Background: an optimization exercise with open tools, aiming at small area, a short achievable clock period and few clock cycles per item. Do not read the settings as production practice.
Where RTL was checked, it was by simulation tests only, not by an equivalence proof against the original.
Some runs may be left out. An edit can pass the tests and still lose a function that they never use.
The RTL of run 7 was laid out without a check of its function.
Power is estimated from default activity; no workload was simulated.

==> design/flow/design.v <==
module memory(clk, data_in, data_out, addr, wr_en);
    parameter                   T=16, SIZE=64;
    localparam                  LOGSIZE=$clog2(SIZE);
    input [T-1:0]               data_in;
    output logic [T-1:0]        data_out;
    input [LOGSIZE-1:0]         addr;
    input                       clk, wr_en;
    logic [SIZE-1:0][T-1:0]     mem;
    always_ff @(posedge clk) begin
        data_out <= mem[addr];
        if (wr_en)
            mem[addr] <= data_in;
    end
endmodule
module f_ff(clk, reset, clear, enable_f, acc, f);
    parameter                           T = 14;                          
    input                               clk, reset, clear, enable_f;     
    input signed [T-1:0]                acc;                             
    output logic signed [T-1:0]         f;                               
    always_ff @ (posedge clk) begin                                      
        if (reset == 1 || clear == 1)                                    
            f <= 0;                                                      
        else if (enable_f == 1)                                          
            f <= acc;                                                    
    end
endmodule
module control(clk, reset, input_valid, output_ready,
               addr_x, wr_en_x, addr_w, clear_acc, en_acc,
               input_ready, output_valid, state);
    parameter                   T = 14, M = 8, N = 8, P = 1;                                     
    localparam                  SIZE_x=$clog2(N), SIZE_w=$clog2(M*N);                            
    parameter [1:0]             STATE_INIT = 0,                                                  
                                STATE_STORE_X = 1, 
                                STATE_COMPUTE = 2, 
                                STATE_STALL = 3;
    output logic [1:0]          state; 
    logic [1:0]                 next_state;                                                      
    logic [SIZE_x:0]            iterations_x;                                                    
    logic [SIZE_w:0]            iterations_w;                                                    
    logic                       en_acc_delay, clear_acc_delay;                                   
    input                       clk, reset, input_valid, output_ready;                           
    output logic [SIZE_x-1:0]   addr_x;                                                          
    output logic [SIZE_w-1:0]   addr_w;                                                          
    output logic                wr_en_x, clear_acc, en_acc, input_ready, output_valid;           
    always_ff @ (posedge clk) begin
        if (reset)                                   
            state <= STATE_INIT;                     
        else begin                                   
            state <= next_state;                     
        end
    end
    always_ff @ (posedge clk) begin
        if (reset) begin                             
            iterations_x <= 0;                       
            iterations_w <= 0;                       
        end 
        else if (state == STATE_COMPUTE) begin       
            if (iterations_x == N-1) begin           
                iterations_x <= 0;                   
                iterations_w <= iterations_w + 1;  
            end
            else begin                               
                iterations_x <= iterations_x + 1;    
                iterations_w <= iterations_w + 1;    
            end
        end
        else if (state == STATE_STALL) begin         
            iterations_x <= iterations_x;            
            iterations_w <= iterations_w;            
        end
        else if (state != next_state) begin          
            iterations_x <= 0;                       
            iterations_w <= 0;                       
        end
        else if (state == STATE_STORE_X && input_valid && input_ready)    
            iterations_x <= iterations_x + 1;        
    end
    always_ff @ (posedge clk) begin
        if (reset) begin                             
            en_acc <= 0;                             
            clear_acc <= 1;                          
        end
        else begin                                   
            en_acc <= en_acc_delay;                  
            clear_acc <= clear_acc_delay;            
        end
    end
    always_ff @ (posedge clk) begin
        if (reset)                                   
            output_valid <= 0;                       
        if (state == STATE_STALL && next_state == STATE_STALL)   
            output_valid <= 1;                       
        else                                         
            output_valid <= 0;                       
    end
    always_comb begin
        case(state)
            STATE_INIT: begin
                addr_x = 0;                          
                wr_en_x = 0;                         
                addr_w = 0;                          
                clear_acc_delay = 1;                 
                en_acc_delay = 0;                    
                input_ready = 0;                     
                if (input_valid)                     
                    next_state = STATE_STORE_X;      
                else
                    next_state = STATE_INIT;         
            end
            STATE_STORE_X: begin                    
                addr_x = iterations_x;               
                wr_en_x = 1;                         
                addr_w = 0;                          
                clear_acc_delay = 0;                 
                en_acc_delay = 0;                    
                input_ready = 1;                     
                if (input_valid && iterations_x == N-1)          
                    next_state = STATE_COMPUTE;                  
                else                                             
                    next_state = STATE_STORE_X;                  
            end
            STATE_COMPUTE: begin
                addr_x = iterations_x;               
                wr_en_x = 0;                         
                addr_w = iterations_w;               
                clear_acc_delay = 0;                 
                en_acc_delay = 1;                    
                input_ready = 0;                     
                if ((iterations_w + 1) % N == 0)     
                    next_state = STATE_STALL;        
                else                                 
                    next_state = STATE_COMPUTE;      
            end
            STATE_STALL: begin
                addr_x = iterations_x;               
                wr_en_x = 0;                         
                addr_w = iterations_w;               
                en_acc_delay = 0;                    
                if (output_valid && output_ready)    
                    clear_acc_delay = 1;             
                else                                 
                    clear_acc_delay = 0;             
                input_ready = 0;                     
                if (output_valid && output_ready) begin              
                    if (iterations_w == M*N/P)                         
                        next_state = STATE_INIT;                     
                    else                                             
                        next_state = STATE_COMPUTE;                  
                end
                else                                                 
                    next_state = STATE_STALL;                        
            end
            default: begin
                addr_x = 0;                          
                wr_en_x = 0;                         
                addr_w = 0;                          
                clear_acc_delay = 1;                 
                en_acc_delay = 0;                    
                input_ready = 0;                     
                next_state = STATE_INIT;             
            end
        endcase
    end
endmodule
module l1_fc_8_16_16_1_2_W_rom_l1_fc_8_16_16_1_20(clk, addr, z);
   input clk;
   input [6:0] addr;
   output logic signed [15:0] z;
   always_ff @(posedge clk) begin
      case(addr)
        0: z <= 16'd7;
        1: z <= -16'd4;
        2: z <= 16'd7;
        3: z <= -16'd1;
        4: z <= 16'd6;
        5: z <= 16'd3;
        6: z <= -16'd5;
        7: z <= 16'd3;
        8: z <= -16'd2;
        9: z <= -16'd5;
        10: z <= 16'd6;
        11: z <= -16'd3;
        12: z <= -16'd8;
        13: z <= -16'd4;
        14: z <= -16'd2;
        15: z <= 16'd5;
        16: z <= -16'd2;
        17: z <= -16'd8;
        18: z <= 16'd0;
        19: z <= -16'd8;
        20: z <= 16'd1;
        21: z <= -16'd4;
        22: z <= 16'd4;
        23: z <= 16'd4;
        24: z <= -16'd4;
        25: z <= -16'd6;
        26: z <= 16'd3;
        27: z <= -16'd7;
        28: z <= 16'd7;
        29: z <= -16'd5;
        30: z <= -16'd7;
        31: z <= -16'd8;
        32: z <= 16'd5;
        33: z <= 16'd0;
        34: z <= -16'd8;
        35: z <= 16'd7;
        36: z <= 16'd0;
        37: z <= 16'd6;
        38: z <= -16'd6;
        39: z <= 16'd2;
        40: z <= 16'd5;
        41: z <= -16'd6;
        42: z <= -16'd3;
        43: z <= -16'd4;
        44: z <= 16'd3;
        45: z <= 16'd3;
        46: z <= 16'd7;
        47: z <= 16'd1;
        48: z <= 16'd0;
        49: z <= -16'd2;
        50: z <= -16'd8;
        51: z <= -16'd6;
        52: z <= -16'd8;
        53: z <= 16'd4;
        54: z <= -16'd4;
        55: z <= 16'd0;
        56: z <= -16'd2;
        57: z <= 16'd4;
        58: z <= -16'd7;
        59: z <= 16'd2;
        60: z <= 16'd1;
        61: z <= -16'd6;
        62: z <= 16'd5;
        63: z <= -16'd5;
        default: z <= '0;
      endcase
   end
endmodule
module l1_fc_8_16_16_1_2_W_rom_l1_fc_8_16_16_1_21(clk, addr, z);
   input clk;
   input [6:0] addr;
   output logic signed [15:0] z;
   always_ff @(posedge clk) begin
      case(addr)
        0: z <= 16'd1;
        1: z <= 16'd4;
        2: z <= 16'd7;
        3: z <= 16'd2;
        4: z <= 16'd3;
        5: z <= 16'd4;
        6: z <= -16'd2;
        7: z <= 16'd1;
        8: z <= 16'd3;
        9: z <= -16'd4;
        10: z <= -16'd7;
        11: z <= -16'd3;
        12: z <= -16'd8;
        13: z <= 16'd6;
        14: z <= -16'd8;
        15: z <= 16'd7;
        16: z <= -16'd3;
        17: z <= 16'd0;
        18: z <= 16'd6;
        19: z <= -16'd8;
        20: z <= -16'd1;
        21: z <= -16'd4;
        22: z <= -16'd3;
        23: z <= -16'd7;
        24: z <= -16'd3;
        25: z <= 16'd5;
        26: z <= 16'd1;
        27: z <= -16'd3;
        28: z <= 16'd6;
        29: z <= 16'd2;
        30: z <= 16'd5;
        31: z <= 16'd4;
        32: z <= -16'd7;
        33: z <= 16'd3;
        34: z <= -16'd4;
        35: z <= -16'd4;
        36: z <= 16'd3;
        37: z <= -16'd3;
        38: z <= 16'd3;
        39: z <= 16'd4;
        40: z <= -16'd3;
        41: z <= 16'd2;
        42: z <= -16'd7;
        43: z <= -16'd4;
        44: z <= -16'd3;
        45: z <= -16'd8;
        46: z <= -16'd1;
        47: z <= 16'd1;
        48: z <= -16'd1;
        49: z <= 16'd3;
        50: z <= -16'd7;
        51: z <= 16'd4;
        52: z <= -16'd7;
        53: z <= 16'd5;
        54: z <= -16'd8;
        55: z <= 16'd1;
        56: z <= -16'd6;
        57: z <= -16'd8;
        58: z <= 16'd3;
        59: z <= 16'd2;
        60: z <= 16'd2;
        61: z <= -16'd5;
        62: z <= 16'd5;
        63: z <= 16'd4;
        default: z <= '0;
      endcase
   end
endmodule
module multiplier(a, b, ab);
    parameter                                 T=16;
    input logic signed [T-1:0]                a, b;
    logic signed [2*T-1:0]                    intermediate;
    output logic signed [T-1:0]               ab;
    always_comb begin
        intermediate = a * b;
        if (intermediate > 17'sd32767)
            ab = 16'sd32767;
        else if (intermediate < -17'sd32768)
            ab = -16'sd32768;
        else
            ab = intermediate[15:0];
    end
endmodule
module adder(ab, f, acc);
    parameter                                 T=16;
    input signed [T-1:0]                      ab, f;
    logic signed [T:0]                        intermediate;
    output logic signed [T-1:0]               acc;
    always_comb begin
        intermediate = f + ab;
        if (intermediate > 17'sd32767)
            acc = 16'sd32767;
        else if (intermediate < -17'sd32768)
            acc = -16'sd32768;
        else
            acc = intermediate[15:0];
    end
endmodule
module OutputMUX_l1_fc_8_16_16_1_2(clk, reset, output_data_inside, output_valid_inside, output_data, output_valid, output_ready, output_ready_inside);
    parameter                                 T=16, P=2;
    localparam                                SIZE_turn=$clog2(P);
    input                                     clk, reset;
    input [P-1:0]                             output_valid_inside;
    input signed [P-1:0][T-1:0]               output_data_inside;
    output logic signed [T-1:0]               output_data;
    output logic                              output_valid;
    input                                     output_ready;
    output logic [P-1:0]                      output_ready_inside;
    logic [SIZE_turn-1:0]                     turn;
    always_comb begin
        if (turn == 0) begin
            output_data = output_data_inside[0];
            output_valid = output_valid_inside[0]; 
            output_ready_inside = (output_ready << 0);
        end
        else if (turn == 1) begin
            output_data = output_data_inside[1];
            output_valid = output_valid_inside[1];
            output_ready_inside = (output_ready << 1);
        end
        else begin
            output_data = '0;
            output_valid = 0;
            output_ready_inside = '0;
        end
    end
    always_ff @ (posedge clk) begin
        if (reset)
            turn <= 0;
        else if (output_ready && output_valid) begin
            if (turn == P-1)
                turn <= 0;
            else
                turn <= turn + 1;
        end
    end
endmodule
module DataPath_l1_fc_8_16_16_1_20(clk, reset, input_data, addr_x, wr_en_x, addr_w, clear_acc, en_acc, output_data);
    parameter                      T=16, M=8, N=16;
    localparam                     SIZE_x=$clog2(N), SIZE_w=$clog2(M*N);
    input                          clk, reset;
    input[T-1:0]                   input_data;
    input                          wr_en_x, clear_acc, en_acc;
    input logic [SIZE_x-1:0]       addr_x;
    input logic [SIZE_w-1:0]       addr_w;
    output logic [T-1:0]           output_data;
    logic [T-1:0]                  mem_x_out, mem_w_out;
    logic [T-1:0]                  multiplier_out, acc;
    memory #(T,N) mem_x(.clk(clk), .data_in(input_data), .data_out(mem_x_out), .addr(addr_x), .wr_en(wr_en_x));
    l1_fc_8_16_16_1_2_W_rom_l1_fc_8_16_16_1_20 mem_w(.clk(clk), .addr(addr_w), .z(mem_w_out));
    multiplier multiplier0(.a(mem_x_out), .b(mem_w_out), .ab(multiplier_out));
    adder adder0(.ab(multiplier_out), .f(output_data), .acc(acc));
    f_ff #(T) f_ff0(.clk(clk), .reset(reset), .clear(clear_acc), .enable_f(en_acc), .acc(acc), .f(output_data));
endmodule
module DataPath_l1_fc_8_16_16_1_21(clk, reset, input_data, addr_x, wr_en_x, addr_w, clear_acc, en_acc, output_data);
    parameter                      T=16, M=8, N=16;
    localparam                     SIZE_x=$clog2(N), SIZE_w=$clog2(M*N);
    input                          clk, reset;
    input[T-1:0]                   input_data;
    input                          wr_en_x, clear_acc, en_acc;
    input logic [SIZE_x-1:0]       addr_x;
    input logic [SIZE_w-1:0]       addr_w;
    output logic [T-1:0]           output_data;
    logic [T-1:0]                  mem_x_out, mem_w_out;
    logic [T-1:0]                  multiplier_out, acc;
    memory #(T,N) mem_x(.clk(clk), .data_in(input_data), .data_out(mem_x_out), .addr(addr_x), .wr_en(wr_en_x));
    l1_fc_8_16_16_1_2_W_rom_l1_fc_8_16_16_1_21 mem_w(.clk(clk), .addr(addr_w), .z(mem_w_out));
    multiplier multiplier0(.a(mem_x_out), .b(mem_w_out), .ab(multiplier_out));
    adder adder0(.ab(multiplier_out), .f(output_data), .acc(acc));
    f_ff #(T) f_ff0(.clk(clk), .reset(reset), .clear(clear_acc), .enable_f(en_acc), .acc(acc), .f(output_data));
endmodule
module ReLU(incoming, outgoing);
    parameter                                 T=16;
    input signed [T-1:0]                      incoming;
    output logic signed [T-1:0]               outgoing;
    always_comb begin
        if (incoming < 0)
            outgoing = 0;
        else
            outgoing = incoming;
    end
endmodule
module l1_fc_8_16_16_1_2(clk, reset, input_valid, input_ready, input_data, output_valid, output_ready, output_data);
   parameter                     T=16, M=8, N=16, P=2;
   localparam                    SIZE_x=$clog2(N), SIZE_w=$clog2(M*N);
   input                         clk, reset, input_valid, output_ready;
   input signed [T-1:0]          input_data;
   output logic signed [T-1:0]   output_data;
   output logic                  output_valid, input_ready;
   logic                         wr_en_x0, clear_acc0, en_acc0;
   logic[SIZE_x-1:0]             addr_x0;
   logic[SIZE_w-1:0]             addr_w0;
   logic                         wr_en_x1, clear_acc1, en_acc1;
   logic[SIZE_x-1:0]             addr_x1;
   logic[SIZE_w-1:0]             addr_w1;
   parameter[1:0]                STATE_INIT=0, STATE_STORE_X=1, STATE_COMPUTE=2, STATE_STALL=3;
   logic[1:0]                    state;
   logic [P-1:0]                 input_ready_inside, output_valid_inside, output_ready_inside;
   logic [P-1:0][T-1:0]          output_data_inside;
   assign input_ready = input_ready_inside[0] & input_ready_inside[1];
   control #(T,M,N,P) control0(.clk(clk), .reset(reset), .input_valid(input_valid && (state != STATE_COMPUTE && state != STATE_STALL)), .output_ready(output_ready_inside[0]), .addr_x(addr_x0), .wr_en_x(wr_en_x0), .addr_w(addr_w0), .clear_acc(clear_acc0), .en_acc(en_acc0), .input_ready(input_ready_inside[0]), .output_valid(output_valid_inside[0]));
   control #(T,M,N,P) control1(.clk(clk), .reset(reset), .input_valid(input_valid && (state != STATE_COMPUTE && state != STATE_STALL)), .output_ready(output_ready_inside[1]), .addr_x(addr_x1), .wr_en_x(wr_en_x1), .addr_w(addr_w1), .clear_acc(clear_acc1), .en_acc(en_acc1), .input_ready(input_ready_inside[1]), .output_valid(output_valid_inside[1]), .state(state));
   logic signed [T-1:0] datapathout0;
   DataPath_l1_fc_8_16_16_1_20 datapathinstance0(.clk(clk), .reset(reset), .input_data(input_data), .addr_x(addr_x0), .wr_en_x(wr_en_x0), .addr_w(addr_w0), .clear_acc(clear_acc0), .en_acc(en_acc0), .output_data(datapathout0));
   ReLU ReLU0(.incoming(datapathout0), .outgoing(output_data_inside[0]));
   logic signed [T-1:0] datapathout1;
   DataPath_l1_fc_8_16_16_1_21 datapathinstance1(.clk(clk), .reset(reset), .input_data(input_data), .addr_x(addr_x1), .wr_en_x(wr_en_x1), .addr_w(addr_w1), .clear_acc(clear_acc1), .en_acc(en_acc1), .output_data(datapathout1));
   ReLU ReLU1(.incoming(datapathout1), .outgoing(output_data_inside[1]));
   OutputMUX_l1_fc_8_16_16_1_2 outputmux(.clk(clk), .reset(reset), .output_data_inside(output_data_inside), .output_valid_inside(output_valid_inside), .output_data(output_data), .output_valid(output_valid), .output_ready(output_ready), .output_ready_inside(output_ready_inside));
endmodule
module l2_fc_8_8_16_1_2_W_rom_l2_fc_8_8_16_1_20(clk, addr, z);
   input clk;
   input [5:0] addr;
   output logic signed [15:0] z;
   always_ff @(posedge clk) begin
      case(addr)
        0: z <= 16'd0;
        1: z <= 16'd5;
        2: z <= 16'd1;
        3: z <= -16'd6;
        4: z <= -16'd7;
        5: z <= 16'd7;
        6: z <= 16'd4;
        7: z <= 16'd4;
        8: z <= -16'd6;
        9: z <= 16'd4;
        10: z <= -16'd6;
        11: z <= -16'd1;
        12: z <= 16'd5;
        13: z <= -16'd6;
        14: z <= -16'd7;
        15: z <= 16'd4;
        16: z <= -16'd4;
        17: z <= 16'd0;
        18: z <= 16'd4;
        19: z <= -16'd2;
        20: z <= -16'd8;
        21: z <= -16'd2;
        22: z <= 16'd3;
        23: z <= 16'd3;
        24: z <= 16'd1;
        25: z <= 16'd0;
        26: z <= -16'd5;
        27: z <= -16'd2;
        28: z <= 16'd6;
        29: z <= -16'd3;
        30: z <= -16'd7;
        31: z <= 16'd7;
        default: z <= '0;
      endcase
   end
endmodule
module l2_fc_8_8_16_1_2_W_rom_l2_fc_8_8_16_1_21(clk, addr, z);
   input clk;
   input [5:0] addr;
   output logic signed [15:0] z;
   always_ff @(posedge clk) begin
      case(addr)
        0: z <= -16'd8;
        1: z <= 16'd7;
        2: z <= 16'd1;
        3: z <= 16'd6;
        4: z <= 16'd5;
        5: z <= 16'd2;
        6: z <= 16'd5;
        7: z <= -16'd2;
        8: z <= 16'd3;
        9: z <= 16'd2;
        10: z <= 16'd6;
        11: z <= 16'd1;
        12: z <= 16'd3;
        13: z <= -16'd8;
        14: z <= -16'd6;
        15: z <= -16'd4;
        16: z <= -16'd7;
        17: z <= -16'd1;
        18: z <= 16'd6;
        19: z <= -16'd6;
        20: z <= -16'd3;
        21: z <= 16'd4;
        22: z <= 16'd2;
        23: z <= -16'd8;
        24: z <= 16'd2;
        25: z <= 16'd4;
        26: z <= 16'd5;
        27: z <= 16'd3;
        28: z <= 16'd5;
        29: z <= 16'd6;
        30: z <= -16'd5;
        31: z <= 16'd6;
        default: z <= '0;
      endcase
   end
endmodule
module OutputMUX_l2_fc_8_8_16_1_2(clk, reset, output_data_inside, output_valid_inside, output_data, output_valid, output_ready, output_ready_inside);
    parameter                                 T=16, P=2;
    localparam                                SIZE_turn=$clog2(P);
    input                                     clk, reset;
    input [P-1:0]                             output_valid_inside;
    input signed [P-1:0][T-1:0]               output_data_inside;
    output logic signed [T-1:0]               output_data;
    output logic                              output_valid;
    input                                     output_ready;
    output logic [P-1:0]                      output_ready_inside;
    logic [SIZE_turn-1:0]                     turn;
    always_comb begin
        if (turn == 0) begin
            output_data = output_data_inside[0];
            output_valid = output_valid_inside[0]; 
            output_ready_inside = (output_ready << 0);
        end
        else if (turn == 1) begin
            output_data = output_data_inside[1];
            output_valid = output_valid_inside[1];
            output_ready_inside = (output_ready << 1);
        end
        else begin
            output_data = '0;
            output_valid = 0;
            output_ready_inside = '0;
        end
    end
    always_ff @ (posedge clk) begin
        if (reset)
            turn <= 0;
        else if (output_ready && output_valid) begin
            if (turn == P-1)
                turn <= 0;
            else
                turn <= turn + 1;
        end
    end
endmodule
module DataPath_l2_fc_8_8_16_1_20(clk, reset, input_data, addr_x, wr_en_x, addr_w, clear_acc, en_acc, output_data);
    parameter                      T=16, M=8, N=8;
    localparam                     SIZE_x=$clog2(N), SIZE_w=$clog2(M*N);
    input                          clk, reset;
    input[T-1:0]                   input_data;
    input                          wr_en_x, clear_acc, en_acc;
    input logic [SIZE_x-1:0]       addr_x;
    input logic [SIZE_w-1:0]       addr_w;
    output logic [T-1:0]           output_data;
    logic [T-1:0]                  mem_x_out, mem_w_out;
    logic [T-1:0]                  multiplier_out, acc;
    memory #(T,N) mem_x(.clk(clk), .data_in(input_data), .data_out(mem_x_out), .addr(addr_x), .wr_en(wr_en_x));
    l2_fc_8_8_16_1_2_W_rom_l2_fc_8_8_16_1_20 mem_w(.clk(clk), .addr(addr_w), .z(mem_w_out));
    multiplier multiplier0(.a(mem_x_out), .b(mem_w_out), .ab(multiplier_out));
    adder adder0(.ab(multiplier_out), .f(output_data), .acc(acc));
    f_ff #(T) f_ff0(.clk(clk), .reset(reset), .clear(clear_acc), .enable_f(en_acc), .acc(acc), .f(output_data));
endmodule
module DataPath_l2_fc_8_8_16_1_21(clk, reset, input_data, addr_x, wr_en_x, addr_w, clear_acc, en_acc, output_data);
    parameter                      T=16, M=8, N=8;
    localparam                     SIZE_x=$clog2(N), SIZE_w=$clog2(M*N);
    input                          clk, reset;
    input[T-1:0]                   input_data;
    input                          wr_en_x, clear_acc, en_acc;
    input logic [SIZE_x-1:0]       addr_x;
    input logic [SIZE_w-1:0]       addr_w;
    output logic [T-1:0]           output_data;
    logic [T-1:0]                  mem_x_out, mem_w_out;
    logic [T-1:0]                  multiplier_out, acc;
    memory #(T,N) mem_x(.clk(clk), .data_in(input_data), .data_out(mem_x_out), .addr(addr_x), .wr_en(wr_en_x));
    l2_fc_8_8_16_1_2_W_rom_l2_fc_8_8_16_1_21 mem_w(.clk(clk), .addr(addr_w), .z(mem_w_out));
    multiplier multiplier0(.a(mem_x_out), .b(mem_w_out), .ab(multiplier_out));
    adder adder0(.ab(multiplier_out), .f(output_data), .acc(acc));
    f_ff #(T) f_ff0(.clk(clk), .reset(reset), .clear(clear_acc), .enable_f(en_acc), .acc(acc), .f(output_data));
endmodule
module l2_fc_8_8_16_1_2(clk, reset, input_valid, input_ready, input_data, output_valid, output_ready, output_data);
   parameter                     T=16, M=8, N=8, P=2;
   localparam                    SIZE_x=$clog2(N), SIZE_w=$clog2(M*N);
   input                         clk, reset, input_valid, output_ready;
   input signed [T-1:0]          input_data;
   output logic signed [T-1:0]   output_data;
   output logic                  output_valid, input_ready;
   logic                         wr_en_x0, clear_acc0, en_acc0;
   logic[SIZE_x-1:0]             addr_x0;
   logic[SIZE_w-1:0]             addr_w0;
   logic                         wr_en_x1, clear_acc1, en_acc1;
   logic[SIZE_x-1:0]             addr_x1;
   logic[SIZE_w-1:0]             addr_w1;
   parameter[1:0]                STATE_INIT=0, STATE_STORE_X=1, STATE_COMPUTE=2, STATE_STALL=3;
   logic[1:0]                    state;
   logic [P-1:0]                 input_ready_inside, output_valid_inside, output_ready_inside;
   logic [P-1:0][T-1:0]          output_data_inside;
   assign input_ready = input_ready_inside[0] & input_ready_inside[1];
   control #(T,M,N,P) control0(.clk(clk), .reset(reset), .input_valid(input_valid && (state != STATE_COMPUTE && state != STATE_STALL)), .output_ready(output_ready_inside[0]), .addr_x(addr_x0), .wr_en_x(wr_en_x0), .addr_w(addr_w0), .clear_acc(clear_acc0), .en_acc(en_acc0), .input_ready(input_ready_inside[0]), .output_valid(output_valid_inside[0]));
   control #(T,M,N,P) control1(.clk(clk), .reset(reset), .input_valid(input_valid && (state != STATE_COMPUTE && state != STATE_STALL)), .output_ready(output_ready_inside[1]), .addr_x(addr_x1), .wr_en_x(wr_en_x1), .addr_w(addr_w1), .clear_acc(clear_acc1), .en_acc(en_acc1), .input_ready(input_ready_inside[1]), .output_valid(output_valid_inside[1]), .state(state));
   logic signed [T-1:0] datapathout0;
   DataPath_l2_fc_8_8_16_1_20 datapathinstance0(.clk(clk), .reset(reset), .input_data(input_data), .addr_x(addr_x0), .wr_en_x(wr_en_x0), .addr_w(addr_w0), .clear_acc(clear_acc0), .en_acc(en_acc0), .output_data(datapathout0));
   ReLU ReLU0(.incoming(datapathout0), .outgoing(output_data_inside[0]));
   logic signed [T-1:0] datapathout1;
   DataPath_l2_fc_8_8_16_1_21 datapathinstance1(.clk(clk), .reset(reset), .input_data(input_data), .addr_x(addr_x1), .wr_en_x(wr_en_x1), .addr_w(addr_w1), .clear_acc(clear_acc1), .en_acc(en_acc1), .output_data(datapathout1));
   ReLU ReLU1(.incoming(datapathout1), .outgoing(output_data_inside[1]));
   OutputMUX_l2_fc_8_8_16_1_2 outputmux(.clk(clk), .reset(reset), .output_data_inside(output_data_inside), .output_valid_inside(output_valid_inside), .output_data(output_data), .output_valid(output_valid), .output_ready(output_ready), .output_ready_inside(output_ready_inside));
endmodule
module l3_fc_4_8_16_1_1_W_rom_l3_fc_4_8_16_1_10(clk, addr, z);
   input clk;
   input [4:0] addr;
   output logic signed [15:0] z;
   always_ff @(posedge clk) begin
      case(addr)
        0: z <= -16'd7;
        1: z <= 16'd5;
        2: z <= 16'd4;
        3: z <= -16'd1;
        4: z <= -16'd2;
        5: z <= 16'd4;
        6: z <= -16'd4;
        7: z <= -16'd1;
        8: z <= 16'd6;
        9: z <= 16'd1;
        10: z <= 16'd3;
        11: z <= -16'd8;
        12: z <= 16'd7;
        13: z <= -16'd4;
        14: z <= -16'd8;
        15: z <= -16'd5;
        16: z <= 16'd5;
        17: z <= 16'd4;
        18: z <= 16'd5;
        19: z <= -16'd3;
        20: z <= 16'd0;
        21: z <= 16'd2;
        22: z <= 16'd2;
        23: z <= 16'd2;
        24: z <= 16'd7;
        25: z <= 16'd3;
        26: z <= 16'd2;
        27: z <= 16'd4;
        28: z <= 16'd4;
        29: z <= 16'd5;
        30: z <= -16'd1;
        31: z <= -16'd1;
        default: z <= '0;
      endcase
   end
endmodule
module DataPath_l3_fc_4_8_16_1_10(clk, reset, input_data, addr_x, wr_en_x, addr_w, clear_acc, en_acc, output_data);
    parameter                      T=16, M=4, N=8;
    localparam                     SIZE_x=$clog2(N), SIZE_w=$clog2(M*N);
    input                          clk, reset;
    input[T-1:0]                   input_data;
    input                          wr_en_x, clear_acc, en_acc;
    input logic [SIZE_x-1:0]       addr_x;
    input logic [SIZE_w-1:0]       addr_w;
    output logic [T-1:0]           output_data;
    logic [T-1:0]                  mem_x_out, mem_w_out;
    logic [T-1:0]                  multiplier_out, acc;
    memory #(T,N) mem_x(.clk(clk), .data_in(input_data), .data_out(mem_x_out), .addr(addr_x), .wr_en(wr_en_x));
    l3_fc_4_8_16_1_1_W_rom_l3_fc_4_8_16_1_10 mem_w(.clk(clk), .addr(addr_w), .z(mem_w_out));
    multiplier multiplier0(.a(mem_x_out), .b(mem_w_out), .ab(multiplier_out));
    adder adder0(.ab(multiplier_out), .f(output_data), .acc(acc));
    f_ff #(T) f_ff0(.clk(clk), .reset(reset), .clear(clear_acc), .enable_f(en_acc), .acc(acc), .f(output_data));
endmodule
module l3_fc_4_8_16_1_1(clk, reset, input_valid, input_ready, input_data, output_valid, output_ready, output_data);
   parameter                     T=16, M=4, N=8, P=1;
   localparam                    SIZE_x=$clog2(N), SIZE_w=$clog2(M*N);
   input                         clk, reset, input_valid, output_ready;
   input signed [T-1:0]          input_data;
   output logic signed [T-1:0]   output_data;
   output logic                  output_valid, input_ready;
   logic                         wr_en_x0, clear_acc0, en_acc0;
   logic[SIZE_x-1:0]             addr_x0;
   logic[SIZE_w-1:0]             addr_w0;
   control #(T,M,N,P) control0(.clk(clk), .reset(reset), .input_valid(input_valid), .output_ready(output_ready), .addr_x(addr_x0), .wr_en_x(wr_en_x0), .addr_w(addr_w0), .clear_acc(clear_acc0), .en_acc(en_acc0), .input_ready(input_ready), .output_valid(output_valid));
   logic signed [T-1:0] datapathout0;
   DataPath_l3_fc_4_8_16_1_10 datapathinstance0(.clk(clk), .reset(reset), .input_data(input_data), .addr_x(addr_x0), .wr_en_x(wr_en_x0), .addr_w(addr_w0), .clear_acc(clear_acc0), .en_acc(en_acc0), .output_data(datapathout0));
   ReLU ReLU0(.incoming(datapathout0), .outgoing(output_data));
endmodule
module net_16_8_8_4_16_1_5(clk, reset, input_valid, input_ready, input_data, output_valid, output_ready, output_data);
   parameter                     T=16, N=16, M1=8, M2=8, M3=4;
   input                         clk, reset, input_valid, output_ready;
   input signed [T-1:0]          input_data;
   output logic signed [T-1:0]   output_data;
   output logic                  output_valid, input_ready;
   logic[T-1:0]                  dataL12, dataL23;
   logic                         validL12, validL23, readyL12, readyL23;
   l1_fc_8_16_16_1_2 l1_fc_8_16_16_1_20(.clk(clk), .reset(reset), .input_valid(input_valid), .input_ready(input_ready), .input_data(input_data), .output_valid(validL12), .output_ready(readyL12), .output_data(dataL12));
   l2_fc_8_8_16_1_2 l2_fc_8_8_16_1_20(.clk(clk), .reset(reset), .input_valid(validL12), .input_ready(readyL12), .input_data(dataL12), .output_valid(validL23), .output_ready(readyL23), .output_data(dataL23));
   l3_fc_4_8_16_1_1 l3_fc_4_8_16_1_10(.clk(clk), .reset(reset), .input_valid(validL23), .input_ready(readyL23), .input_data(dataL23), .output_valid(output_valid), .output_ready(output_ready), .output_data(output_data));
endmodule
==> design/flow/run.sh <==
#!/bin/bash
# synth_recipe.tcl (not shown) runs the flow's synth.tcl, then flattens the netlist and writes it again
# the make line also repeats each setting of config.mk as NAME=value (left out here)
make -C /OpenROAD-flow-scripts/flow DESIGN_CONFIG=/design/flow/config.mk WORK_HOME=/design/flow/orfs CLKGATE_MAP_FILE= SYNTH_SCRIPT=/design/flow/synth_recipe.tcl finish
==> design/flow/config.mk <==
export PLATFORM = sky130hd
export DESIGN_NAME = net_16_8_8_4_16_1_5
export DESIGN_NICKNAME = net_16_8_8_4_16_1_5
export VERILOG_FILES = /design/flow/design.v
export SDC_FILE = /design/flow/constraint.sdc
export NUM_CORES = 4
export LEC_CHECK = 0
export CAP_MARGIN = 20
export CORE_MARGIN = 2
export CORE_UTILIZATION = 40
export SLEW_MARGIN = 20
==> design/flow/constraint.sdc <==
create_clock -name core_clock -period 11.0 [get_ports {clk}]
set_input_delay 2.2000 -clock core_clock [delete_from_list [all_inputs] [get_ports {clk}]]
set_output_delay 2.2000 -clock core_clock [all_outputs]
set_load 0.01 [all_outputs]
Run 1, sequential cells grouped by signal name:
Bar = 200 um. Other sequential cells in the stronger grey, the rest of the logic in the fainter grey.
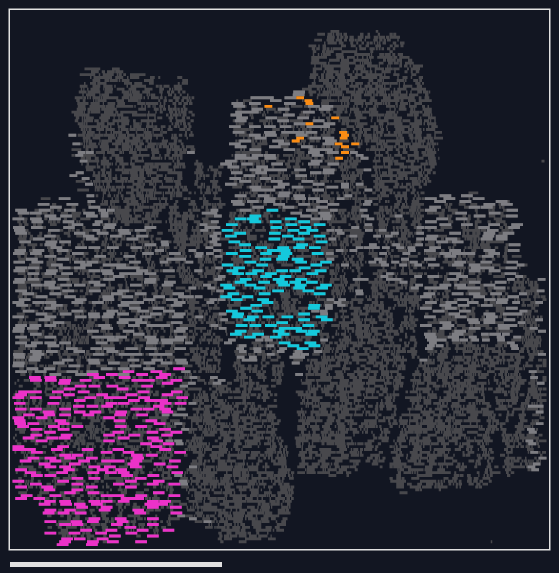
legend:
  magenta:
    netlist_name: `l1_fc_8_16_16_1_20.datapathinstance0.mem_x.mem`
    sequential_cells: 256
    where: south-west
  cyan:
    netlist_name: `l2_fc_8_8_16_1_20.datapathinstance0.mem_x.mem`
    sequential_cells: 128
    where: centre
  orange:
    netlist_name: `l2_fc_8_8_16_1_20.datapathinstance1.mem_x.data_out`
    sequential_cells: 16
    where: north
not coloured: 761

Run 1, flops by top-level scope:
Other cells in grey.
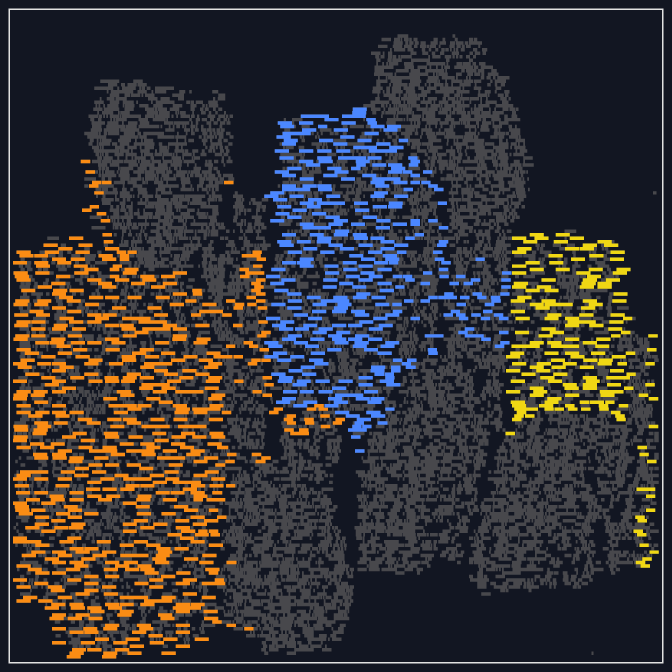
legend:
  orange:
    scope: `l1_fc_8_16_16_1_20`
    sequential_cells: 621
  blue:
    scope: `l2_fc_8_8_16_1_20`
    sequential_cells: 361
  yellow:
    scope: `l3_fc_4_8_16_1_10`
    sequential_cells: 179
    where: east

Run 1, a small window of the routed layout:
Region (117, 117) to (137, 137) um. Cells in grey, sequential cells in the stronger grey; small squares are vias.
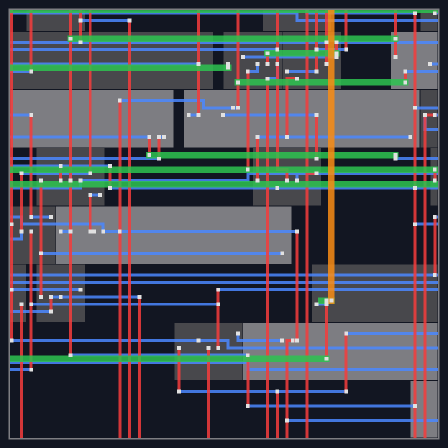
legend:
  blue:
    layer: metal 1
  red:
    layer: metal 2
  orange:
    layer: metal 4
  green:
    layer: metal 3
most frequent: a22o_1 (4), edfxtp_1 (4)
cells with their middle in the window: 13
netlist names of flops here include: `l1_fc_8_16_16_1_20.datapathinstance0.mem_x.mem` (4)
sequential cells in the window: 4

==> run summary, run 1 <==
Clock Tree Root: clkbuf_16
Post-layout util: 43.5%
First-pass GRT wire length: 430000 um
Clock sink total: 1161
Top Metal Used: met5
CP max FO: 15
Post-DP HPWL: 196000 um
Grt ovf: 0
Most used cell, CP: fa_1
Htree depth: 4
Final setup vio count: 0
Fin nets: 11537
First DRT Iteration DRCs: 6281
Routed wl met3: 14700 um
Worst EP required: 11660 ps
Final max-slew violation count: 0
VDD IR max: 167 uV
Startpoint type of the worst setup path: flip-flop
Die Y: 508 um
Cell variety after synth: 107
Via-to-Cell Ratio: 5.58
Hold path start: l2_fc_8_8_16_1_20.control0.iterations_x[3]
Share of the yosys chip area belonging to registers: 31.6%
MaxCap Viol Count: 0
Outcome: finished clean
Wl on met1: 118000 um
Worst hold path type: flip-flop to flip-flop
Die area: 0.259 mm^2
Core Area: 0.253 mm^2
Dpl ws: 107 ps
Via count: 74772
Reg2reg end: l1_fc_8_16_16_1_20.datapathinstance1.f_ff0.f[0]
Yosys reg bits: 1161
Synth Cell Area: 0.102 mm^2
PortBufs: 36
Share of layout cells above drive strength 1: 7.65%
Critical path arrival: 11130 ps
I/O pins: 38
Fmax: 95.5 MHz
WL met2: 130000 um
RR Startpoint: l1_fc_8_16_16_1_20.datapathinstance1.mem_w.z[14]
Hold buffers post-CTS: 0
Post-synth EDFFs: 896
Die X: 508 um
Slowest Stage Delay on Critical Path: 540 ps
Clk buf depth: 4
R2r setup slk: 530 ps
Rows: 185
Number of global-route vias before repair: 76239
Critical path's slowest cell: fa_1
PD cells: 126 mW/mm^2
Gpl congestion: 0.906
Synthesized instance count: 10142
YS warnings: 16
Avg WL per Cell: 20.2 um
Area Overhead vs Synth: 8.30%
Inserted Clock Buffers: 139
Top_reg_cell synth: edfxtp_1
Worst setup EP type: flip-flop
Skew final: 63.5 ps
Worst Tran Pin Value: 1300 ps
Syn Nets: 11740
Residual DRC count: 0
Worst Hold Path EP: l2_fc_8_8_16_1_20.control0.iterations_x[3]
Worst-Skew Late Latency: 790 ps
PnR worst setup slack: 529 ps
Final hold violation count: 0
Top Registers: l1_fc_8_16_16_1_20.datapathinstance0.mem_x.mem (256), l1_fc_8_16_16_1_20.datapathinstance1.mem_x.mem (256)
Detailed-route wire length: 270000 um
Worst R2R Path Depth: 35
Leakage: 47.0 nW
Initial antenna violation count: 4
Initial Utilization: 40.2%
Fin crit period: 10470 ps
Largest net degree at the start of global routing: 198
Worst hold path stage count: 1
CP Class: flip-flop to flip-flop
ANT nets after route: 0
Ys async rst share: 0%
CTS tree: yes
Crit share post-route: 95.2%
Syn_area_per_cell: 10.0 um^2
Gr usage total: 20.6%
Clk slew on worst S/H paths: 60 ps
TritonRoute pass-1 iters: 6
Rel. slew slack: 13.2%
Testbench counts for the RTL of run 1, summed over its fixed seeds: cycles 51,280, items 512.
-- run 1: cell families after synthesis --
logic type                 count (synthesis)  share of synthesized area (%)
AOI/OAI and AO/OA                       2392                           16.6
xor gates and xnor gates                 282                           2.43
adders and majority gates               1607                           26.8
buffers and inverters                   2073                           7.69
DFF                                     1161                           31.6
muxes                                    351                           4.30
other                                      1                        0.00368
and+or+nand+nor                         2275                           10.5
-- run 1: what timing repair did --
item	in CTS	in global routing
setup endpoints to repair	0	78
gates resized for setup	0	39
setup buffers	0	12
-- run 1: how the worst max path moves through the flow --
stage | from | to | slack, ps
floorplan | l1_fc_8_16_16_1_20.datapathinstance0.mem_w.z[14] | flip-flop | 910
global placement | l1_fc_8_16_16_1_20.datapathinstance1.mem_w.z[14] | l1_fc_8_16_16_1_20.datapathinstance1.f_ff0.f[6] | 360
detailed placement | l1_fc_8_16_16_1_20.datapathinstance0.mem_w.z[14] | l1_fc_8_16_16_1_20.datapathinstance0.f_ff0.f[3] | 110
CTS | l1_fc_8_16_16_1_20.datapathinstance0.mem_w.z[14] | l1_fc_8_16_16_1_20.datapathinstance0.f_ff0.f[4] | 80
global route | l1_fc_8_16_16_1_20.datapathinstance1.mem_w.z[14] | l1_fc_8_16_16_1_20.datapathinstance1.f_ff0.f[0] | -60
finish | l1_fc_8_16_16_1_20.datapathinstance1.mem_w.z[14] | l1_fc_8_16_16_1_20.datapathinstance1.f_ff0.f[0] | 530
-- run 1: power by group --
part / total (mW) / switching (mW) / internal, mW / leakage (nW)
combinational: 4.51 / 2.65 / 1.86 / 34.8
clock: 4.48 / 1.85 / 2.63 / 2.12
sequential: 4.95 / 0.106 / 4.84 / 10.1
-- run 1: final cells by class --
| class | instances | area (um^2) |
|---|---|---|
| diodes | 2 | 5.00 |
| clock buffers | 182 | 3820 |
| clock inverters | 57 | 485 |
| fillers | 24001 | 143000 |
| inverters | 1524 | 5720 |
| multi-input cells | 6908 | 62100 |
| flip-flops and latches | 1161 | 32200 |
| well taps | 3366 | 4210 |
| repair buffers | 205 | 1620 |
-- run 1: routing by layer --
| metal | vias up | global-route usage (%) |
|---|---|---|
| met5 | - | 0 |
| met4 | 2 | 5.89 |
| met3 | 414 | 2.44 |
| met2 | 2252 | 34.8 |
| met1 | 37432 | 27.7 |
| li1 | 34672 | - |
-- run 1: cell usage after synthesis, drive strengths merged, types with 130 or more instances --
master | number | area share, %
inv | 1520 | 5.6
fa | 970 | 19
nand2 | 914 | 3.4
edfxtp | 896 | 26
ha | 608 | 7.5
a22o | 587 | 5.1
o21ai | 554 | 2.8
clkbuf | 494 | 1.8
nor2 | 445 | 1.6
a21oi | 414 | 2.0
dfxtp | 265 | 5.2
and2 | 216 | 1.3
xnor2 | 192 | 1.7
mux2 | 181 | 2.0
a21o | 142 | 1.0
a211oi | 137 | 1.1
nand3 | 131 | 0.64
nor3 | 130 | 0.64
-- run 1: per-stage QoR --
stage	cells	TNS (ps)	area (um^2)	hold slack (ps)	total power, mW
after CTS	13388	0	110000	491	13.9
after floorplan	10142	0	102000	400	8.41
after detailed placement	13149	0	106000	450	9.44
after global placement	13147	0	106000	450	9.35
final	13405	0	110000	490	13.9
after global routing	13405	-74.3	110000	511	14.7
-- run 1: critical path, delay by kind of cell (launching register included) --
family	cells	cell delay (ps)
compound gates	13	3510
flops	1	410
simple gates	4	1070
buf+inv	7	840
fa+ha+maj	9	4200
xor+xnor	2	280
-- run 1: cell usage in the layout, fill, tap and decap left out, types with 143 or more instances in the layout --
cell       count
clkbuf_16    143
mux2_2       181
inv_1       1516
and2_1       214
a22o_1       587
fa_1         970
o21ai_0      521
edfxtp_1     896
dfxtp_1      256
ha_1         603
nand2_1      913
a21oi_1      408
nor2_1       439
xnor2_1      190
buf_4        163
Run 1, the worst timing path:
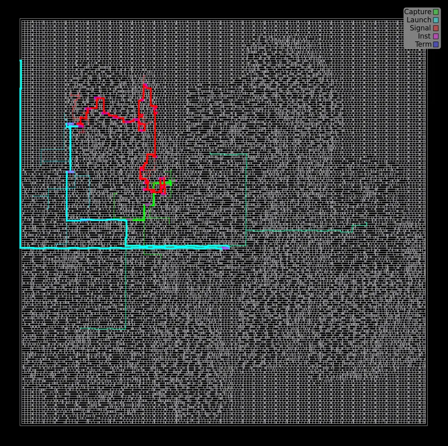

## Run 2: files that changed since run 1, shown whole
removed: design/flow/run.sh
==> design/flow/design.v <==
module net_16_8_8_4_16_1_5(clk, reset, input_valid, input_ready, input_data,
                           output_valid, output_ready, output_data);
  input                        clk, reset, input_valid, output_ready;
  input  signed [15:0]         input_data;
  output logic signed [15:0]   output_data;
  output logic                 output_valid, input_ready;
  function automatic logic signed [15:0] mulsat(input logic [7:0] s, input logic signed [16:0] u,
                                                input logic signed [16:0] nu);
    logic signed [17:0] a1, a2, n1, n2, q0, q1;
    logic signed [19:0] pr;
    a1 = u;
    a2 = a1 <<< 1;
    n1 = nu;
    n2 = n1 <<< 1;
    q0 = ({18{s[0]}} & a1) | ({18{s[1]}} & a2) | ({18{s[2]}} & n1) | ({18{s[3]}} & n2);
    q1 = ({18{s[4]}} & a1) | ({18{s[5]}} & a2) | ({18{s[6]}} & n1) | ({18{s[7]}} & n2);
    pr = q1;
    pr = q0 + (pr <<< 2);
    if (pr[19] & ~&pr[18:15])      mulsat = 16'sh8000;
    else if (~pr[19] & |pr[18:15]) mulsat = 16'sh7fff;
    else                           mulsat = pr[15:0];
  endfunction
  function automatic logic signed [15:0] addsat(input logic signed [15:0] a, input logic signed [15:0] b);
    logic signed [16:0] s;
    s = a + b;
    if (s[16] != s[15]) addsat = s[16] ? 16'sh8000 : 16'sh7fff;
    else                addsat = s[15:0];
  endfunction
  function automatic logic [14:0] relu(input logic signed [15:0] a);
    relu = a[15] ? 15'd0 : a[14:0];
  endfunction
  genvar g;
  logic [3:0]          icnt;         
  logic                pend;         
  logic                accept;
  logic signed [16:0]  x_r, nx_r;    
  logic                xv;
  logic                xf, xl;       
  logic                pv, pf, pl;   
  logic [7:0]          dec1 [0:7];   
  logic                l1_full;      
  logic [14:0]         h1 [0:7];
  logic                h1_full;      
  logic                handoff, consume, h1_full_n, ready_n;
  logic [3:0]          icnt_n;
  logic                pend_n;
  logic signed [16:0]  in17;
  logic                busy, v2, v3, adv, stall, pz;
  logic [3:0]          step;
  logic [3:0]          sv;
  logic [14:0]         slot [0:3];
  assign accept    = input_valid & input_ready;
  assign consume   = adv & (step == 4'd15) & v2;
  assign handoff   = l1_full & (~h1_full | consume);
  assign h1_full_n = handoff | (h1_full & ~consume);
  assign icnt_n    = icnt + {3'd0, accept};
  assign pend_n    = (pend & ~handoff) | (accept & (icnt == 4'd15));
  assign ready_n   = (icnt_n != 4'd0) | ~pend_n | ~h1_full_n | (busy & v2 & (step == 4'd12));
  assign in17      = input_data;
  always_ff @(posedge clk) begin
    x_r  <= in17;
    nx_r <= -in17;
    if (reset) begin
      xf <= 1'b0;
      xl <= 1'b0;
      pf <= 1'b0;
      pl <= 1'b0;
      xv <= 1'b0;
      pv <= 1'b0;
      icnt <= 4'd0;
      pend <= 1'b0;
      l1_full <= 1'b0;
      input_ready <= 1'b1;         
    end else begin
      xf <= accept & (icnt == 4'd0);
      xl <= accept & (icnt == 4'd15);
      pf <= xf;
      pl <= xl;
      xv <= accept;
      pv <= xv;
      icnt <= icnt_n;
      pend <= pend_n;
      l1_full <= (l1_full & ~handoff) | pl;
      input_ready <= ready_n;
    end
  end
  assign dec1[0][0] = (icnt == 4'd11) | (icnt == 4'd15);
  assign dec1[0][1] = 1'b0;
  assign dec1[0][2] = (icnt == 4'd0) | (icnt == 4'd2) | (icnt == 4'd3) | (icnt == 4'd5) | (icnt == 4'd6) | (icnt == 4'd7) | (icnt == 4'd9);
  assign dec1[0][3] = (icnt == 4'd4) | (icnt == 4'd8) | (icnt == 4'd10) | (icnt == 4'd14);
  assign dec1[0][4] = (icnt == 4'd5) | (icnt == 4'd7) | (icnt == 4'd15);
  assign dec1[0][5] = (icnt == 4'd0) | (icnt == 4'd2) | (icnt == 4'd4) | (icnt == 4'd10);
  assign dec1[0][6] = (icnt == 4'd1) | (icnt == 4'd6) | (icnt == 4'd9) | (icnt == 4'd11) | (icnt == 4'd13);
  assign dec1[0][7] = (icnt == 4'd12);
  assign dec1[1][0] = (icnt == 4'd0) | (icnt == 4'd7) | (icnt == 4'd10) | (icnt == 4'd11);
  assign dec1[1][1] = 1'b0;
  assign dec1[1][2] = (icnt == 4'd2) | (icnt == 4'd4) | (icnt == 4'd8) | (icnt == 4'd15);
  assign dec1[1][3] = (icnt == 4'd3) | (icnt == 4'd6) | (icnt == 4'd13);
  assign dec1[1][4] = (icnt == 4'd1) | (icnt == 4'd3) | (icnt == 4'd4) | (icnt == 4'd5) | (icnt == 4'd8);
  assign dec1[1][5] = (icnt == 4'd2) | (icnt == 4'd13) | (icnt == 4'd15);
  assign dec1[1][6] = (icnt == 4'd9) | (icnt == 4'd11);
  assign dec1[1][7] = (icnt == 4'd10) | (icnt == 4'd12) | (icnt == 4'd14);
  assign dec1[2][0] = (icnt == 4'd4) | (icnt == 4'd11) | (icnt == 4'd14);
  assign dec1[2][1] = 1'b0;
  assign dec1[2][2] = (icnt == 4'd10) | (icnt == 4'd12) | (icnt == 4'd13);
  assign dec1[2][3] = (icnt == 4'd0) | (icnt == 4'd9);
  assign dec1[2][4] = (icnt == 4'd6) | (icnt == 4'd7) | (icnt == 4'd10);
  assign dec1[2][5] = (icnt == 4'd12);
  assign dec1[2][6] = (icnt == 4'd5) | (icnt == 4'd8) | (icnt == 4'd9) | (icnt == 4'd13);
  assign dec1[2][7] = (icnt == 4'd1) | (icnt == 4'd3) | (icnt == 4'd11) | (icnt == 4'd14) | (icnt == 4'd15);
  assign dec1[3][0] = (icnt == 4'd0) | (icnt == 4'd6) | (icnt == 4'd7) | (icnt == 4'd8) | (icnt == 4'd9) | (icnt == 4'd10) | (icnt == 4'd11) | (icnt == 4'd14);
  assign dec1[3][1] = 1'b0;
  assign dec1[3][2] = (icnt == 4'd4);
  assign dec1[3][3] = (icnt == 4'd2) | (icnt == 4'd12) | (icnt == 4'd13);
  assign dec1[3][4] = (icnt == 4'd9) | (icnt == 4'd13) | (icnt == 4'd14) | (icnt == 4'd15);
  assign dec1[3][5] = (icnt == 4'd2) | (icnt == 4'd12);
  assign dec1[3][6] = (icnt == 4'd0) | (icnt == 4'd5) | (icnt == 4'd6) | (icnt == 4'd8) | (icnt == 4'd11);
  assign dec1[3][7] = (icnt == 4'd3) | (icnt == 4'd7);
  assign dec1[4][0] = (icnt == 4'd0) | (icnt == 4'd8) | (icnt == 4'd10) | (icnt == 4'd15);
  assign dec1[4][1] = 1'b0;
  assign dec1[4][2] = (icnt == 4'd3) | (icnt == 4'd12) | (icnt == 4'd13) | (icnt == 4'd14);
  assign dec1[4][3] = (icnt == 4'd5) | (icnt == 4'd6) | (icnt == 4'd7) | (icnt == 4'd9);
  assign dec1[4][4] = (icnt == 4'd0) | (icnt == 4'd7) | (icnt == 4'd8) | (icnt == 4'd12) | (icnt == 4'd13);
  assign dec1[4][5] = (icnt == 4'd3) | (icnt == 4'd5) | (icnt == 4'd14);
  assign dec1[4][6] = (icnt == 4'd6) | (icnt == 4'd9) | (icnt == 4'd10) | (icnt == 4'd11);
  assign dec1[4][7] = (icnt == 4'd2);
  assign dec1[5][0] = (icnt == 4'd0) | (icnt == 4'd5) | (icnt == 4'd8) | (icnt == 4'd10) | (icnt == 4'd12) | (icnt == 4'd15);
  assign dec1[5][1] = 1'b0;
  assign dec1[5][2] = (icnt == 4'd1) | (icnt == 4'd4) | (icnt == 4'd6) | (icnt == 4'd14);
  assign dec1[5][3] = (icnt == 4'd9);
  assign dec1[5][4] = (icnt == 4'd1) | (icnt == 4'd4) | (icnt == 4'd6) | (icnt == 4'd7) | (icnt == 4'd9);
  assign dec1[5][5] = 1'b0;
  assign dec1[5][6] = (icnt == 4'd2) | (icnt == 4'd3) | (icnt == 4'd5) | (icnt == 4'd8) | (icnt == 4'd11) | (icnt == 4'd12);
  assign dec1[5][7] = (icnt == 4'd0) | (icnt == 4'd10) | (icnt == 4'd13);
  assign dec1[6][0] = (icnt == 4'd10) | (icnt == 4'd12) | (icnt == 4'd14);
  assign dec1[6][1] = 1'b0;
  assign dec1[6][2] = (icnt == 4'd15);
  assign dec1[6][3] = (icnt == 4'd1) | (icnt == 4'd3) | (icnt == 4'd8) | (icnt == 4'd11) | (icnt == 4'd13);
  assign dec1[6][4] = (icnt == 4'd5) | (icnt == 4'd9) | (icnt == 4'd11) | (icnt == 4'd14);
  assign dec1[6][5] = 1'b0;
  assign dec1[6][6] = (icnt == 4'd3) | (icnt == 4'd6) | (icnt == 4'd13) | (icnt == 4'd15);
  assign dec1[6][7] = (icnt == 4'd2) | (icnt == 4'd4) | (icnt == 4'd10);
  assign dec1[7][0] = (icnt == 4'd2) | (icnt == 4'd4) | (icnt == 4'd5) | (icnt == 4'd7) | (icnt == 4'd14);
  assign dec1[7][1] = 1'b0;
  assign dec1[7][2] = (icnt == 4'd0) | (icnt == 4'd1) | (icnt == 4'd10) | (icnt == 4'd13);
  assign dec1[7][3] = (icnt == 4'd8) | (icnt == 4'd11) | (icnt == 4'd12);
  assign dec1[7][4] = (icnt == 4'd1) | (icnt == 4'd3) | (icnt == 4'd5) | (icnt == 4'd10) | (icnt == 4'd11) | (icnt == 4'd12) | (icnt == 4'd14) | (icnt == 4'd15);
  assign dec1[7][5] = 1'b0;
  assign dec1[7][6] = (icnt == 4'd8) | (icnt == 4'd13);
  assign dec1[7][7] = (icnt == 4'd2) | (icnt == 4'd4) | (icnt == 4'd6) | (icnt == 4'd9);
  generate for (g = 0; g < 8; g++) begin : l1
    logic [7:0]         sel;          
    logic signed [15:0] p, acc;
    always_ff @(posedge clk) begin
      sel <= accept ? dec1[g] : 8'd0;        
      p   <= mulsat(sel, x_r, nx_r);
      acc <= addsat(pf ? 16'sd0 : acc, p);
      if (handoff) h1[g] <= relu(acc);
    end
  end endgenerate
  assign stall = (step == 4'd8) & v3 & sv[0];
  assign adv   = busy & ~stall & ~pz;
  always_ff @(posedge clk) begin
    if (reset) begin
      busy <= 1'b0;
      step <= 4'd0;
      v2 <= 1'b0;
      v3 <= 1'b0;
      h1_full <= 1'b0;
      pz <= 1'b0;
    end else begin
      h1_full <= h1_full_n;
      pz <= pz ^ (busy & ~adv);
      if (adv) begin
        step <= step + 4'd1;
        if (step == 4'd15) begin
          v2 <= h1_full_n;
          v3 <= v2;
          busy <= h1_full_n | v2;
        end
      end else if (~busy & handoff) begin
        busy <= 1'b1;
        step <= 4'd0;
        v2 <= 1'b1;
        v3 <= 1'b0;
      end
    end
  end
  logic [2:0]          c2;
  logic [7:0]          dec2 [0:3];
  logic [14:0]         u2;
  logic signed [16:0]  u2_r, nu2_r;
  logic                f2_d, f2_dd;
  logic [14:0]         h2 [0:3];
  assign c2 = step[2:0];
  assign u2 = h1[c2];
  always_ff @(posedge clk) begin
    u2_r  <= {2'b0, u2};
    nu2_r <= -{2'b0, u2};
    if (reset) begin
      f2_d <= 1'b0;
      f2_dd <= 1'b0;
    end else begin
      f2_d <= adv & (c2 == 3'd0);
      f2_dd <= f2_d;
    end
  end
  assign dec2[0][0] = (step == 4'd1) | (step == 4'd2) | (step == 4'd4);
  assign dec2[0][1] = 1'b0;
  assign dec2[0][2] = (step == 4'd5) | (step == 4'd14) | (step == 4'd15);
  assign dec2[0][3] = (step == 4'd3) | (step == 4'd11) | (step == 4'd13);
  assign dec2[0][4] = (step == 4'd1) | (step == 4'd6) | (step == 4'd7) | (step == 4'd10) | (step == 4'd14) | (step == 4'd15);
  assign dec2[0][5] = (step == 4'd5);
  assign dec2[0][6] = (step == 4'd3) | (step == 4'd8);
  assign dec2[0][7] = (step == 4'd4) | (step == 4'd12);
  assign dec2[1][0] = (step == 4'd2) | (step == 4'd4) | (step == 4'd6) | (step == 4'd8) | (step == 4'd12);
  assign dec2[1][1] = 1'b0;
  assign dec2[1][2] = (step == 4'd1) | (step == 4'd9);
  assign dec2[1][3] = (step == 4'd3) | (step == 4'd5) | (step == 4'd7) | (step == 4'd10) | (step == 4'd11) | (step == 4'd14);
  assign dec2[1][4] = (step == 4'd4) | (step == 4'd5) | (step == 4'd6) | (step == 4'd13) | (step == 4'd14);
  assign dec2[1][5] = (step == 4'd1) | (step == 4'd3) | (step == 4'd10);
  assign dec2[1][6] = (step == 4'd11) | (step == 4'd12);
  assign dec2[1][7] = (step == 4'd0) | (step == 4'd8) | (step == 4'd15);
  assign dec2[2][0] = (step == 4'd4) | (step == 4'd6) | (step == 4'd8) | (step == 4'd13) | (step == 4'd14);
  assign dec2[2][1] = 1'b0;
  assign dec2[2][2] = (step == 4'd3) | (step == 4'd10) | (step == 4'd15);
  assign dec2[2][3] = (step == 4'd0) | (step == 4'd2) | (step == 4'd5) | (step == 4'd11) | (step == 4'd12);
  assign dec2[2][4] = (step == 4'd1) | (step == 4'd4) | (step == 4'd7);
  assign dec2[2][5] = (step == 4'd12) | (step == 4'd15);
  assign dec2[2][6] = (step == 4'd0) | (step == 4'd2) | (step == 4'd5) | (step == 4'd10) | (step == 4'd13);
  assign dec2[2][7] = (step == 4'd6) | (step == 4'd14);
  assign dec2[3][0] = (step == 4'd3) | (step == 4'd10) | (step == 4'd12);
  assign dec2[3][1] = 1'b0;
  assign dec2[3][2] = (step == 4'd0) | (step == 4'd4) | (step == 4'd11) | (step == 4'd14);
  assign dec2[3][3] = (step == 4'd1) | (step == 4'd2) | (step == 4'd6) | (step == 4'd8) | (step == 4'd13) | (step == 4'd15);
  assign dec2[3][4] = (step == 4'd0) | (step == 4'd1) | (step == 4'd4) | (step == 4'd8) | (step == 4'd9) | (step == 4'd10) | (step == 4'd11) | (step == 4'd12);
  assign dec2[3][5] = (step == 4'd2) | (step == 4'd13) | (step == 4'd15);
  assign dec2[3][6] = (step == 4'd6) | (step == 4'd7) | (step == 4'd14);
  assign dec2[3][7] = (step == 4'd5);
  generate for (g = 0; g < 4; g++) begin : l2
    logic [7:0]         sel;
    logic signed [15:0] p, acc;
    always_ff @(posedge clk) begin
      sel <= (adv & v2) ? dec2[g] : 8'd0;
      p   <= mulsat(sel, u2_r, nu2_r);
      acc <= addsat(f2_dd ? 16'sd0 : acc, p);
      if (adv & ((step == 4'd10) | (step == 4'd2))) h2[g] <= relu(acc);
    end
  end endgenerate
  logic [3:0]          k3;
  logic [2:0]          c3;
  logic                pair, val3, f3_d, f3_dd;
  logic [7:0]          dec3 [0:1];
  logic [14:0]         u3;
  logic signed [16:0]  u3_r, nu3_r;
  logic [14:0]         y [0:3];
  assign k3   = step + 4'd5;           
  assign c3   = k3[3:1];
  assign pair = k3[0];
  assign val3 = (step >= 4'd11) ? v2 : v3;
  assign u3   = h2[c3[1:0]];
  always_ff @(posedge clk) begin
    u3_r   <= {2'b0, u3};
    nu3_r  <= -{2'b0, u3};
    if (reset) begin
      f3_d <= 1'b0;
      f3_dd <= 1'b0;
    end else begin
      f3_d <= adv & (c3 == 3'd0);
      f3_dd <= f3_d;
    end
  end
  assign dec3[0][0] = (step == 4'd0) | (step == 4'd2) | (step == 4'd11) | (step == 4'd12) | (step == 4'd13);
  assign dec3[0][1] = 1'b0;
  assign dec3[0][2] = (step == 4'd1) | (step == 4'd9);
  assign dec3[0][3] = (step == 4'd3) | (step == 4'd6) | (step == 4'd8) | (step == 4'd10);
  assign dec3[0][4] = (step == 4'd0) | (step == 4'd5) | (step == 4'd6) | (step == 4'd8) | (step == 4'd10) | (step == 4'd12) | (step == 4'd13) | (step == 4'd14) | (step == 4'd15);
  assign dec3[0][5] = 1'b0;
  assign dec3[0][6] = (step == 4'd2) | (step == 4'd7);
  assign dec3[0][7] = (step == 4'd11);
  assign dec3[1][0] = (step == 4'd6) | (step == 4'd13);
  assign dec3[1][1] = 1'b0;
  assign dec3[1][2] = (step == 4'd3) | (step == 4'd8) | (step == 4'd9) | (step == 4'd10) | (step == 4'd12) | (step == 4'd14) | (step == 4'd15);
  assign dec3[1][3] = (step == 4'd0) | (step == 4'd11);
  assign dec3[1][4] = (step == 4'd0) | (step == 4'd2) | (step == 4'd4) | (step == 4'd6) | (step == 4'd14) | (step == 4'd15);
  assign dec3[1][5] = (step == 4'd3) | (step == 4'd11) | (step == 4'd12);
  assign dec3[1][6] = (step == 4'd5) | (step == 4'd9);
  assign dec3[1][7] = (step == 4'd1) | (step == 4'd7);
  generate for (g = 0; g < 2; g++) begin : l3
    logic [7:0]         sel;
    logic signed [15:0] p, top, oth;
    always_ff @(posedge clk) begin
      sel <= (adv & val3) ? dec3[g] : 8'd0;
      p <= mulsat(sel, u3_r, nu3_r);
      top <= oth;
      oth <= addsat(f3_dd ? 16'sd0 : top, p);
    end
    assign y[g]     = relu(top);
    assign y[g + 2] = relu(oth);
  end endgenerate
  logic load, shift;
  assign load  = adv & (step == 4'd13) & v3;
  assign shift = sv[0] & output_ready;
  always_ff @(posedge clk) begin
    if (reset) sv <= 4'd0;
    else if (load) sv <= 4'b1111;
    else if (shift) sv <= {1'b0, sv[3:1]};
    if (load) begin
      slot[0] <= y[0];
      slot[1] <= y[1];
      slot[2] <= y[2];
      slot[3] <= y[3];
    end else if (shift) begin
      slot[0] <= slot[1];
      slot[1] <= slot[2];
      slot[2] <= slot[3];
    end
  end
  assign output_valid = sv[0];
  assign output_data  = {1'b0, slot[0]};
endmodule
==> design/flow/flow/run.sh <==
#!/bin/bash
set -euo pipefail
bash standard.sh synth > synth.log 2>&1
bash standard.sh SETUP_SLACK_MARGIN=7.2 finish > layout.log 2>&1
==> design/flow/standard.sh <==
#!/bin/bash
# synth_recipe.tcl (not shown) runs the flow's synth.tcl, then flattens the netlist and writes it again
# the make line also repeats each setting of config.mk as NAME=value (left out here)
make -C /OpenROAD-flow-scripts/flow DESIGN_CONFIG=/design/flow/config.mk WORK_HOME=/design/flow/orfs CLKGATE_MAP_FILE= SYNTH_SCRIPT=/design/flow/synth_recipe.tcl "${@:-finish}"
==> design/flow/config.mk <==
export PLATFORM = sky130hd
export DESIGN_NAME = net_16_8_8_4_16_1_5
export DESIGN_NICKNAME = net_16_8_8_4_16_1_5
export VERILOG_FILES = /design/flow/design.v
export SDC_FILE = /design/flow/constraint.sdc
export NUM_CORES = 4
export LEC_CHECK = 0
export ABC_CLOCK_PERIOD_IN_PS = 4000
export CAP_MARGIN = 20
export CORE_MARGIN = 2
export CORE_UTILIZATION = 30
export PLACE_DENSITY = 0.45
export SLEW_MARGIN = 20
Run 2, the worst timing path:
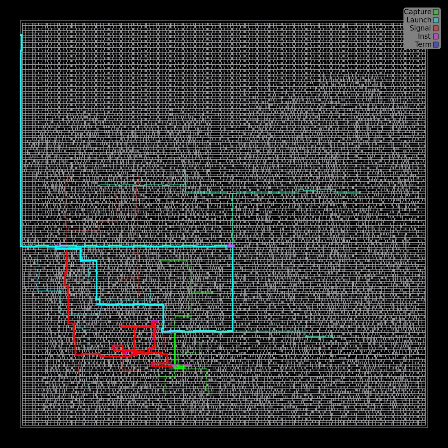
Non-Filler Instances: 9579
fin crit period: 3790 ps
post-layout util: 34.2%
PnR worst setup slack: 7210 ps

==> run 2 against run 1 <==
  * Combinational power increased by 38%
  * Clock power shrank 19%
  * Non-clock buffer count down 33
==> run summary, run 2 <==
Gpl congestion: 0.887 (-2.1%)
Via count: 51696 (-31%)
CP Class: flip-flop to flip-flop
Syn_area_per_cell: 8.72 um^2 (-13%)
FILL cells: 20789 (-13%)
Die Y: 455 um (-11%)
TritonRoute pass-1 iters: 13 (+7)
Commonest non-fill, non-tap cell in the layout: dfxtp_1
Cell total after placement: 9292 (-29%)
Avg WL per Cell: 21.1 um (+4.9%)
VDD IR max: 115 uV (-31%)
Worst EP required: 11600 ps (-60 ps)
Worst setup EP type: flip-flop
Area leader, netlist: dfxtp_1
Die area: 0.207 mm^2 (-20%)
MaxCap Viol Count: 0 (unchanged)
Syn Nets: 7509 (-36%)
Clock Tree Root: clkbuf_16
Ys async rst share: 0% (unchanged)
Initial antenna violation count: 5 (+1)
Area Overhead vs Synth: 13.3%
Number of global-route vias before repair: 49516 (-35%)
Crit share post-route: 34.5% (-61 points)
Clk buf depth: 3 (-1)
Synth Cell Area: 0.0609 mm^2 (-40%)
Rows: 165 (-11%)
Outcome: finished clean
Detailed-route wire length: 202000 um (-25%)
Residual DRC count: 0 (unchanged)
Critical path arrival: 4390 ps (-6740 ps)
Fin Setup TNS: 0 ps (unchanged)
Fin nets: 7334 (-36%)
Dominant cells by area after synthesis: dfxtp_1 (23%), edfxtp_1 (12%), ha_1 (9.7%)
Final max-slew violation count: 0 (unchanged)
Initial Utilization: 30.2% (-10 points)
Post-DP HPWL: 144000 um (-26%)
Synth top area share: 22.8% (-3.7 points)
Leakage: 29.9 nW (-36%)
ANT nets after route: 0 (unchanged)
Rel. slew slack: 28.9% (+16 points)
Final hold violation count: 0 (unchanged)
Yosys reg bits: 933 (-20%)
Inserted Clock Buffers: 104 (-25%)
R2r setup slk: 7210 ps (+6680 ps)
PortBufs: 36 (unchanged)
RSZ-0062 raised after global routing: yes
Worst Tran Pin Value: 1060 ps (-240 ps)
Share of the yosys chip area belonging to registers: 34.6% (+3.0 points)
Share of layout cells above drive strength 1: 9.74% (+2.1 points)
I/O pins: 38 (unchanged)
Synth top cells by count: dfxtp_1 (693), a21oi_1 (578), nand2_1 (525)
PD cells: 213 mW/mm^2 (+68%)
Startpoint type of the worst setup path: flip-flop
Clk slew on worst S/H paths: 60 ps (about the same)
Synthesized instance count: 6988 (-31%)
Cell variety after synth: 98 (-8.4%)
Core Area: 0.202 mm^2 (-20%)
Largest net degree at the start of global routing: 97 (-51%)
First-pass GRT wire length: 306000 um (-29%)
Die X: 455 um (-11%)
Post-synth EDFFs: 240 (-73%)
Most common cell in the netlist: dfxtp_1
Hold buffers post-CTS: 0 (unchanged)
Top Registers: l1.acc (128), l1.p (128), h1 (120)
Top_reg_cell synth: dfxtp_1
Final setup vio count: 0 (unchanged)
Via-to-Cell Ratio: 5.40 (-3.2%)
YS warnings: 8 (-8)
Gr usage total: 18.9% (-1.7 points)
First DRT Iteration DRCs: 5643 (-10%)
Clock sink total: 933 (-20%)
Htree depth: 3 (-1)
CP max FO: 32 (+17)
Worst hold path type: flip-flop to flip-flop
Most used cells in the layout excluding fill and tap cells: dfxtp_1 (578), a21oi_1 (568), nand2_1 (520)
Grt ovf: 0 (unchanged)
CTS tree: yes
Fmax: 264 MHz (+180%)
Testbench counts for the RTL of run 2, summed over its fixed seeds: cycles 8,488, items 512.
Run 2, clock wires, drivers and flops:
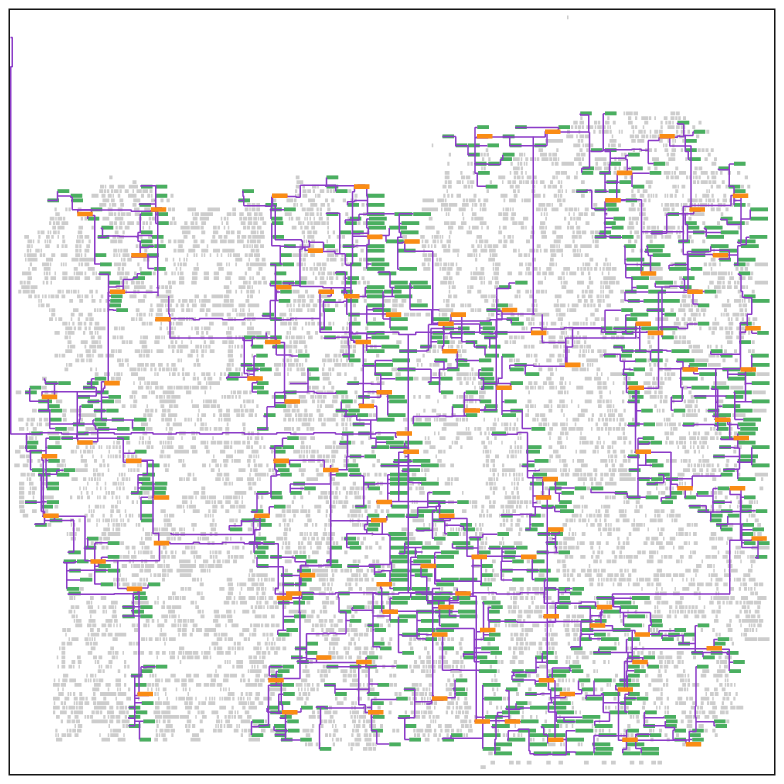
legend:
  green:
    item: flip-flops
    count: 933
  orange:
    item: clock drivers
    count: 104
  purple:
    item: clock wires
    length: 13700 um
flops lie: widely spread
Worst-Skew Late Latency: 760 ps
skew final: 47.9 ps
Clk pwr share: 24.7%
clk pwr: 3.63 mW

==> run 2: cell count changes in the layout (fill, tap and decap cells not counted), moves of 201 or more <==
cell / before / now
inv_1: 1516 / 430
edfxtp_1: 896 / 240
a22o_1: 587 / 22
nor2b_1: 71 / 500
and2_1: 214 / 13
dfxtp_1: 256 / 578
a22oi_1: 64 / 301
fa_1: 970 / 28
nand2_1: 913 / 520
a222oi_1: 0 / 272
o21ai_0: 521 / 312
==> run 2: critical path, stage by stage (launching register included) <==
cell	delay [ps]
dfxtp_1	320
buf_6	330
o21a_1	210
ha_1	210
inv_1	80
fa_1	460
nor2b_1	180
o2111ai_1	120
nand4b_1	190
o31ai_2	120
o31ai_2	380
o211ai_1	190
o31a_2	390
buf_12	150
o31a_1	310
==> run 2: report_power, final <==
group          internal, mW  switching [mW]  leakage [nW]
Sequential             4.35           0.518          7.96
Clock                  2.07            1.55          1.75
Combinational          2.67            3.54          20.2
==> run 2: final timing paths <==
check                                    from             to  depth (start not counted)
worst max-delay path                  nx_r[0]    l1[2].p[14]                         14
worst min-delay path            l3[1].oth[13]  l3[1].top[13]                          0
worst max register to register        nx_r[0]    l1[2].p[14]                         14
worst min register to register  l3[1].oth[13]  l3[1].top[13]                          0
==> run 2: cells by family after synthesis <==
| logic type | share of synthesized area, % |
|---|---|
| XOR/XNOR | 6.49 |
| other | 0.00616 |
| multiplexers | 1.12 |
| buffers and inverters | 5.63 |
| AO/OA/AOI/OAI | 25.6 |
| flip-flops | 34.6 |
| AND/OR/NAND/NOR | 15.6 |
| adder cells (fa/ha/maj) | 11.0 |
==> run 2: final cells by class <==
| cell class | instances | area, um^2 | area share (%) |
|---|---|---|---|
| sequential | 933 | 21300 | 30.8 |
| antenna | 5 | 12.5 | 0.0181 |
| clock inverter | 57 | 663 | 0.961 |
| timing repair buffer | 172 | 1710 | 2.48 |
| timing repair inverter | 2 | 12.5 | 0.0181 |
| inverter | 437 | 1660 | 2.40 |
| tap | 2672 | 3340 | 4.84 |
| multi-input combinational | 5163 | 37400 | 54.2 |
| clock buffer | 138 | 2910 | 4.22 |
==> run 2: layer usage <==
metal	up-vias	global-route usage [%]	share of wire, %
met5	-	0	0
met4	0	6.36	3.5
met3	303	2.17	4.9
met2	1573	30.3	45
met1	24590	26.3	47
li1	25230	-	-
==> run 2: what timing repair did <==
item	in CTS	in global routing
pin swaps	21	47
gates cloned	5	3
resized for setup	159	208
buffers inserted	33	46
setup endpoints to repair	488	417
==> run 2: metrics by stage <==
| step | power (mW) | area [um^2] | worst slack [ps] | hold slack, ps |
|---|---|---|---|---|
| floorplan | 9.35 | 60900 | 7230 | 324 |
| global placement | 10.9 | 63300 | 6090 | 325 |
| detailed placement | 10.9 | 63300 | 6020 | 331 |
| CTS | 14.7 | 67700 | 7100 | 318 |
| global route | 15.7 | 69000 | 7020 | 323 |
| finish | 14.7 | 69000 | 7210 | 313 |
Run 2, flops by top-level scope:
Other sequential cells in the stronger grey, the rest of the logic in the fainter grey.
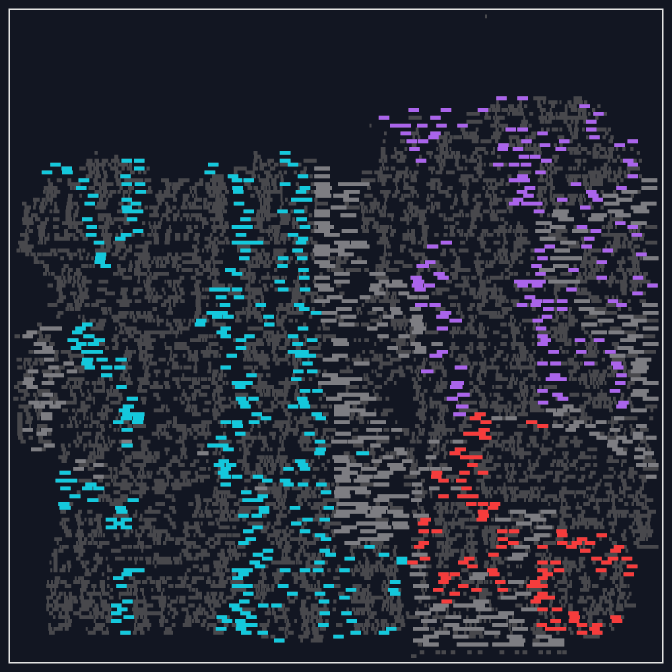

==> run 3, diff against run 2 <==
==> design/flow/run.sh (new file) <==
#!/bin/bash
# synth_recipe.tcl (not shown) runs the flow's synth.tcl, then flattens the netlist and writes it again
# the make line also repeats each setting of config.mk as NAME=value (left out here)
make -C /OpenROAD-flow-scripts/flow DESIGN_CONFIG=/design/flow/config.mk WORK_HOME=/design/flow/orfs CLKGATE_MAP_FILE= SYNTH_SCRIPT=/design/flow/synth_recipe.tcl finish
--- a/design/flow/config.mk
+++ b/design/flow/config.mk
@@ -10,4 +10,5 @@
 export CORE_MARGIN = 2
 export CORE_UTILIZATION = 30
 export PLACE_DENSITY = 0.45
+export SETUP_SLACK_MARGIN = 5
 export SLEW_MARGIN = 20
removed: design/flow/flow/run.sh
removed: design/flow/standard.sh
Run 3, flops by top-level scope:
Other sequential cells in the stronger grey, the rest of the logic in the fainter grey.
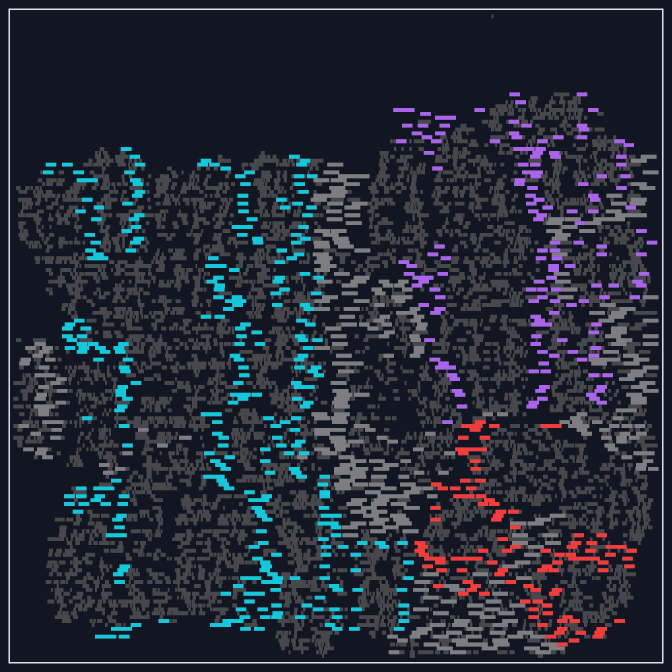
legend:
  purple:
    scope: `l2`
    sequential_cells: 155
  red:
    scope: `l3`
    sequential_cells: 109
    where: south-east
  cyan:
    scope: `l1`
    sequential_cells: 307
not coloured: 362
die area: 0.207 mm^2
Non-Filler Instances: 9492

==> run 3 against run 2 <==
  * Combinational power fell by 3%
  * Hold slack better by 26 ps
  * Synthesized cell count stayed put
  * Still clean
  * Clock skew rose by 15 ps
  * Power fell by 0.71%
  * Sequential cell count stayed put
  * Critical endpoint is now h1[7][11]
  * Final cell count decreased by 0.91%
  * Via count is 0.85% lower
  * Non-clock buffer count decreased by 83
  * Fmax down 22%
  * Register-to-register slack worse by 1100 ps
==> run summary, run 3 <==
First-pass GRT wire length: 304000 um (-0.77%)
Residual DRC count: 0 (unchanged)
Rows: 165 (unchanged)
Fin crit period: 4860 ps (+1060 ps)
Clock Tree Root: clkbuf_16
Startpoint type of the worst setup path: flip-flop
Syn Nets: 7509 (unchanged)
Hold path start: l3[1].oth[14]
Initial Utilization: 30.2% (unchanged)
First DRT Iteration DRCs: 5993 (+6.2%)
VDD IR max: 130 uV (+12%)
Share of layout cells above drive strength 1: 5.15% (-4.6 points)
Share of the yosys chip area belonging to registers: 34.6% (unchanged)
Commonest non-fill, non-tap cell in the layout: dfxtp_1
Final setup vio count: 0 (unchanged)
Core Area: 0.202 mm^2 (unchanged)
Combinational power share: 41.3% (-0.9 points)
Post-synth EDFFs: 240 (unchanged)
Area leader, netlist: dfxtp_1
Outcome: finished clean
Inserted Clock Buffers: 105 (+0.96%)
Hold buffers post-CTS: 0 (unchanged)
Gpl congestion: 0.888 (+0.14%)
Largest net degree at the start of global routing: 97 (unchanged)
CP Class: flip-flop to flip-flop
R2r setup slk: 6140 ps (-1060 ps)
I/O pins: 38 (unchanged)
Worst setup EP type: flip-flop
Fmax: 206 MHz (-22%)
PD cells: 218 mW/mm^2 (+2.3%)
Worst Hold Path EP: l3[1].top[14]
Worst R2R Path Depth: 9 (-5)
Grt ovf: 0 (unchanged)
Synth top area share: 22.8% (unchanged)
Post-CTS setup buffer count: 0 (-100%)
Initial antenna violation count: 4 (-1)
Clk buf depth: 3 (unchanged)
Most common cell in the netlist: dfxtp_1
WL met2: 89500 um (-1.5%)
Fin nets: 7245 (-1.2%)
Leakage: 29.1 nW (-2.6%)
Via-to-Cell Ratio: 5.40 (about the same)
Run 3, clock wires, drivers and flops:
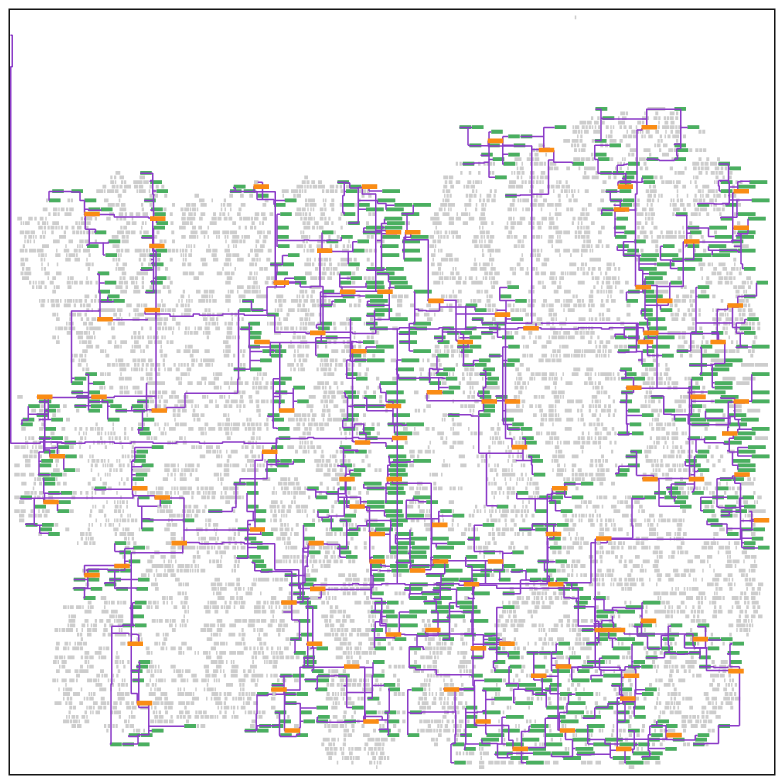
legend:
  green:
    item: flip-flops
    count: 933
  orange:
    item: clock drivers
    count: 105
  purple:
    item: clock wires
    length: 13800 um
flops lie: widely spread
routed clock nets: 106
skew final: 62.8 ps
Worst-Skew Late Latency: 750 ps
clk pwr: 3.71 mW
Clk pwr share: 25.4%

[run 3: cell counts after synthesis]
Identical to the previous run, type by type.
[run 3: kinds of logic after synthesis]
kind of cell | share of synthesized area [%]
xor+xnor | 6.49
simple gates | 15.6
buf+inv | 5.63
flops | 34.6
fa+ha+maj | 11.0
compound gates | 25.6
other cells | 0.00616
mux | 1.12
[run 3: power groups by stage]
stage	sequential (mW)	clock, mW	combinational, mW
floorplan	4.60	0	4.75
global placement	4.94	0	5.98
detailed placement	4.93	0	5.96
CTS	4.87	3.83	6.01
global route	4.94	3.94	6.74
finish	4.86	3.71	6.02
[run 3: per-layer routing]
layer	global-route usage, %	up-vias
met5	0	-
met4	6.43	0
met3	2.60	310
met2	29.8	1505
met1	25.9	24416
li1	-	25026
[run 3: how the worst max path moves through the flow]
stage | startpoint | cells after the start | to
6_report | step[2] | 9 | h1[7][11]
5_1_grt | step[2] | 9 | h1[3][11]
4_1_cts | step[2] | 9 | h1[7][11]
3_5_place_dp | step[2] | 9 | h1[7][14]
3_3_place_gp | step[2] | 9 | h1[3][13]
2_1_floorplan | step[0] | 9 | h1[0][0]
[run 3: metrics by stage]
| step | total power [mW] | std cells | utilization, % | hold WS [ps] | instance area (um^2) |
|---|---|---|---|---|---|
| floorplan | 9.35 | 6988 | - | 324 | 60900 |
| global placement | 10.9 | 9288 | 31.3 | 328 | 63200 |
| detailed placement | 10.9 | 9288 | 31.3 | 327 | 63300 |
| CTS | 14.7 | 9487 | 33.2 | 335 | 66900 |
| global route | 15.6 | 9489 | 33.2 | 342 | 67000 |
| finish | 14.6 | 9492 | 33.2 | 339 | 67000 |
[run 3: final cells by class]
cell class                 count  area [um^2]
antenna                        4         10.0
clock buffer                 142         3040
clock inverter                57          653
fill                       20952       135000
inverter                     437         1640
multi-input combinational   5158        36400
sequential                   933        21100
tap                         2672         3340
timing repair buffer          89          753
Run 3, a small window of the routed layout:
Region (104, 104) to (124, 124) um. Cells in grey, sequential cells in the stronger grey; small squares are vias.
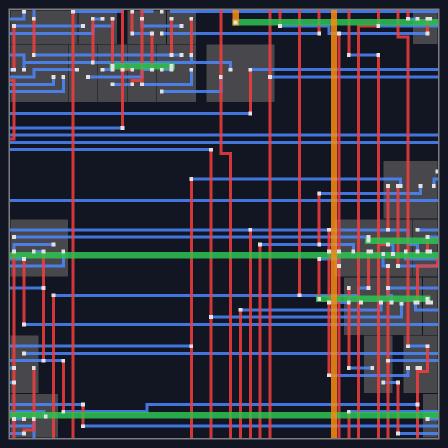

==> run 4, diff against run 3 <==
==> design/flow/flow/run.sh (new file) <==
#!/bin/bash
set -euo pipefail
bash standard.sh synth > synth.log 2>&1
bash standard.sh SETUP_SLACK_MARGIN=7.5 finish > layout.log 2>&1
==> design/flow/standard.sh (new file) <==
#!/bin/bash
# synth_recipe.tcl (not shown) runs the flow's synth.tcl, then flattens the netlist and writes it again
# the make line also repeats each setting of config.mk as NAME=value (left out here)
make -C /OpenROAD-flow-scripts/flow DESIGN_CONFIG=/design/flow/config.mk WORK_HOME=/design/flow/orfs CLKGATE_MAP_FILE= SYNTH_SCRIPT=/design/flow/synth_recipe.tcl "${@:-finish}"
--- a/design/flow/config.mk
+++ b/design/flow/config.mk
@@ -10,5 +10,4 @@
 export CORE_MARGIN = 2
 export CORE_UTILIZATION = 30
 export PLACE_DENSITY = 0.45
-export SETUP_SLACK_MARGIN = 5
 export SLEW_MARGIN = 20
removed: design/flow/run.sh
Run 4, a small window of the routed layout:
Region (104, 104) to (124, 124) um. Cells in grey, sequential cells in the stronger grey; small squares are vias.
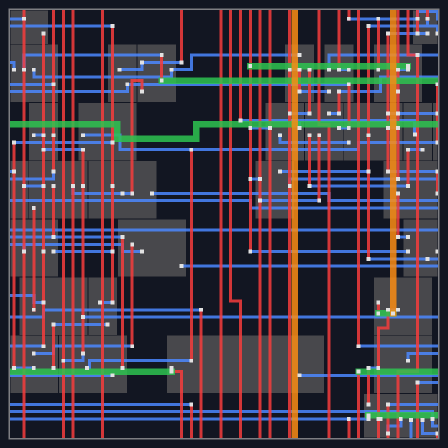
legend:
  green:
    layer: metal 3
  red:
    layer: metal 2
  blue:
    layer: metal 1
  orange:
    layer: metal 4
sequential cells in the window: 0
cells with their middle in the window: 28

==> run 4 against run 3 <==
  * Sequential share of layout area decreased by 2.1 points
  * Non-clock buffer count up 238
  * Global-route usage increased by 0.57 points
  * Die area stayed put
  * Power increased by 3.0%
  * Via count up 3.7%
  * Final cell count increased by 2.5%
  * Core utilization increased by 2.9 points
  * Sequential cell count did not move
  * Fmax is 32% higher
  * Hold slack improved by 5.7 ps
  * Sequential power hardly changed
  * Critical path type unchanged
  * Critical endpoint is now l1[7].p[14]
  * Largest cell class unchanged
==> run summary, run 4 <==
Clk buf depth: 3 (unchanged)
I/O pins: 38 (unchanged)
Startpoint type of the worst setup path: flip-flop
Syn Nets: 7509 (unchanged)
Initial antenna violation count: 9 (+5)
Via-to-Cell Ratio: 5.46 (+1.1%)
Leakage: 31.2 nW (+7.3%)
Area leader, netlist: dfxtp_1
Outcome: finished clean
Synthesized instance count: 6988
Fin Hold WS: 344 ps (+5.71 ps)
Post-synth EDFFs: 240 (unchanged)
Share of layout cells above drive strength 1: 16.1% (+11 points)
Critical path's slowest cell: a221o_1
Rows: 165 (unchanged)
Hold buffers post-CTS: 0 (unchanged)
Mux share of post-synthesis cell area: 1.12% (unchanged)
Fin nets: 7493 (+3.4%)
Final setup vio count: 0 (unchanged)
Most common cell in the netlist: dfxtp_1
Top_reg_cell synth: dfxtp_1
Fmax: 272 MHz (+32%)
Gpl congestion: 0.883 (-0.60%)
Commonest non-fill, non-tap cell in the layout: dfxtp_1
Clock Tree Root: clkbuf_16
Hold path start: l3[1].oth[10]
Worst-Skew Late Latency: 750 ps (about the same)
PD cells: 206 mW/mm^2 (-5.3%)
XOR/XNOR Fraction of Synth Area: 6.49% (unchanged)
Dominant cells by area after synthesis: dfxtp_1 (23%), edfxtp_1 (12%), ha_1 (9.7%)
Register area: 0.0214 mm^2 (+1.5%)
CP Class: flip-flop to flip-flop
Slowest Stage Delay on Critical Path: 390 ps
First-pass GRT wire length: 311000 um (+2.5%)
Residual DRC count: 0 (unchanged)
Synth Area in Adders: 11.0% (unchanged)
Skew final: 64.6 ps (+1.82 ps)
FILL cells: 20631 (-1.5%)
Die area: 0.207 mm^2 (unchanged)
Simple-gate share of the synthesized area: 15.6% (unchanged)
Largest net degree at the start of global routing: 97 (unchanged)
Largest family of logic cells by synthesized area: compound AO/OA/AOI/OAI gates
VDD IR max: 134 uV (+3.4%)
Worst setup path startpoint: x_r[1]
Footprint of the multi-input gates: 0.0395 mm^2 (+8.4%)
Grt ovf: 0 (unchanged)
Non-Filler Instances: 9734 (+2.5%)
Share of the yosys chip area belonging to registers: 34.6% (unchanged)
Worst setup EP type: flip-flop
Initial Utilization: 30.2% (unchanged)
First DRT Iteration DRCs: 6126 (+2.2%)
Synth Area in Compound Gates: 25.6% (unchanged)
Run 4, the worst timing path:
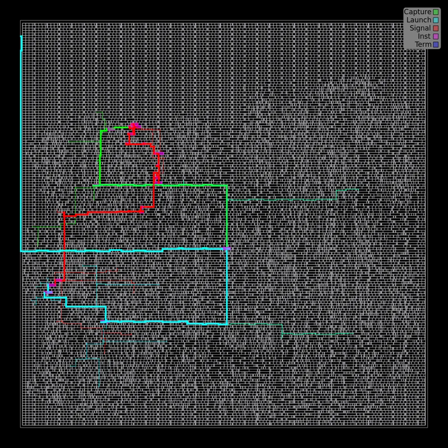
PnR worst setup slack: 7320 ps
post-layout util: 36.1%
fin crit period: 3680 ps

-- run 4: cell counts after synthesis --
No cell type changed its count.
-- run 4: path summary, 6_finish.rpt --
kind | end | slack, ps | depth (start not counted)
worst max-delay path | l1[7].p[14] | 7320 | 14
worst min-delay path | l3[1].top[10] | 340 | 0
worst max register to register | l1[7].p[14] | 7320 | 14
worst min register to register | l3[1].top[10] | 340 | 0
-- run 4: power breakdown --
group	total (mW)	leakage (nW)	internal [mW]	switching, mW
combinational	6.56	21.5	2.87	3.69
clock	3.63	1.74	2.08	1.55
sequential	4.84	7.98	4.34	0.501
-- run 4: area by class of cell --
type / count / area share [%]
clock inverter: 65 / 1.01
clock buffer: 128 / 3.85
sequential: 933 / 29.4
inverter: 437 / 2.27
tap: 2672 / 4.59
antenna: 2 / 0.00687
multi-input combinational: 5170 / 54.2
timing repair buffer: 327 / 4.71
-- run 4: stage by stage --
stage               worst slack, ps  area, um^2  total power [mW]
floorplan                      7480       61000              9.35
detailed placement             6280       63400              10.9
global placement               6180       63400              10.9
global route                   7190       72900              16.1
CTS                            7360       69700              14.8
finish                         7320       72900              15.0
-- run 4: per-layer routing --
layer | vias up | part of all wire (%) | GRT usage [%]
li1 | 25520 | - | -
met1 | 25611 | 45 | 26.3
met2 | 1658 | 46 | 31.4
met3 | 342 | 5.9 | 2.68
met4 | 2 | 3.2 | 6.34
met5 | - | 0.0057 | 0
-- run 4: critical path: cells and delay by family (launching register included) --
family                   cells  cell delay (ps)
AO/OA/AOI/OAI                8             2180
buffers and inverters        3              410
flip-flops                   1              370
adder cells (fa/ha/maj)      1              250
XOR/XNOR                     1              210
AND/OR/NAND/NOR              1              100
-- run 4: repair_timing --
item / in CTS / in global routing
resized for setup: 484 / 411
gates cloned: 15 / 16
buffers inserted: 105 / 107
pin swaps: 93 / 213
endpoints found under the setup margin: 598 / 440
-- run 4: logic make-up after synthesis --
kind of cell             count (synthesis)
AO/OA/AOI/OAI                         2241
XOR/XNOR                               447
adder cells (fa/ha/maj)                523
buffers and inverters                  897
flip-flops                             933
multiplexers                            46
other                                    1
AND/OR/NAND/NOR                       1900
Run 4, sequential cells grouped by signal name:
Bar = 100 um. Other sequential cells in the stronger grey, the rest of the logic in the fainter grey.
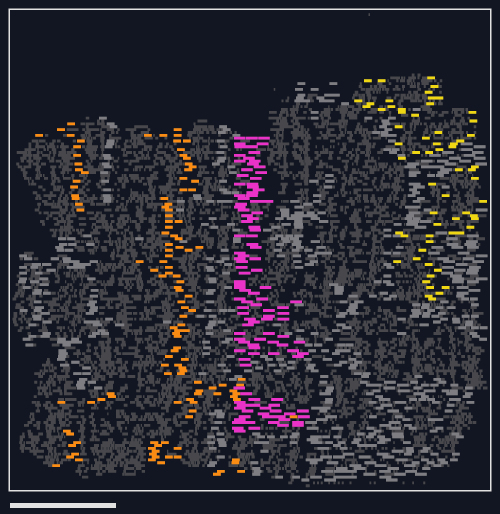

==> run 5, diff against run 4 <==
==> design/flow/flow/run.sh (replaced) <==
#!/bin/bash
set -euo pipefail
bash standard.sh synth > synth.log 2>&1
bash standard.sh SETUP_SLACK_MARGIN=7.1 finish > layout.log 2>&1
Run 5, sequential cells grouped by signal name:
Bar = 100 um. Other sequential cells in the stronger grey, the rest of the logic in the fainter grey.
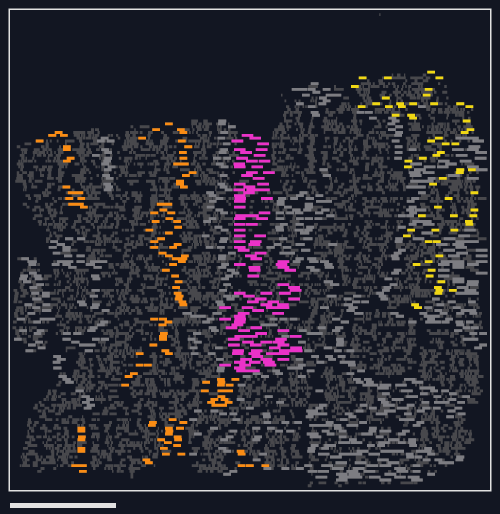
legend:
  yellow:
    netlist_name: `l2.acc`
    sequential_cells: 64
  orange:
    netlist_name: `l1.p`
    sequential_cells: 128
  magenta:
    netlist_name: `h1`
    sequential_cells: 120

==> run 5 against run 4 <==
  * Fmax decreased by 3.5%
  * Critical endpoint is now output_data[0]
  * Sequential cell count unchanged
  * Hold slack got worse by 1.2 ps
  * Largest cell class unchanged
  * Clock power decreased by 2%
==> run summary, run 5 <==
First DRT Iteration DRCs: 5553 (-9.4%)
Final setup vio count: 0 (unchanged)
Worst R2R Path Depth: 14 (unchanged)
Fin crit period: 3810 ps (+132 ps)
Synthesized instance count: 6988 (unchanged)
Synth top cells by count: dfxtp_1 (693), a21oi_1 (578), nand2_1 (525)
Grt ovf: 0 (unchanged)
Via-to-Cell Ratio: 5.43 (-0.47%)
Worst setup EP type: output port
Die area: 0.207 mm^2 (unchanged)
Slowest Stage Delay on Critical Path: 540 ps (+150 ps)
VDD IR max: 149 uV (+11%)
Outcome: finished clean
Gpl congestion: 0.877 (-0.59%)
FILL cells: 20924 (+1.4%)
Inserted Clock Buffers: 106
First-pass GRT wire length: 307000 um (-1.4%)
Rows: 165 (unchanged)
Share of layout cells above drive strength 1: 8.29% (-7.9 points)
Initial antenna violation count: 5 (-4)
Fin Hold WS: 343 ps (-1.25 ps)
Leakage: 29.6 nW (-5.2%)
Startpoint type of the worst setup path: flip-flop
Clk buf depth: 3 (unchanged)
Worst hold path stage count: 0 (unchanged)
Largest net degree at the start of global routing: 97 (unchanged)
Initial Utilization: 30.2% (unchanged)
Area leader, netlist: dfxtp_1
Residual DRC count: 0 (unchanged)
Register area: 0.0213 mm^2 (-0.58%)
CP Class: flip-flop to output port
Via count: 51925
Share of the yosys chip area belonging to registers: 34.6% (unchanged)
Die Y: 455 um
WP buf/inv: 1 (-2)
Worst-Skew Late Latency: 760 ps (about the same)
Most common cell in the netlist: dfxtp_1
Footprint of the multi-input gates: 0.0371 mm^2 (-6.1%)
Top_reg_cell synth: dfxtp_1
Fin nets: 7313 (-2.4%)
Post-layout util: 33.9% (-2.2 points)
I/O pins: 38 (unchanged)
CP Depth: 1 (-13)
Dominant cells by area after synthesis: dfxtp_1 (23%), edfxtp_1 (12%), ha_1 (9.7%)
Run 5, a small window of the routed layout:
Region (104, 104) to (124, 124) um. Cells in grey, sequential cells in the stronger grey; small squares are vias.
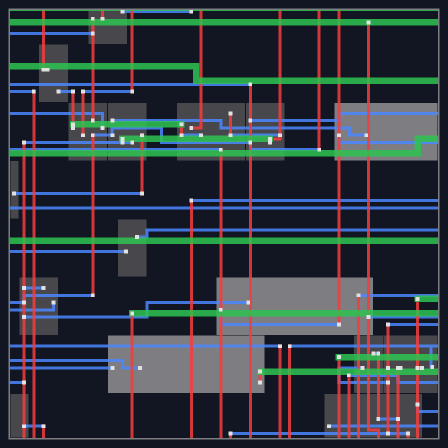
legend:
  blue:
    layer: metal 1
  green:
    layer: metal 3
  red:
    layer: metal 2
cells with their middle in the window: 14
sequential cells in the window: 3
most frequent: inv_1 (3), a21oi_1 (3), dfxtp_1 (3)
netlist names of flops here include: `l1.p` (3)

## run 5: cell families after synthesis
kind of cell,after synthesis,synth area share [%]
adders and majority gates,523,11.0
muxes,46,1.12
DFF,933,34.6
buffers and inverters,897,5.63
xor gates and xnor gates,447,6.49
other,1,0.00616
AOI/OAI and AO/OA,2241,25.6
and+or+nand+nor,1900,15.6
## run 5: repair_timing
item                                    4_1_cts  5_1_grt
cloned                                        2        6
setup buffers                                16       41
resized for setup                           102      179
pin swaps                                    11       39
hold buffers                                  0        0
endpoints found under the setup margin      495      399
endpoints found under the hold margin         0        0
## run 5: final timing paths
| kind | from | to | slack (ps) |
|---|---|---|---|
| setup / recovery | slot[0][0] | output_data[0] | 7190 |
| hold / removal | l3[1].oth[14] | l3[1].top[14] | 340 |
| setup reg to reg | x_r[1] | l1[7].p[0] | 7220 |
| hold reg to reg | l3[1].oth[14] | l3[1].top[14] | 340 |
## run 5: where the power goes
group / leakage (nW) / internal, mW / switching (mW)
combinational: 19.9 / 2.64 / 3.57
sequential: 7.96 / 4.35 / 0.503
clock: 1.72 / 2.01 / 1.54
total: 29.6 / 8.99 / 5.61
## run 5: layout make-up
class / instances / area share, %
tap: 2672 / 4.89
clock buffer: 146 / 4.40
multi-input combinational: 5163 / 54.2
timing repair inverter: 2 / 0.0183
timing repair buffer: 149 / 2.15
sequential: 933 / 31.1
antenna: 1 / 0.00366
clock inverter: 55 / 0.758
inverter: 437 / 2.42
## run 5: through the flow
stage	worst slack, ps	power (mW)	cells	instance area (um^2)
2_1_floorplan	7160	9.35	6988	60900
3_3_place_gp	5880	10.9	9290	63300
6_report	7190	14.6	9558	68400
3_5_place_dp	5750	10.9	9291	63300
5_1_grt	7050	15.7	9558	68400
4_1_cts	7100	14.6	9510	67300
## run 5: layer usage
layer	part of all wire [%]	vias up	wire, um	GRT usage, %
met1	46	24847	94000	26.0
li1	-	25182	-	-
met3	5.3	286	10800	2.59
met5	0	-	0	0
met2	45	1610	91700	30.6
met4	3.2	0	6480	6.05
Run 5, the worst timing path:
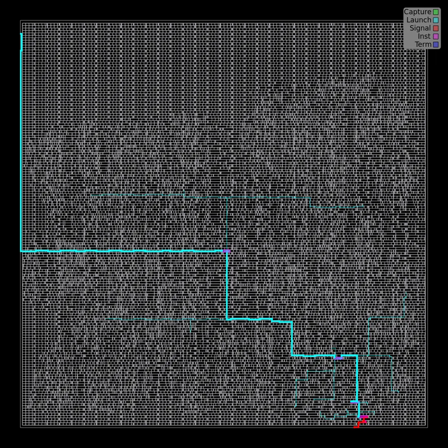

==> run 6, diff against run 5 <==
==> design/flow/flow/run.sh (replaced) <==
#!/bin/bash
set -euo pipefail
bash standard.sh synth > synth.log 2>&1
bash standard.sh SETUP_SLACK_MARGIN=7.3 finish > layout.log 2>&1
--- a/design/flow/config.mk
+++ b/design/flow/config.mk
@@ -8,6 +8,6 @@
 export ABC_CLOCK_PERIOD_IN_PS = 4000
 export CAP_MARGIN = 20
 export CORE_MARGIN = 2
-export CORE_UTILIZATION = 30
-export PLACE_DENSITY = 0.45
+export CORE_UTILIZATION = 25
+export PLACE_DENSITY = 0.4
 export SLEW_MARGIN = 20
Run 6, the worst timing path:
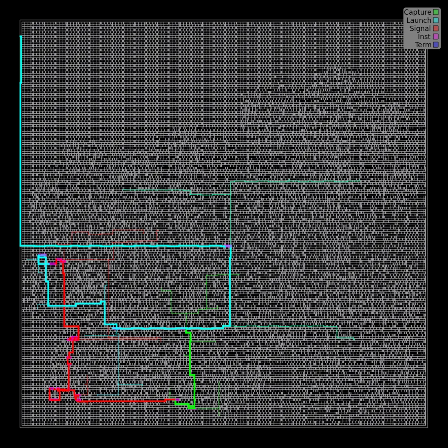
Fin Setup TNS: 0 ps
PnR worst setup slack: 7240 ps
post-layout util: 29.5%
Non-Filler Instances: 10193

==> run 6 against run 5 <==
  * Highest routed layer unchanged
  * Core utilization is 4.3 points lower
  * Fmax is 1.4% higher
  * Count of clock-buffer cells in the layout is 14 higher
  * Register-to-register slack better by 20 ps
  * Routed wire length is 7.1% higher
==> run summary, run 6 <==
Synthesized instance count: 6988 (unchanged)
First DRT Iteration DRCs: 5236 (-5.7%)
Reg2reg end: l1[5].p[6]
R2r setup slk: 7240 ps (+20 ps)
Grt ovf: 0 (unchanged)
Fin nets: 7412 (+1.4%)
Detailed-route wire length: 217000 um
Share of layout cells above drive strength 1: 12.3% (+4.0 points)
Combinational power share: 42.9% (+0.4 points)
Mux share of post-synthesis cell area: 1.12% (unchanged)
Sw Share: 38.5% (+0.070 points)
Worst-Skew Late Latency: 760 ps (about the same)
First-pass GRT wire length: 317000 um (+3.3%)
Worst R2R Path Depth: 15 (+1)
Share of the yosys chip area belonging to registers: 34.6% (unchanged)
Area leader, netlist: dfxtp_1
Largest net degree at the start of global routing: 96 (-1.0%)
Via-to-Cell Ratio: 5.15 (-5.1%)
Simple-gate share of the synthesized area: 15.6% (unchanged)
Inserted Clock Buffers: 110 (+3.8%)
Sw Pwr: 5.81 mW (+3.6%)
Cell total after placement: 9819 (+5.7%)
Most common cell in the netlist: dfxtp_1
Final setup vio count: 0 (unchanged)
VDD IR max: 120 uV (-19%)
I/O pins: 38 (unchanged)
Gpl congestion: 0.843 (-4.0%)
Slowest Stage Delay on Critical Path: 360 ps (-180 ps)
Residual DRC count: 0 (unchanged)
Most used cell, CP: buf_12
Die area: 0.248 mm^2 (+20%)
Fin crit period: 3760 ps (-53.1 ps)
Outcome: finished clean
Register share of total power: 32.3% (-0.9 points)
Worst setup path startpoint: x_r[3]
Largest family of logic cells by synthesized area: compound AO/OA/AOI/OAI gates
Top_reg_cell synth: dfxtp_1
CP endpoint: l1[5].p[6]
CP Class: flip-flop to flip-flop
Internal power: 9.29 mW (+3.3%)
Initial Utilization: 25.1% (-5.1 points)
Final instance area: 0.0717 mm^2 (+4.9%)
Die Y: 498 um (+9.5%)
Synth top cells by count: dfxtp_1 (693), a21oi_1 (578), nand2_1 (525)
Synth Area in Adders: 11.0% (unchanged)
Placement Cell Area: 0.0639 mm^2 (+1.0%)
Initial antenna violation count: 8 (+3)
Dominant cells by area after synthesis: dfxtp_1 (23%), edfxtp_1 (12%), ha_1 (9.7%)
XOR/XNOR Fraction of Synth Area: 6.49% (unchanged)
Synth Area in Compound Gates: 25.6% (unchanged)
Most used cells in the layout excluding fill and tap cells: dfxtp_1 (568), a21oi_1 (529), nand2_1 (514)
FILL cells: 25557 (+22%)
Via count: 52540 (+1.2%)
Clk pwr share: 24.8% (+0.5 points)
Clk buf depth: 3 (unchanged)
Rows: 181 (+9.7%)
Run 6, a small window of the routed layout:
Region (114, 114) to (134, 134) um. Cells in grey, sequential cells in the stronger grey; small squares are vias.
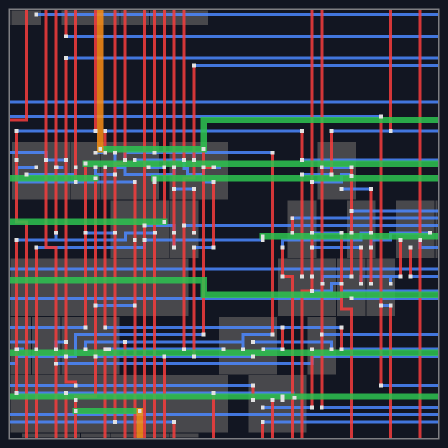
legend:
  red:
    layer: metal 2
  blue:
    layer: metal 1
  green:
    layer: metal 3
  orange:
    layer: metal 4
sequential cells in the window: 0
most frequent: a22oi_1 (8), nand2_1 (8)
cells with their middle in the window: 20

## run 6: how the worst min path moves through the flow
stage	from	to	slack, ps	depth (start not counted)
6_report	l3[1].oth[3]	l3[1].top[3]	340	0
3_3_place_gp	l3[1].oth[6]	l3[1].top[6]	330	0
2_1_floorplan	l3[1].oth[0]	l3[1].top[0]	320	0
3_5_place_dp	l3[1].oth[3]	l3[1].top[3]	330	0
4_1_cts	l3[1].oth[3]	l3[1].top[3]	340	0
5_1_grt	l3[1].oth[4]	l3[1].top[4]	350	0
## run 6: cells by family (layout without fill, tap and decap cells)
group	after synthesis	after routing
flip-flops	933	933
other	1	3
XOR/XNOR	447	447
multiplexers	46	46
AO/OA/AOI/OAI	2241	2247
buffers and inverters	897	891
adder cells (fa/ha/maj)	523	523
AND/OR/NAND/NOR	1900	1901
## run 6: per-stage QoR
stage | power, mW | setup slack, ps | hold WS [ps] | util, %
6_report | 15.1 | 7240 | 344 | 29.5
5_1_grt | 16.2 | 7130 | 351 | 29.5
4_1_cts | 15.0 | 7280 | 345 | 28.4
3_5_place_dp | 11.0 | 5760 | 332 | 26.3
3_3_place_gp | 11.0 | 5810 | 328 | 26.3
2_1_floorplan | 9.35 | 7310 | 324 | -
## run 6: what timing repair did
| action | CTS | global route |
|---|---|---|
| pin swaps | 39 | 140 |
| hold buffers | 0 | 0 |
| gates cloned | 4 | 24 |
| gates resized for setup | 252 | 347 |
| buffers inserted | 36 | 98 |
| endpoints found under the setup margin | 597 | 463 |
## run 6: power by group through the flow
| stage | Sequential [mW] | Combinational [mW] | Clock, mW |
|---|---|---|---|
| 6_report | 4.87 | 6.48 | 3.75 |
| 5_1_grt | 4.95 | 7.25 | 4.00 |
| 4_1_cts | 4.88 | 6.25 | 3.87 |
| 3_5_place_dp | 4.94 | 6.07 | 0 |
| 3_3_place_gp | 4.96 | 6.08 | 0 |
| 2_1_floorplan | 4.60 | 4.76 | 0 |
## run 6: cell type report
| cell class | count | area, um^2 | share of cell area (%) |
|---|---|---|---|
| clock buffer | 160 | 3210 | 4.47 |
| sequential | 933 | 21400 | 29.8 |
| timing repair buffer | 242 | 2680 | 3.73 |
| tap | 3202 | 4010 | 5.59 |
| inverter | 437 | 1650 | 2.30 |
| clock inverter | 50 | 553 | 0.771 |
| timing repair inverter | 2 | 12.5 | 0.0175 |
| multi-input combinational | 5165 | 38200 | 53.3 |
| antenna | 2 | 5.00 | 0.00698 |
## run 6: routing by layer
| layer | vias up | global-route usage [%] | share of wire, % |
|---|---|---|---|
| li1 | 25378 | - | - |
| met3 | 264 | 2.17 | 5.3 |
| met2 | 1458 | 26.1 | 45 |
| met4 | 0 | 4.49 | 2.8 |
| met5 | - | 0 | 0 |
| met1 | 25440 | 22.8 | 47 |
## run 6: critical path: cells and delay by family (launching register included)
| kind | cells | cell delay [ps] |
|---|---|---|
| fa+ha+maj | 1 | 270 |
| flops | 1 | 350 |
| buf+inv | 4 | 540 |
| simple gates | 1 | 190 |
| xor+xnor | 1 | 310 |
| compound gates | 8 | 1990 |
Run 6, sequential cells grouped by signal name:
Bar = 100 um. Other sequential cells in the stronger grey, the rest of the logic in the fainter grey.
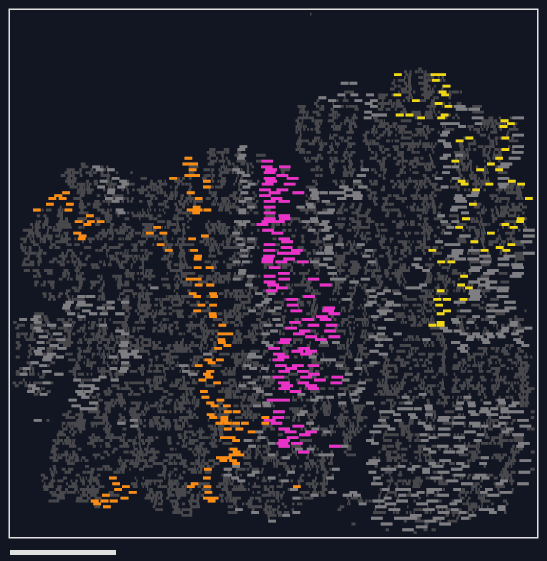

==> run 7, diff against run 6 <==
--- a/design/flow/design.v
+++ b/design/flow/design.v
@@ -45,7 +45,7 @@
   logic [3:0]          icnt_n;
   logic                pend_n;
   logic signed [16:0]  in17;
-  logic                busy, v2, v3, adv, stall, pz;
+  logic                busy, v2, v3, adv;
   logic [3:0]          step;
   logic [3:0]          sv;
   logic [14:0]         slot [0:3];
@@ -70,7 +70,7 @@
       icnt <= 4'd0;
       pend <= 1'b0;
       l1_full <= 1'b0;
-      input_ready <= 1'b1;         
+      input_ready <= 1'b0;
     end else begin
       xf <= accept & (icnt == 4'd0);
       xl <= accept & (icnt == 4'd15);
@@ -158,8 +158,7 @@
       if (handoff) h1[g] <= relu(acc);
     end
   end endgenerate
-  assign stall = (step == 4'd8) & v3 & sv[0];
-  assign adv   = busy & ~stall & ~pz;
+  assign adv = busy & ~((step == 4'd8) & v3 & sv[0]);
   always_ff @(posedge clk) begin
     if (reset) begin
       busy <= 1'b0;
@@ -167,10 +166,8 @@
       v2 <= 1'b0;
       v3 <= 1'b0;
       h1_full <= 1'b0;
-      pz <= 1'b0;
     end else begin
       h1_full <= h1_full_n;
-      pz <= pz ^ (busy & ~adv);
       if (adv) begin
         step <= step + 4'd1;
         if (step == 4'd15) begin
@@ -249,7 +246,7 @@
   end endgenerate
   logic [3:0]          k3;
   logic [2:0]          c3;
-  logic                pair, val3, f3_d, f3_dd;
+  logic                pair, val3, f3_d, f3_dd, a3_d, a3_dd;
   logic [7:0]          dec3 [0:1];
   logic [14:0]         u3;
   logic signed [16:0]  u3_r, nu3_r;
@@ -265,9 +262,13 @@
     if (reset) begin
       f3_d <= 1'b0;
       f3_dd <= 1'b0;
+      a3_d <= 1'b0;
+      a3_dd <= 1'b0;
     end else begin
       f3_d <= adv & (c3 == 3'd0);
       f3_dd <= f3_d;
+      a3_d <= adv;
+      a3_dd <= a3_d;
     end
   end
   assign dec3[0][0] = (step == 4'd0) | (step == 4'd2) | (step == 4'd11) | (step == 4'd12) | (step == 4'd13);
@@ -292,8 +293,10 @@
     always_ff @(posedge clk) begin
       sel <= (adv & val3) ? dec3[g] : 8'd0;
       p <= mulsat(sel, u3_r, nu3_r);
-      top <= oth;
-      oth <= addsat(f3_dd ? 16'sd0 : top, p);
+      if (a3_dd) begin
+        top <= oth;
+        oth <= addsat(f3_dd ? 16'sd0 : top, p);
+      end
     end
     assign y[g]     = relu(top);
     assign y[g + 2] = relu(oth);
==> design/flow/flow/run.sh (replaced) <==
#!/bin/bash
set -euo pipefail
bash standard.sh synth > synth.log 2>&1
bash standard.sh SETUP_SLACK_MARGIN=7.5 finish > layout.log 2>&1
--- a/design/flow/config.mk
+++ b/design/flow/config.mk
@@ -8,6 +8,5 @@
 export ABC_CLOCK_PERIOD_IN_PS = 4000
 export CAP_MARGIN = 20
 export CORE_MARGIN = 2
-export CORE_UTILIZATION = 25
-export PLACE_DENSITY = 0.4
+export CORE_UTILIZATION = 40
 export SLEW_MARGIN = 20
Run 7, sequential cells grouped by signal name:
Bar = 100 um. Other sequential cells in the stronger grey, the rest of the logic in the fainter grey.
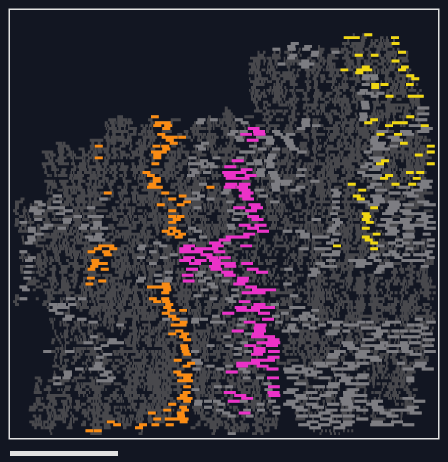
legend:
  orange:
    netlist_name: `l1.p`
    sequential_cells: 128
  yellow:
    netlist_name: `l2.acc`
    sequential_cells: 64
  magenta:
    netlist_name: `h1`
    sequential_cells: 120
not coloured: 622
post-layout util: 47.5%
register share of the cell area: 30.2%
register area: 0.0220 mm^2
Seq power: 4.59 mW

==> run 7 against run 6 <==
  * Clock skew is 15 ps lower
  * Power down 13%
  * Critical endpoint is now l1[5].p[11]
  * Sequential share of layout area rose by 0.39 points
  * Hold slack better by 77 ps
  * Still clean on timing, DRC and antenna
  * Routed wire length decreased by 8.3%
  * Fmax grew 2.6%
  * Clock power is 3% lower
  * Register-to-register slack gained 90 ps
==> run summary, run 7 <==
Overall Power: 13.1 mW (-13%)
Most used cells in the layout excluding fill and tap cells: nand2_1 (570), a21oi_1 (538), dfxtp_1 (503)
Worst R2R Path Depth: 16 (+1)
Via-to-Cell Ratio: 5.90 (+15%)
Initial Utilization: 40.2% (+15 points)
Hold buffers post-CTS: 0 (unchanged)
CP max FO: 7
First-pass GRT wire length: 294000 um (-7.2%)
Final hold violation count: 0
Die area: 0.158 mm^2 (-36%)
Die Y: 397 um (-20%)
Most common cell in the netlist: dfxtp_1
FILL cells: 14270 (-44%)
Dpl ws: 6140 ps (+382 ps)
I/O pins: 38 (unchanged)
Synth Cell Area: 0.0617 mm^2
Post-synth EDFFs: 304
Residual DRC count: 0 (unchanged)
Fin Setup TNS: 0 ps (unchanged)
First DRT Iteration DRCs: 7363 (+41%)
Reg2reg end: l1[5].p[11]
Worst-Skew Late Latency: 740 ps (-20 ps)
Clk slew on worst S/H paths: 60 ps
Share of layout cells above drive strength 1: 16.2% (+3.9 points)
Clk buf depth: 3 (unchanged)
CP Class: flip-flop to flip-flop
Inserted Clock Buffers: 101 (-8.2%)
Via count: 54535 (+3.8%)
Synthesized instance count: 7107 (+1.7%)
Ys async rst share: 0%
Dominant cells by area after synthesis: dfxtp_1 (20%), edfxtp_1 (15%), ha_1 (9.6%)
VDD IR max: 134 uV (+11%)
Grt ovf: 0 (unchanged)
Rows: 144 (-20%)
Commonest non-fill, non-tap cell in the layout: nand2_1
Fin nets: 7627 (+2.9%)
Antenna diode instance count: 0 (-2)
Worst hold path stage count: 0 (unchanged)
R2r setup slk: 7330 ps (+90 ps)
Hold path start: l3[1].oth[10]
Synth top cells by count: dfxtp_1 (630), a21oi_1 (600), nand2_1 (588)
Htree depth: 3
Outcome: finished clean
Largest net degree at the start of global routing: 88 (-8.3%)
Share of the yosys chip area belonging to registers: 35.2% (+0.61 points)
Placement Cell Area: 0.0633 mm^2 (-1.0%)
Startpoint type of the worst setup path: flip-flop
Gpl congestion: 0.931 (+10%)
Detailed-route wire length: 199000 um (-8.3%)
Final instance area: 0.0730 mm^2 (+1.8%)
Top_reg_cell synth: dfxtp_1
Final setup vio count: 0 (unchanged)
Area leader, netlist: dfxtp_1
Initial antenna violation count: 0 (-8)
Worst Hold Path EP: l3[1].top[10]
Run 7, the worst timing path:
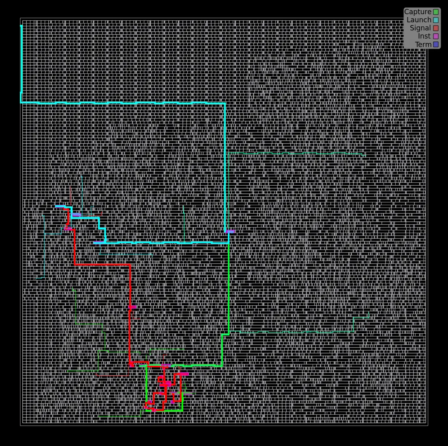
fin crit period: 3670 ps
Non-Filler Instances: 9238
PnR worst setup slack: 7330 ps

[run 7: per-stage QoR]
stage | utilization (%) | std cells | hold WS (ps)
detailed placement | 41.2 | 8773 | 425
floorplan | - | 7107 | 413
global placement | 41.2 | 8773 | 421
global route | 47.5 | 9238 | 436
CTS | 45.1 | 9076 | 424
finish | 47.5 | 9238 | 421
[run 7: worst max path at each step]
stage	end	start	slack [ps]	cells after the start
CTS	l1[4].p[7]	x_r[3]	7400	15
detailed placement	l1[4].acc[11]	pf	6140	13
finish	l1[5].p[11]	x_r[3]	7330	16
global placement	l1[4].acc[11]	pf	6290	13
floorplan	h1[0][0]	step[1]	7320	10
global route	l3[0].p[12]	l3[0].sel[6]	7160	15
[run 7: layer usage]
layer / GRT usage (%) / vias to the layer above / part of all wire [%]
li1: - / 25973 / -
met1: 31.9 / 25728 / 43
met2: 36.5 / 2323 / 44
met3: 3.12 / 511 / 7.1
met4: 11.6 / 0 / 5.9
met5: 0 / - / 0
[run 7: final cells by class]
type	instances	area (um^2)	share of cell area (%)
multi-input combinational	5319	39900	54.6
sequential	934	22000	30.2
timing repair buffer	339	3410	4.67
clock buffer	123	2820	3.86
tap	2044	2560	3.50
inverter	410	1550	2.12
clock inverter	68	754	1.03
timing repair inverter	1	5.00	0.00686
[run 7: logic make-up after synthesis]
kind of cell / share of synthesized area, %
other: 0.00607
buffers and inverters: 5.39
AND/OR/NAND/NOR: 16.4
adder cells (fa/ha/maj): 11.1
flip-flops: 35.2
multiplexers: 0.922
AO/OA/AOI/OAI: 25.3
XOR/XNOR: 5.73
[run 7: critical path, stage by stage, from the launching register on]
cell and delay, ps:
dfxtp_4 360, buf_12 150, buf_12 130, a222oi_1 320
buf_4 190, inv_2 40, ha_4 220, a211oi_4 240
o21ai_2 90, a31oi_2 250, o21ai_2 120, a311o_1 400
xor2_1 190, or3_4 420, o21ai_4 210, clkbuf_16 190
o21ai_2 50
[run 7: report_power, final]
part           internal, mW  leakage (nW)  switching, mW
Combinational          2.16          21.4           2.73
Clock                  2.08          1.75           1.54
Sequential             4.19          8.01          0.391
Total                  8.44          31.2           4.66
[run 7: timing repair]
action / CTS / global route
endpoints found under the setup margin: 611 / 548
resized for setup: 482 / 521
buffers inserted: 98 / 139
cloned: 14 / 23
pin swaps: 81 / 222

==> separate check: timing with driven ports <==
How much do the figures lean on ideal ports? The routed layouts below were timed once more, with nothing changed but the port constraints. Step 1, drivers: a clkbuf_16 drives clk and a buf_2 each remaining input, both assumed. Step 2, shift: input delay + t, output delay - t, t = (earliest + latest rising clock arrival at the registers) / 2. This alone moves slack from input paths to output paths. a / b / c = ideal ports / drivers / drivers and shift; a / b = the first two.
run	t, ns	setup slack, ns	worst slew at a driven data input, ns	pins driven straight from the clock port
run 1	0.868	0.529 / 0.529 / 0.529	0.05	1
run 2	0.820	7.209 / 7.199 / 6.515	0.05	1
run 3	0.807	6.144 / 6.144 / 6.144	0.04	1
run 4	0.807	7.317 / 7.317 / 6.787	0.04	1
run 5	0.818	7.185 / 7.101 / 6.481	0.03	1
run 6	0.828	7.238 / 7.238 / 6.590	0.04	1
run 7	0.798	7.333 / 7.333 / 6.815	0.03	1
After both steps every run listed still meets setup and hold. For run 5, which loses most, drivers alone change the setup slack by -0.084 ns; drivers and shift together by -0.704 ns.
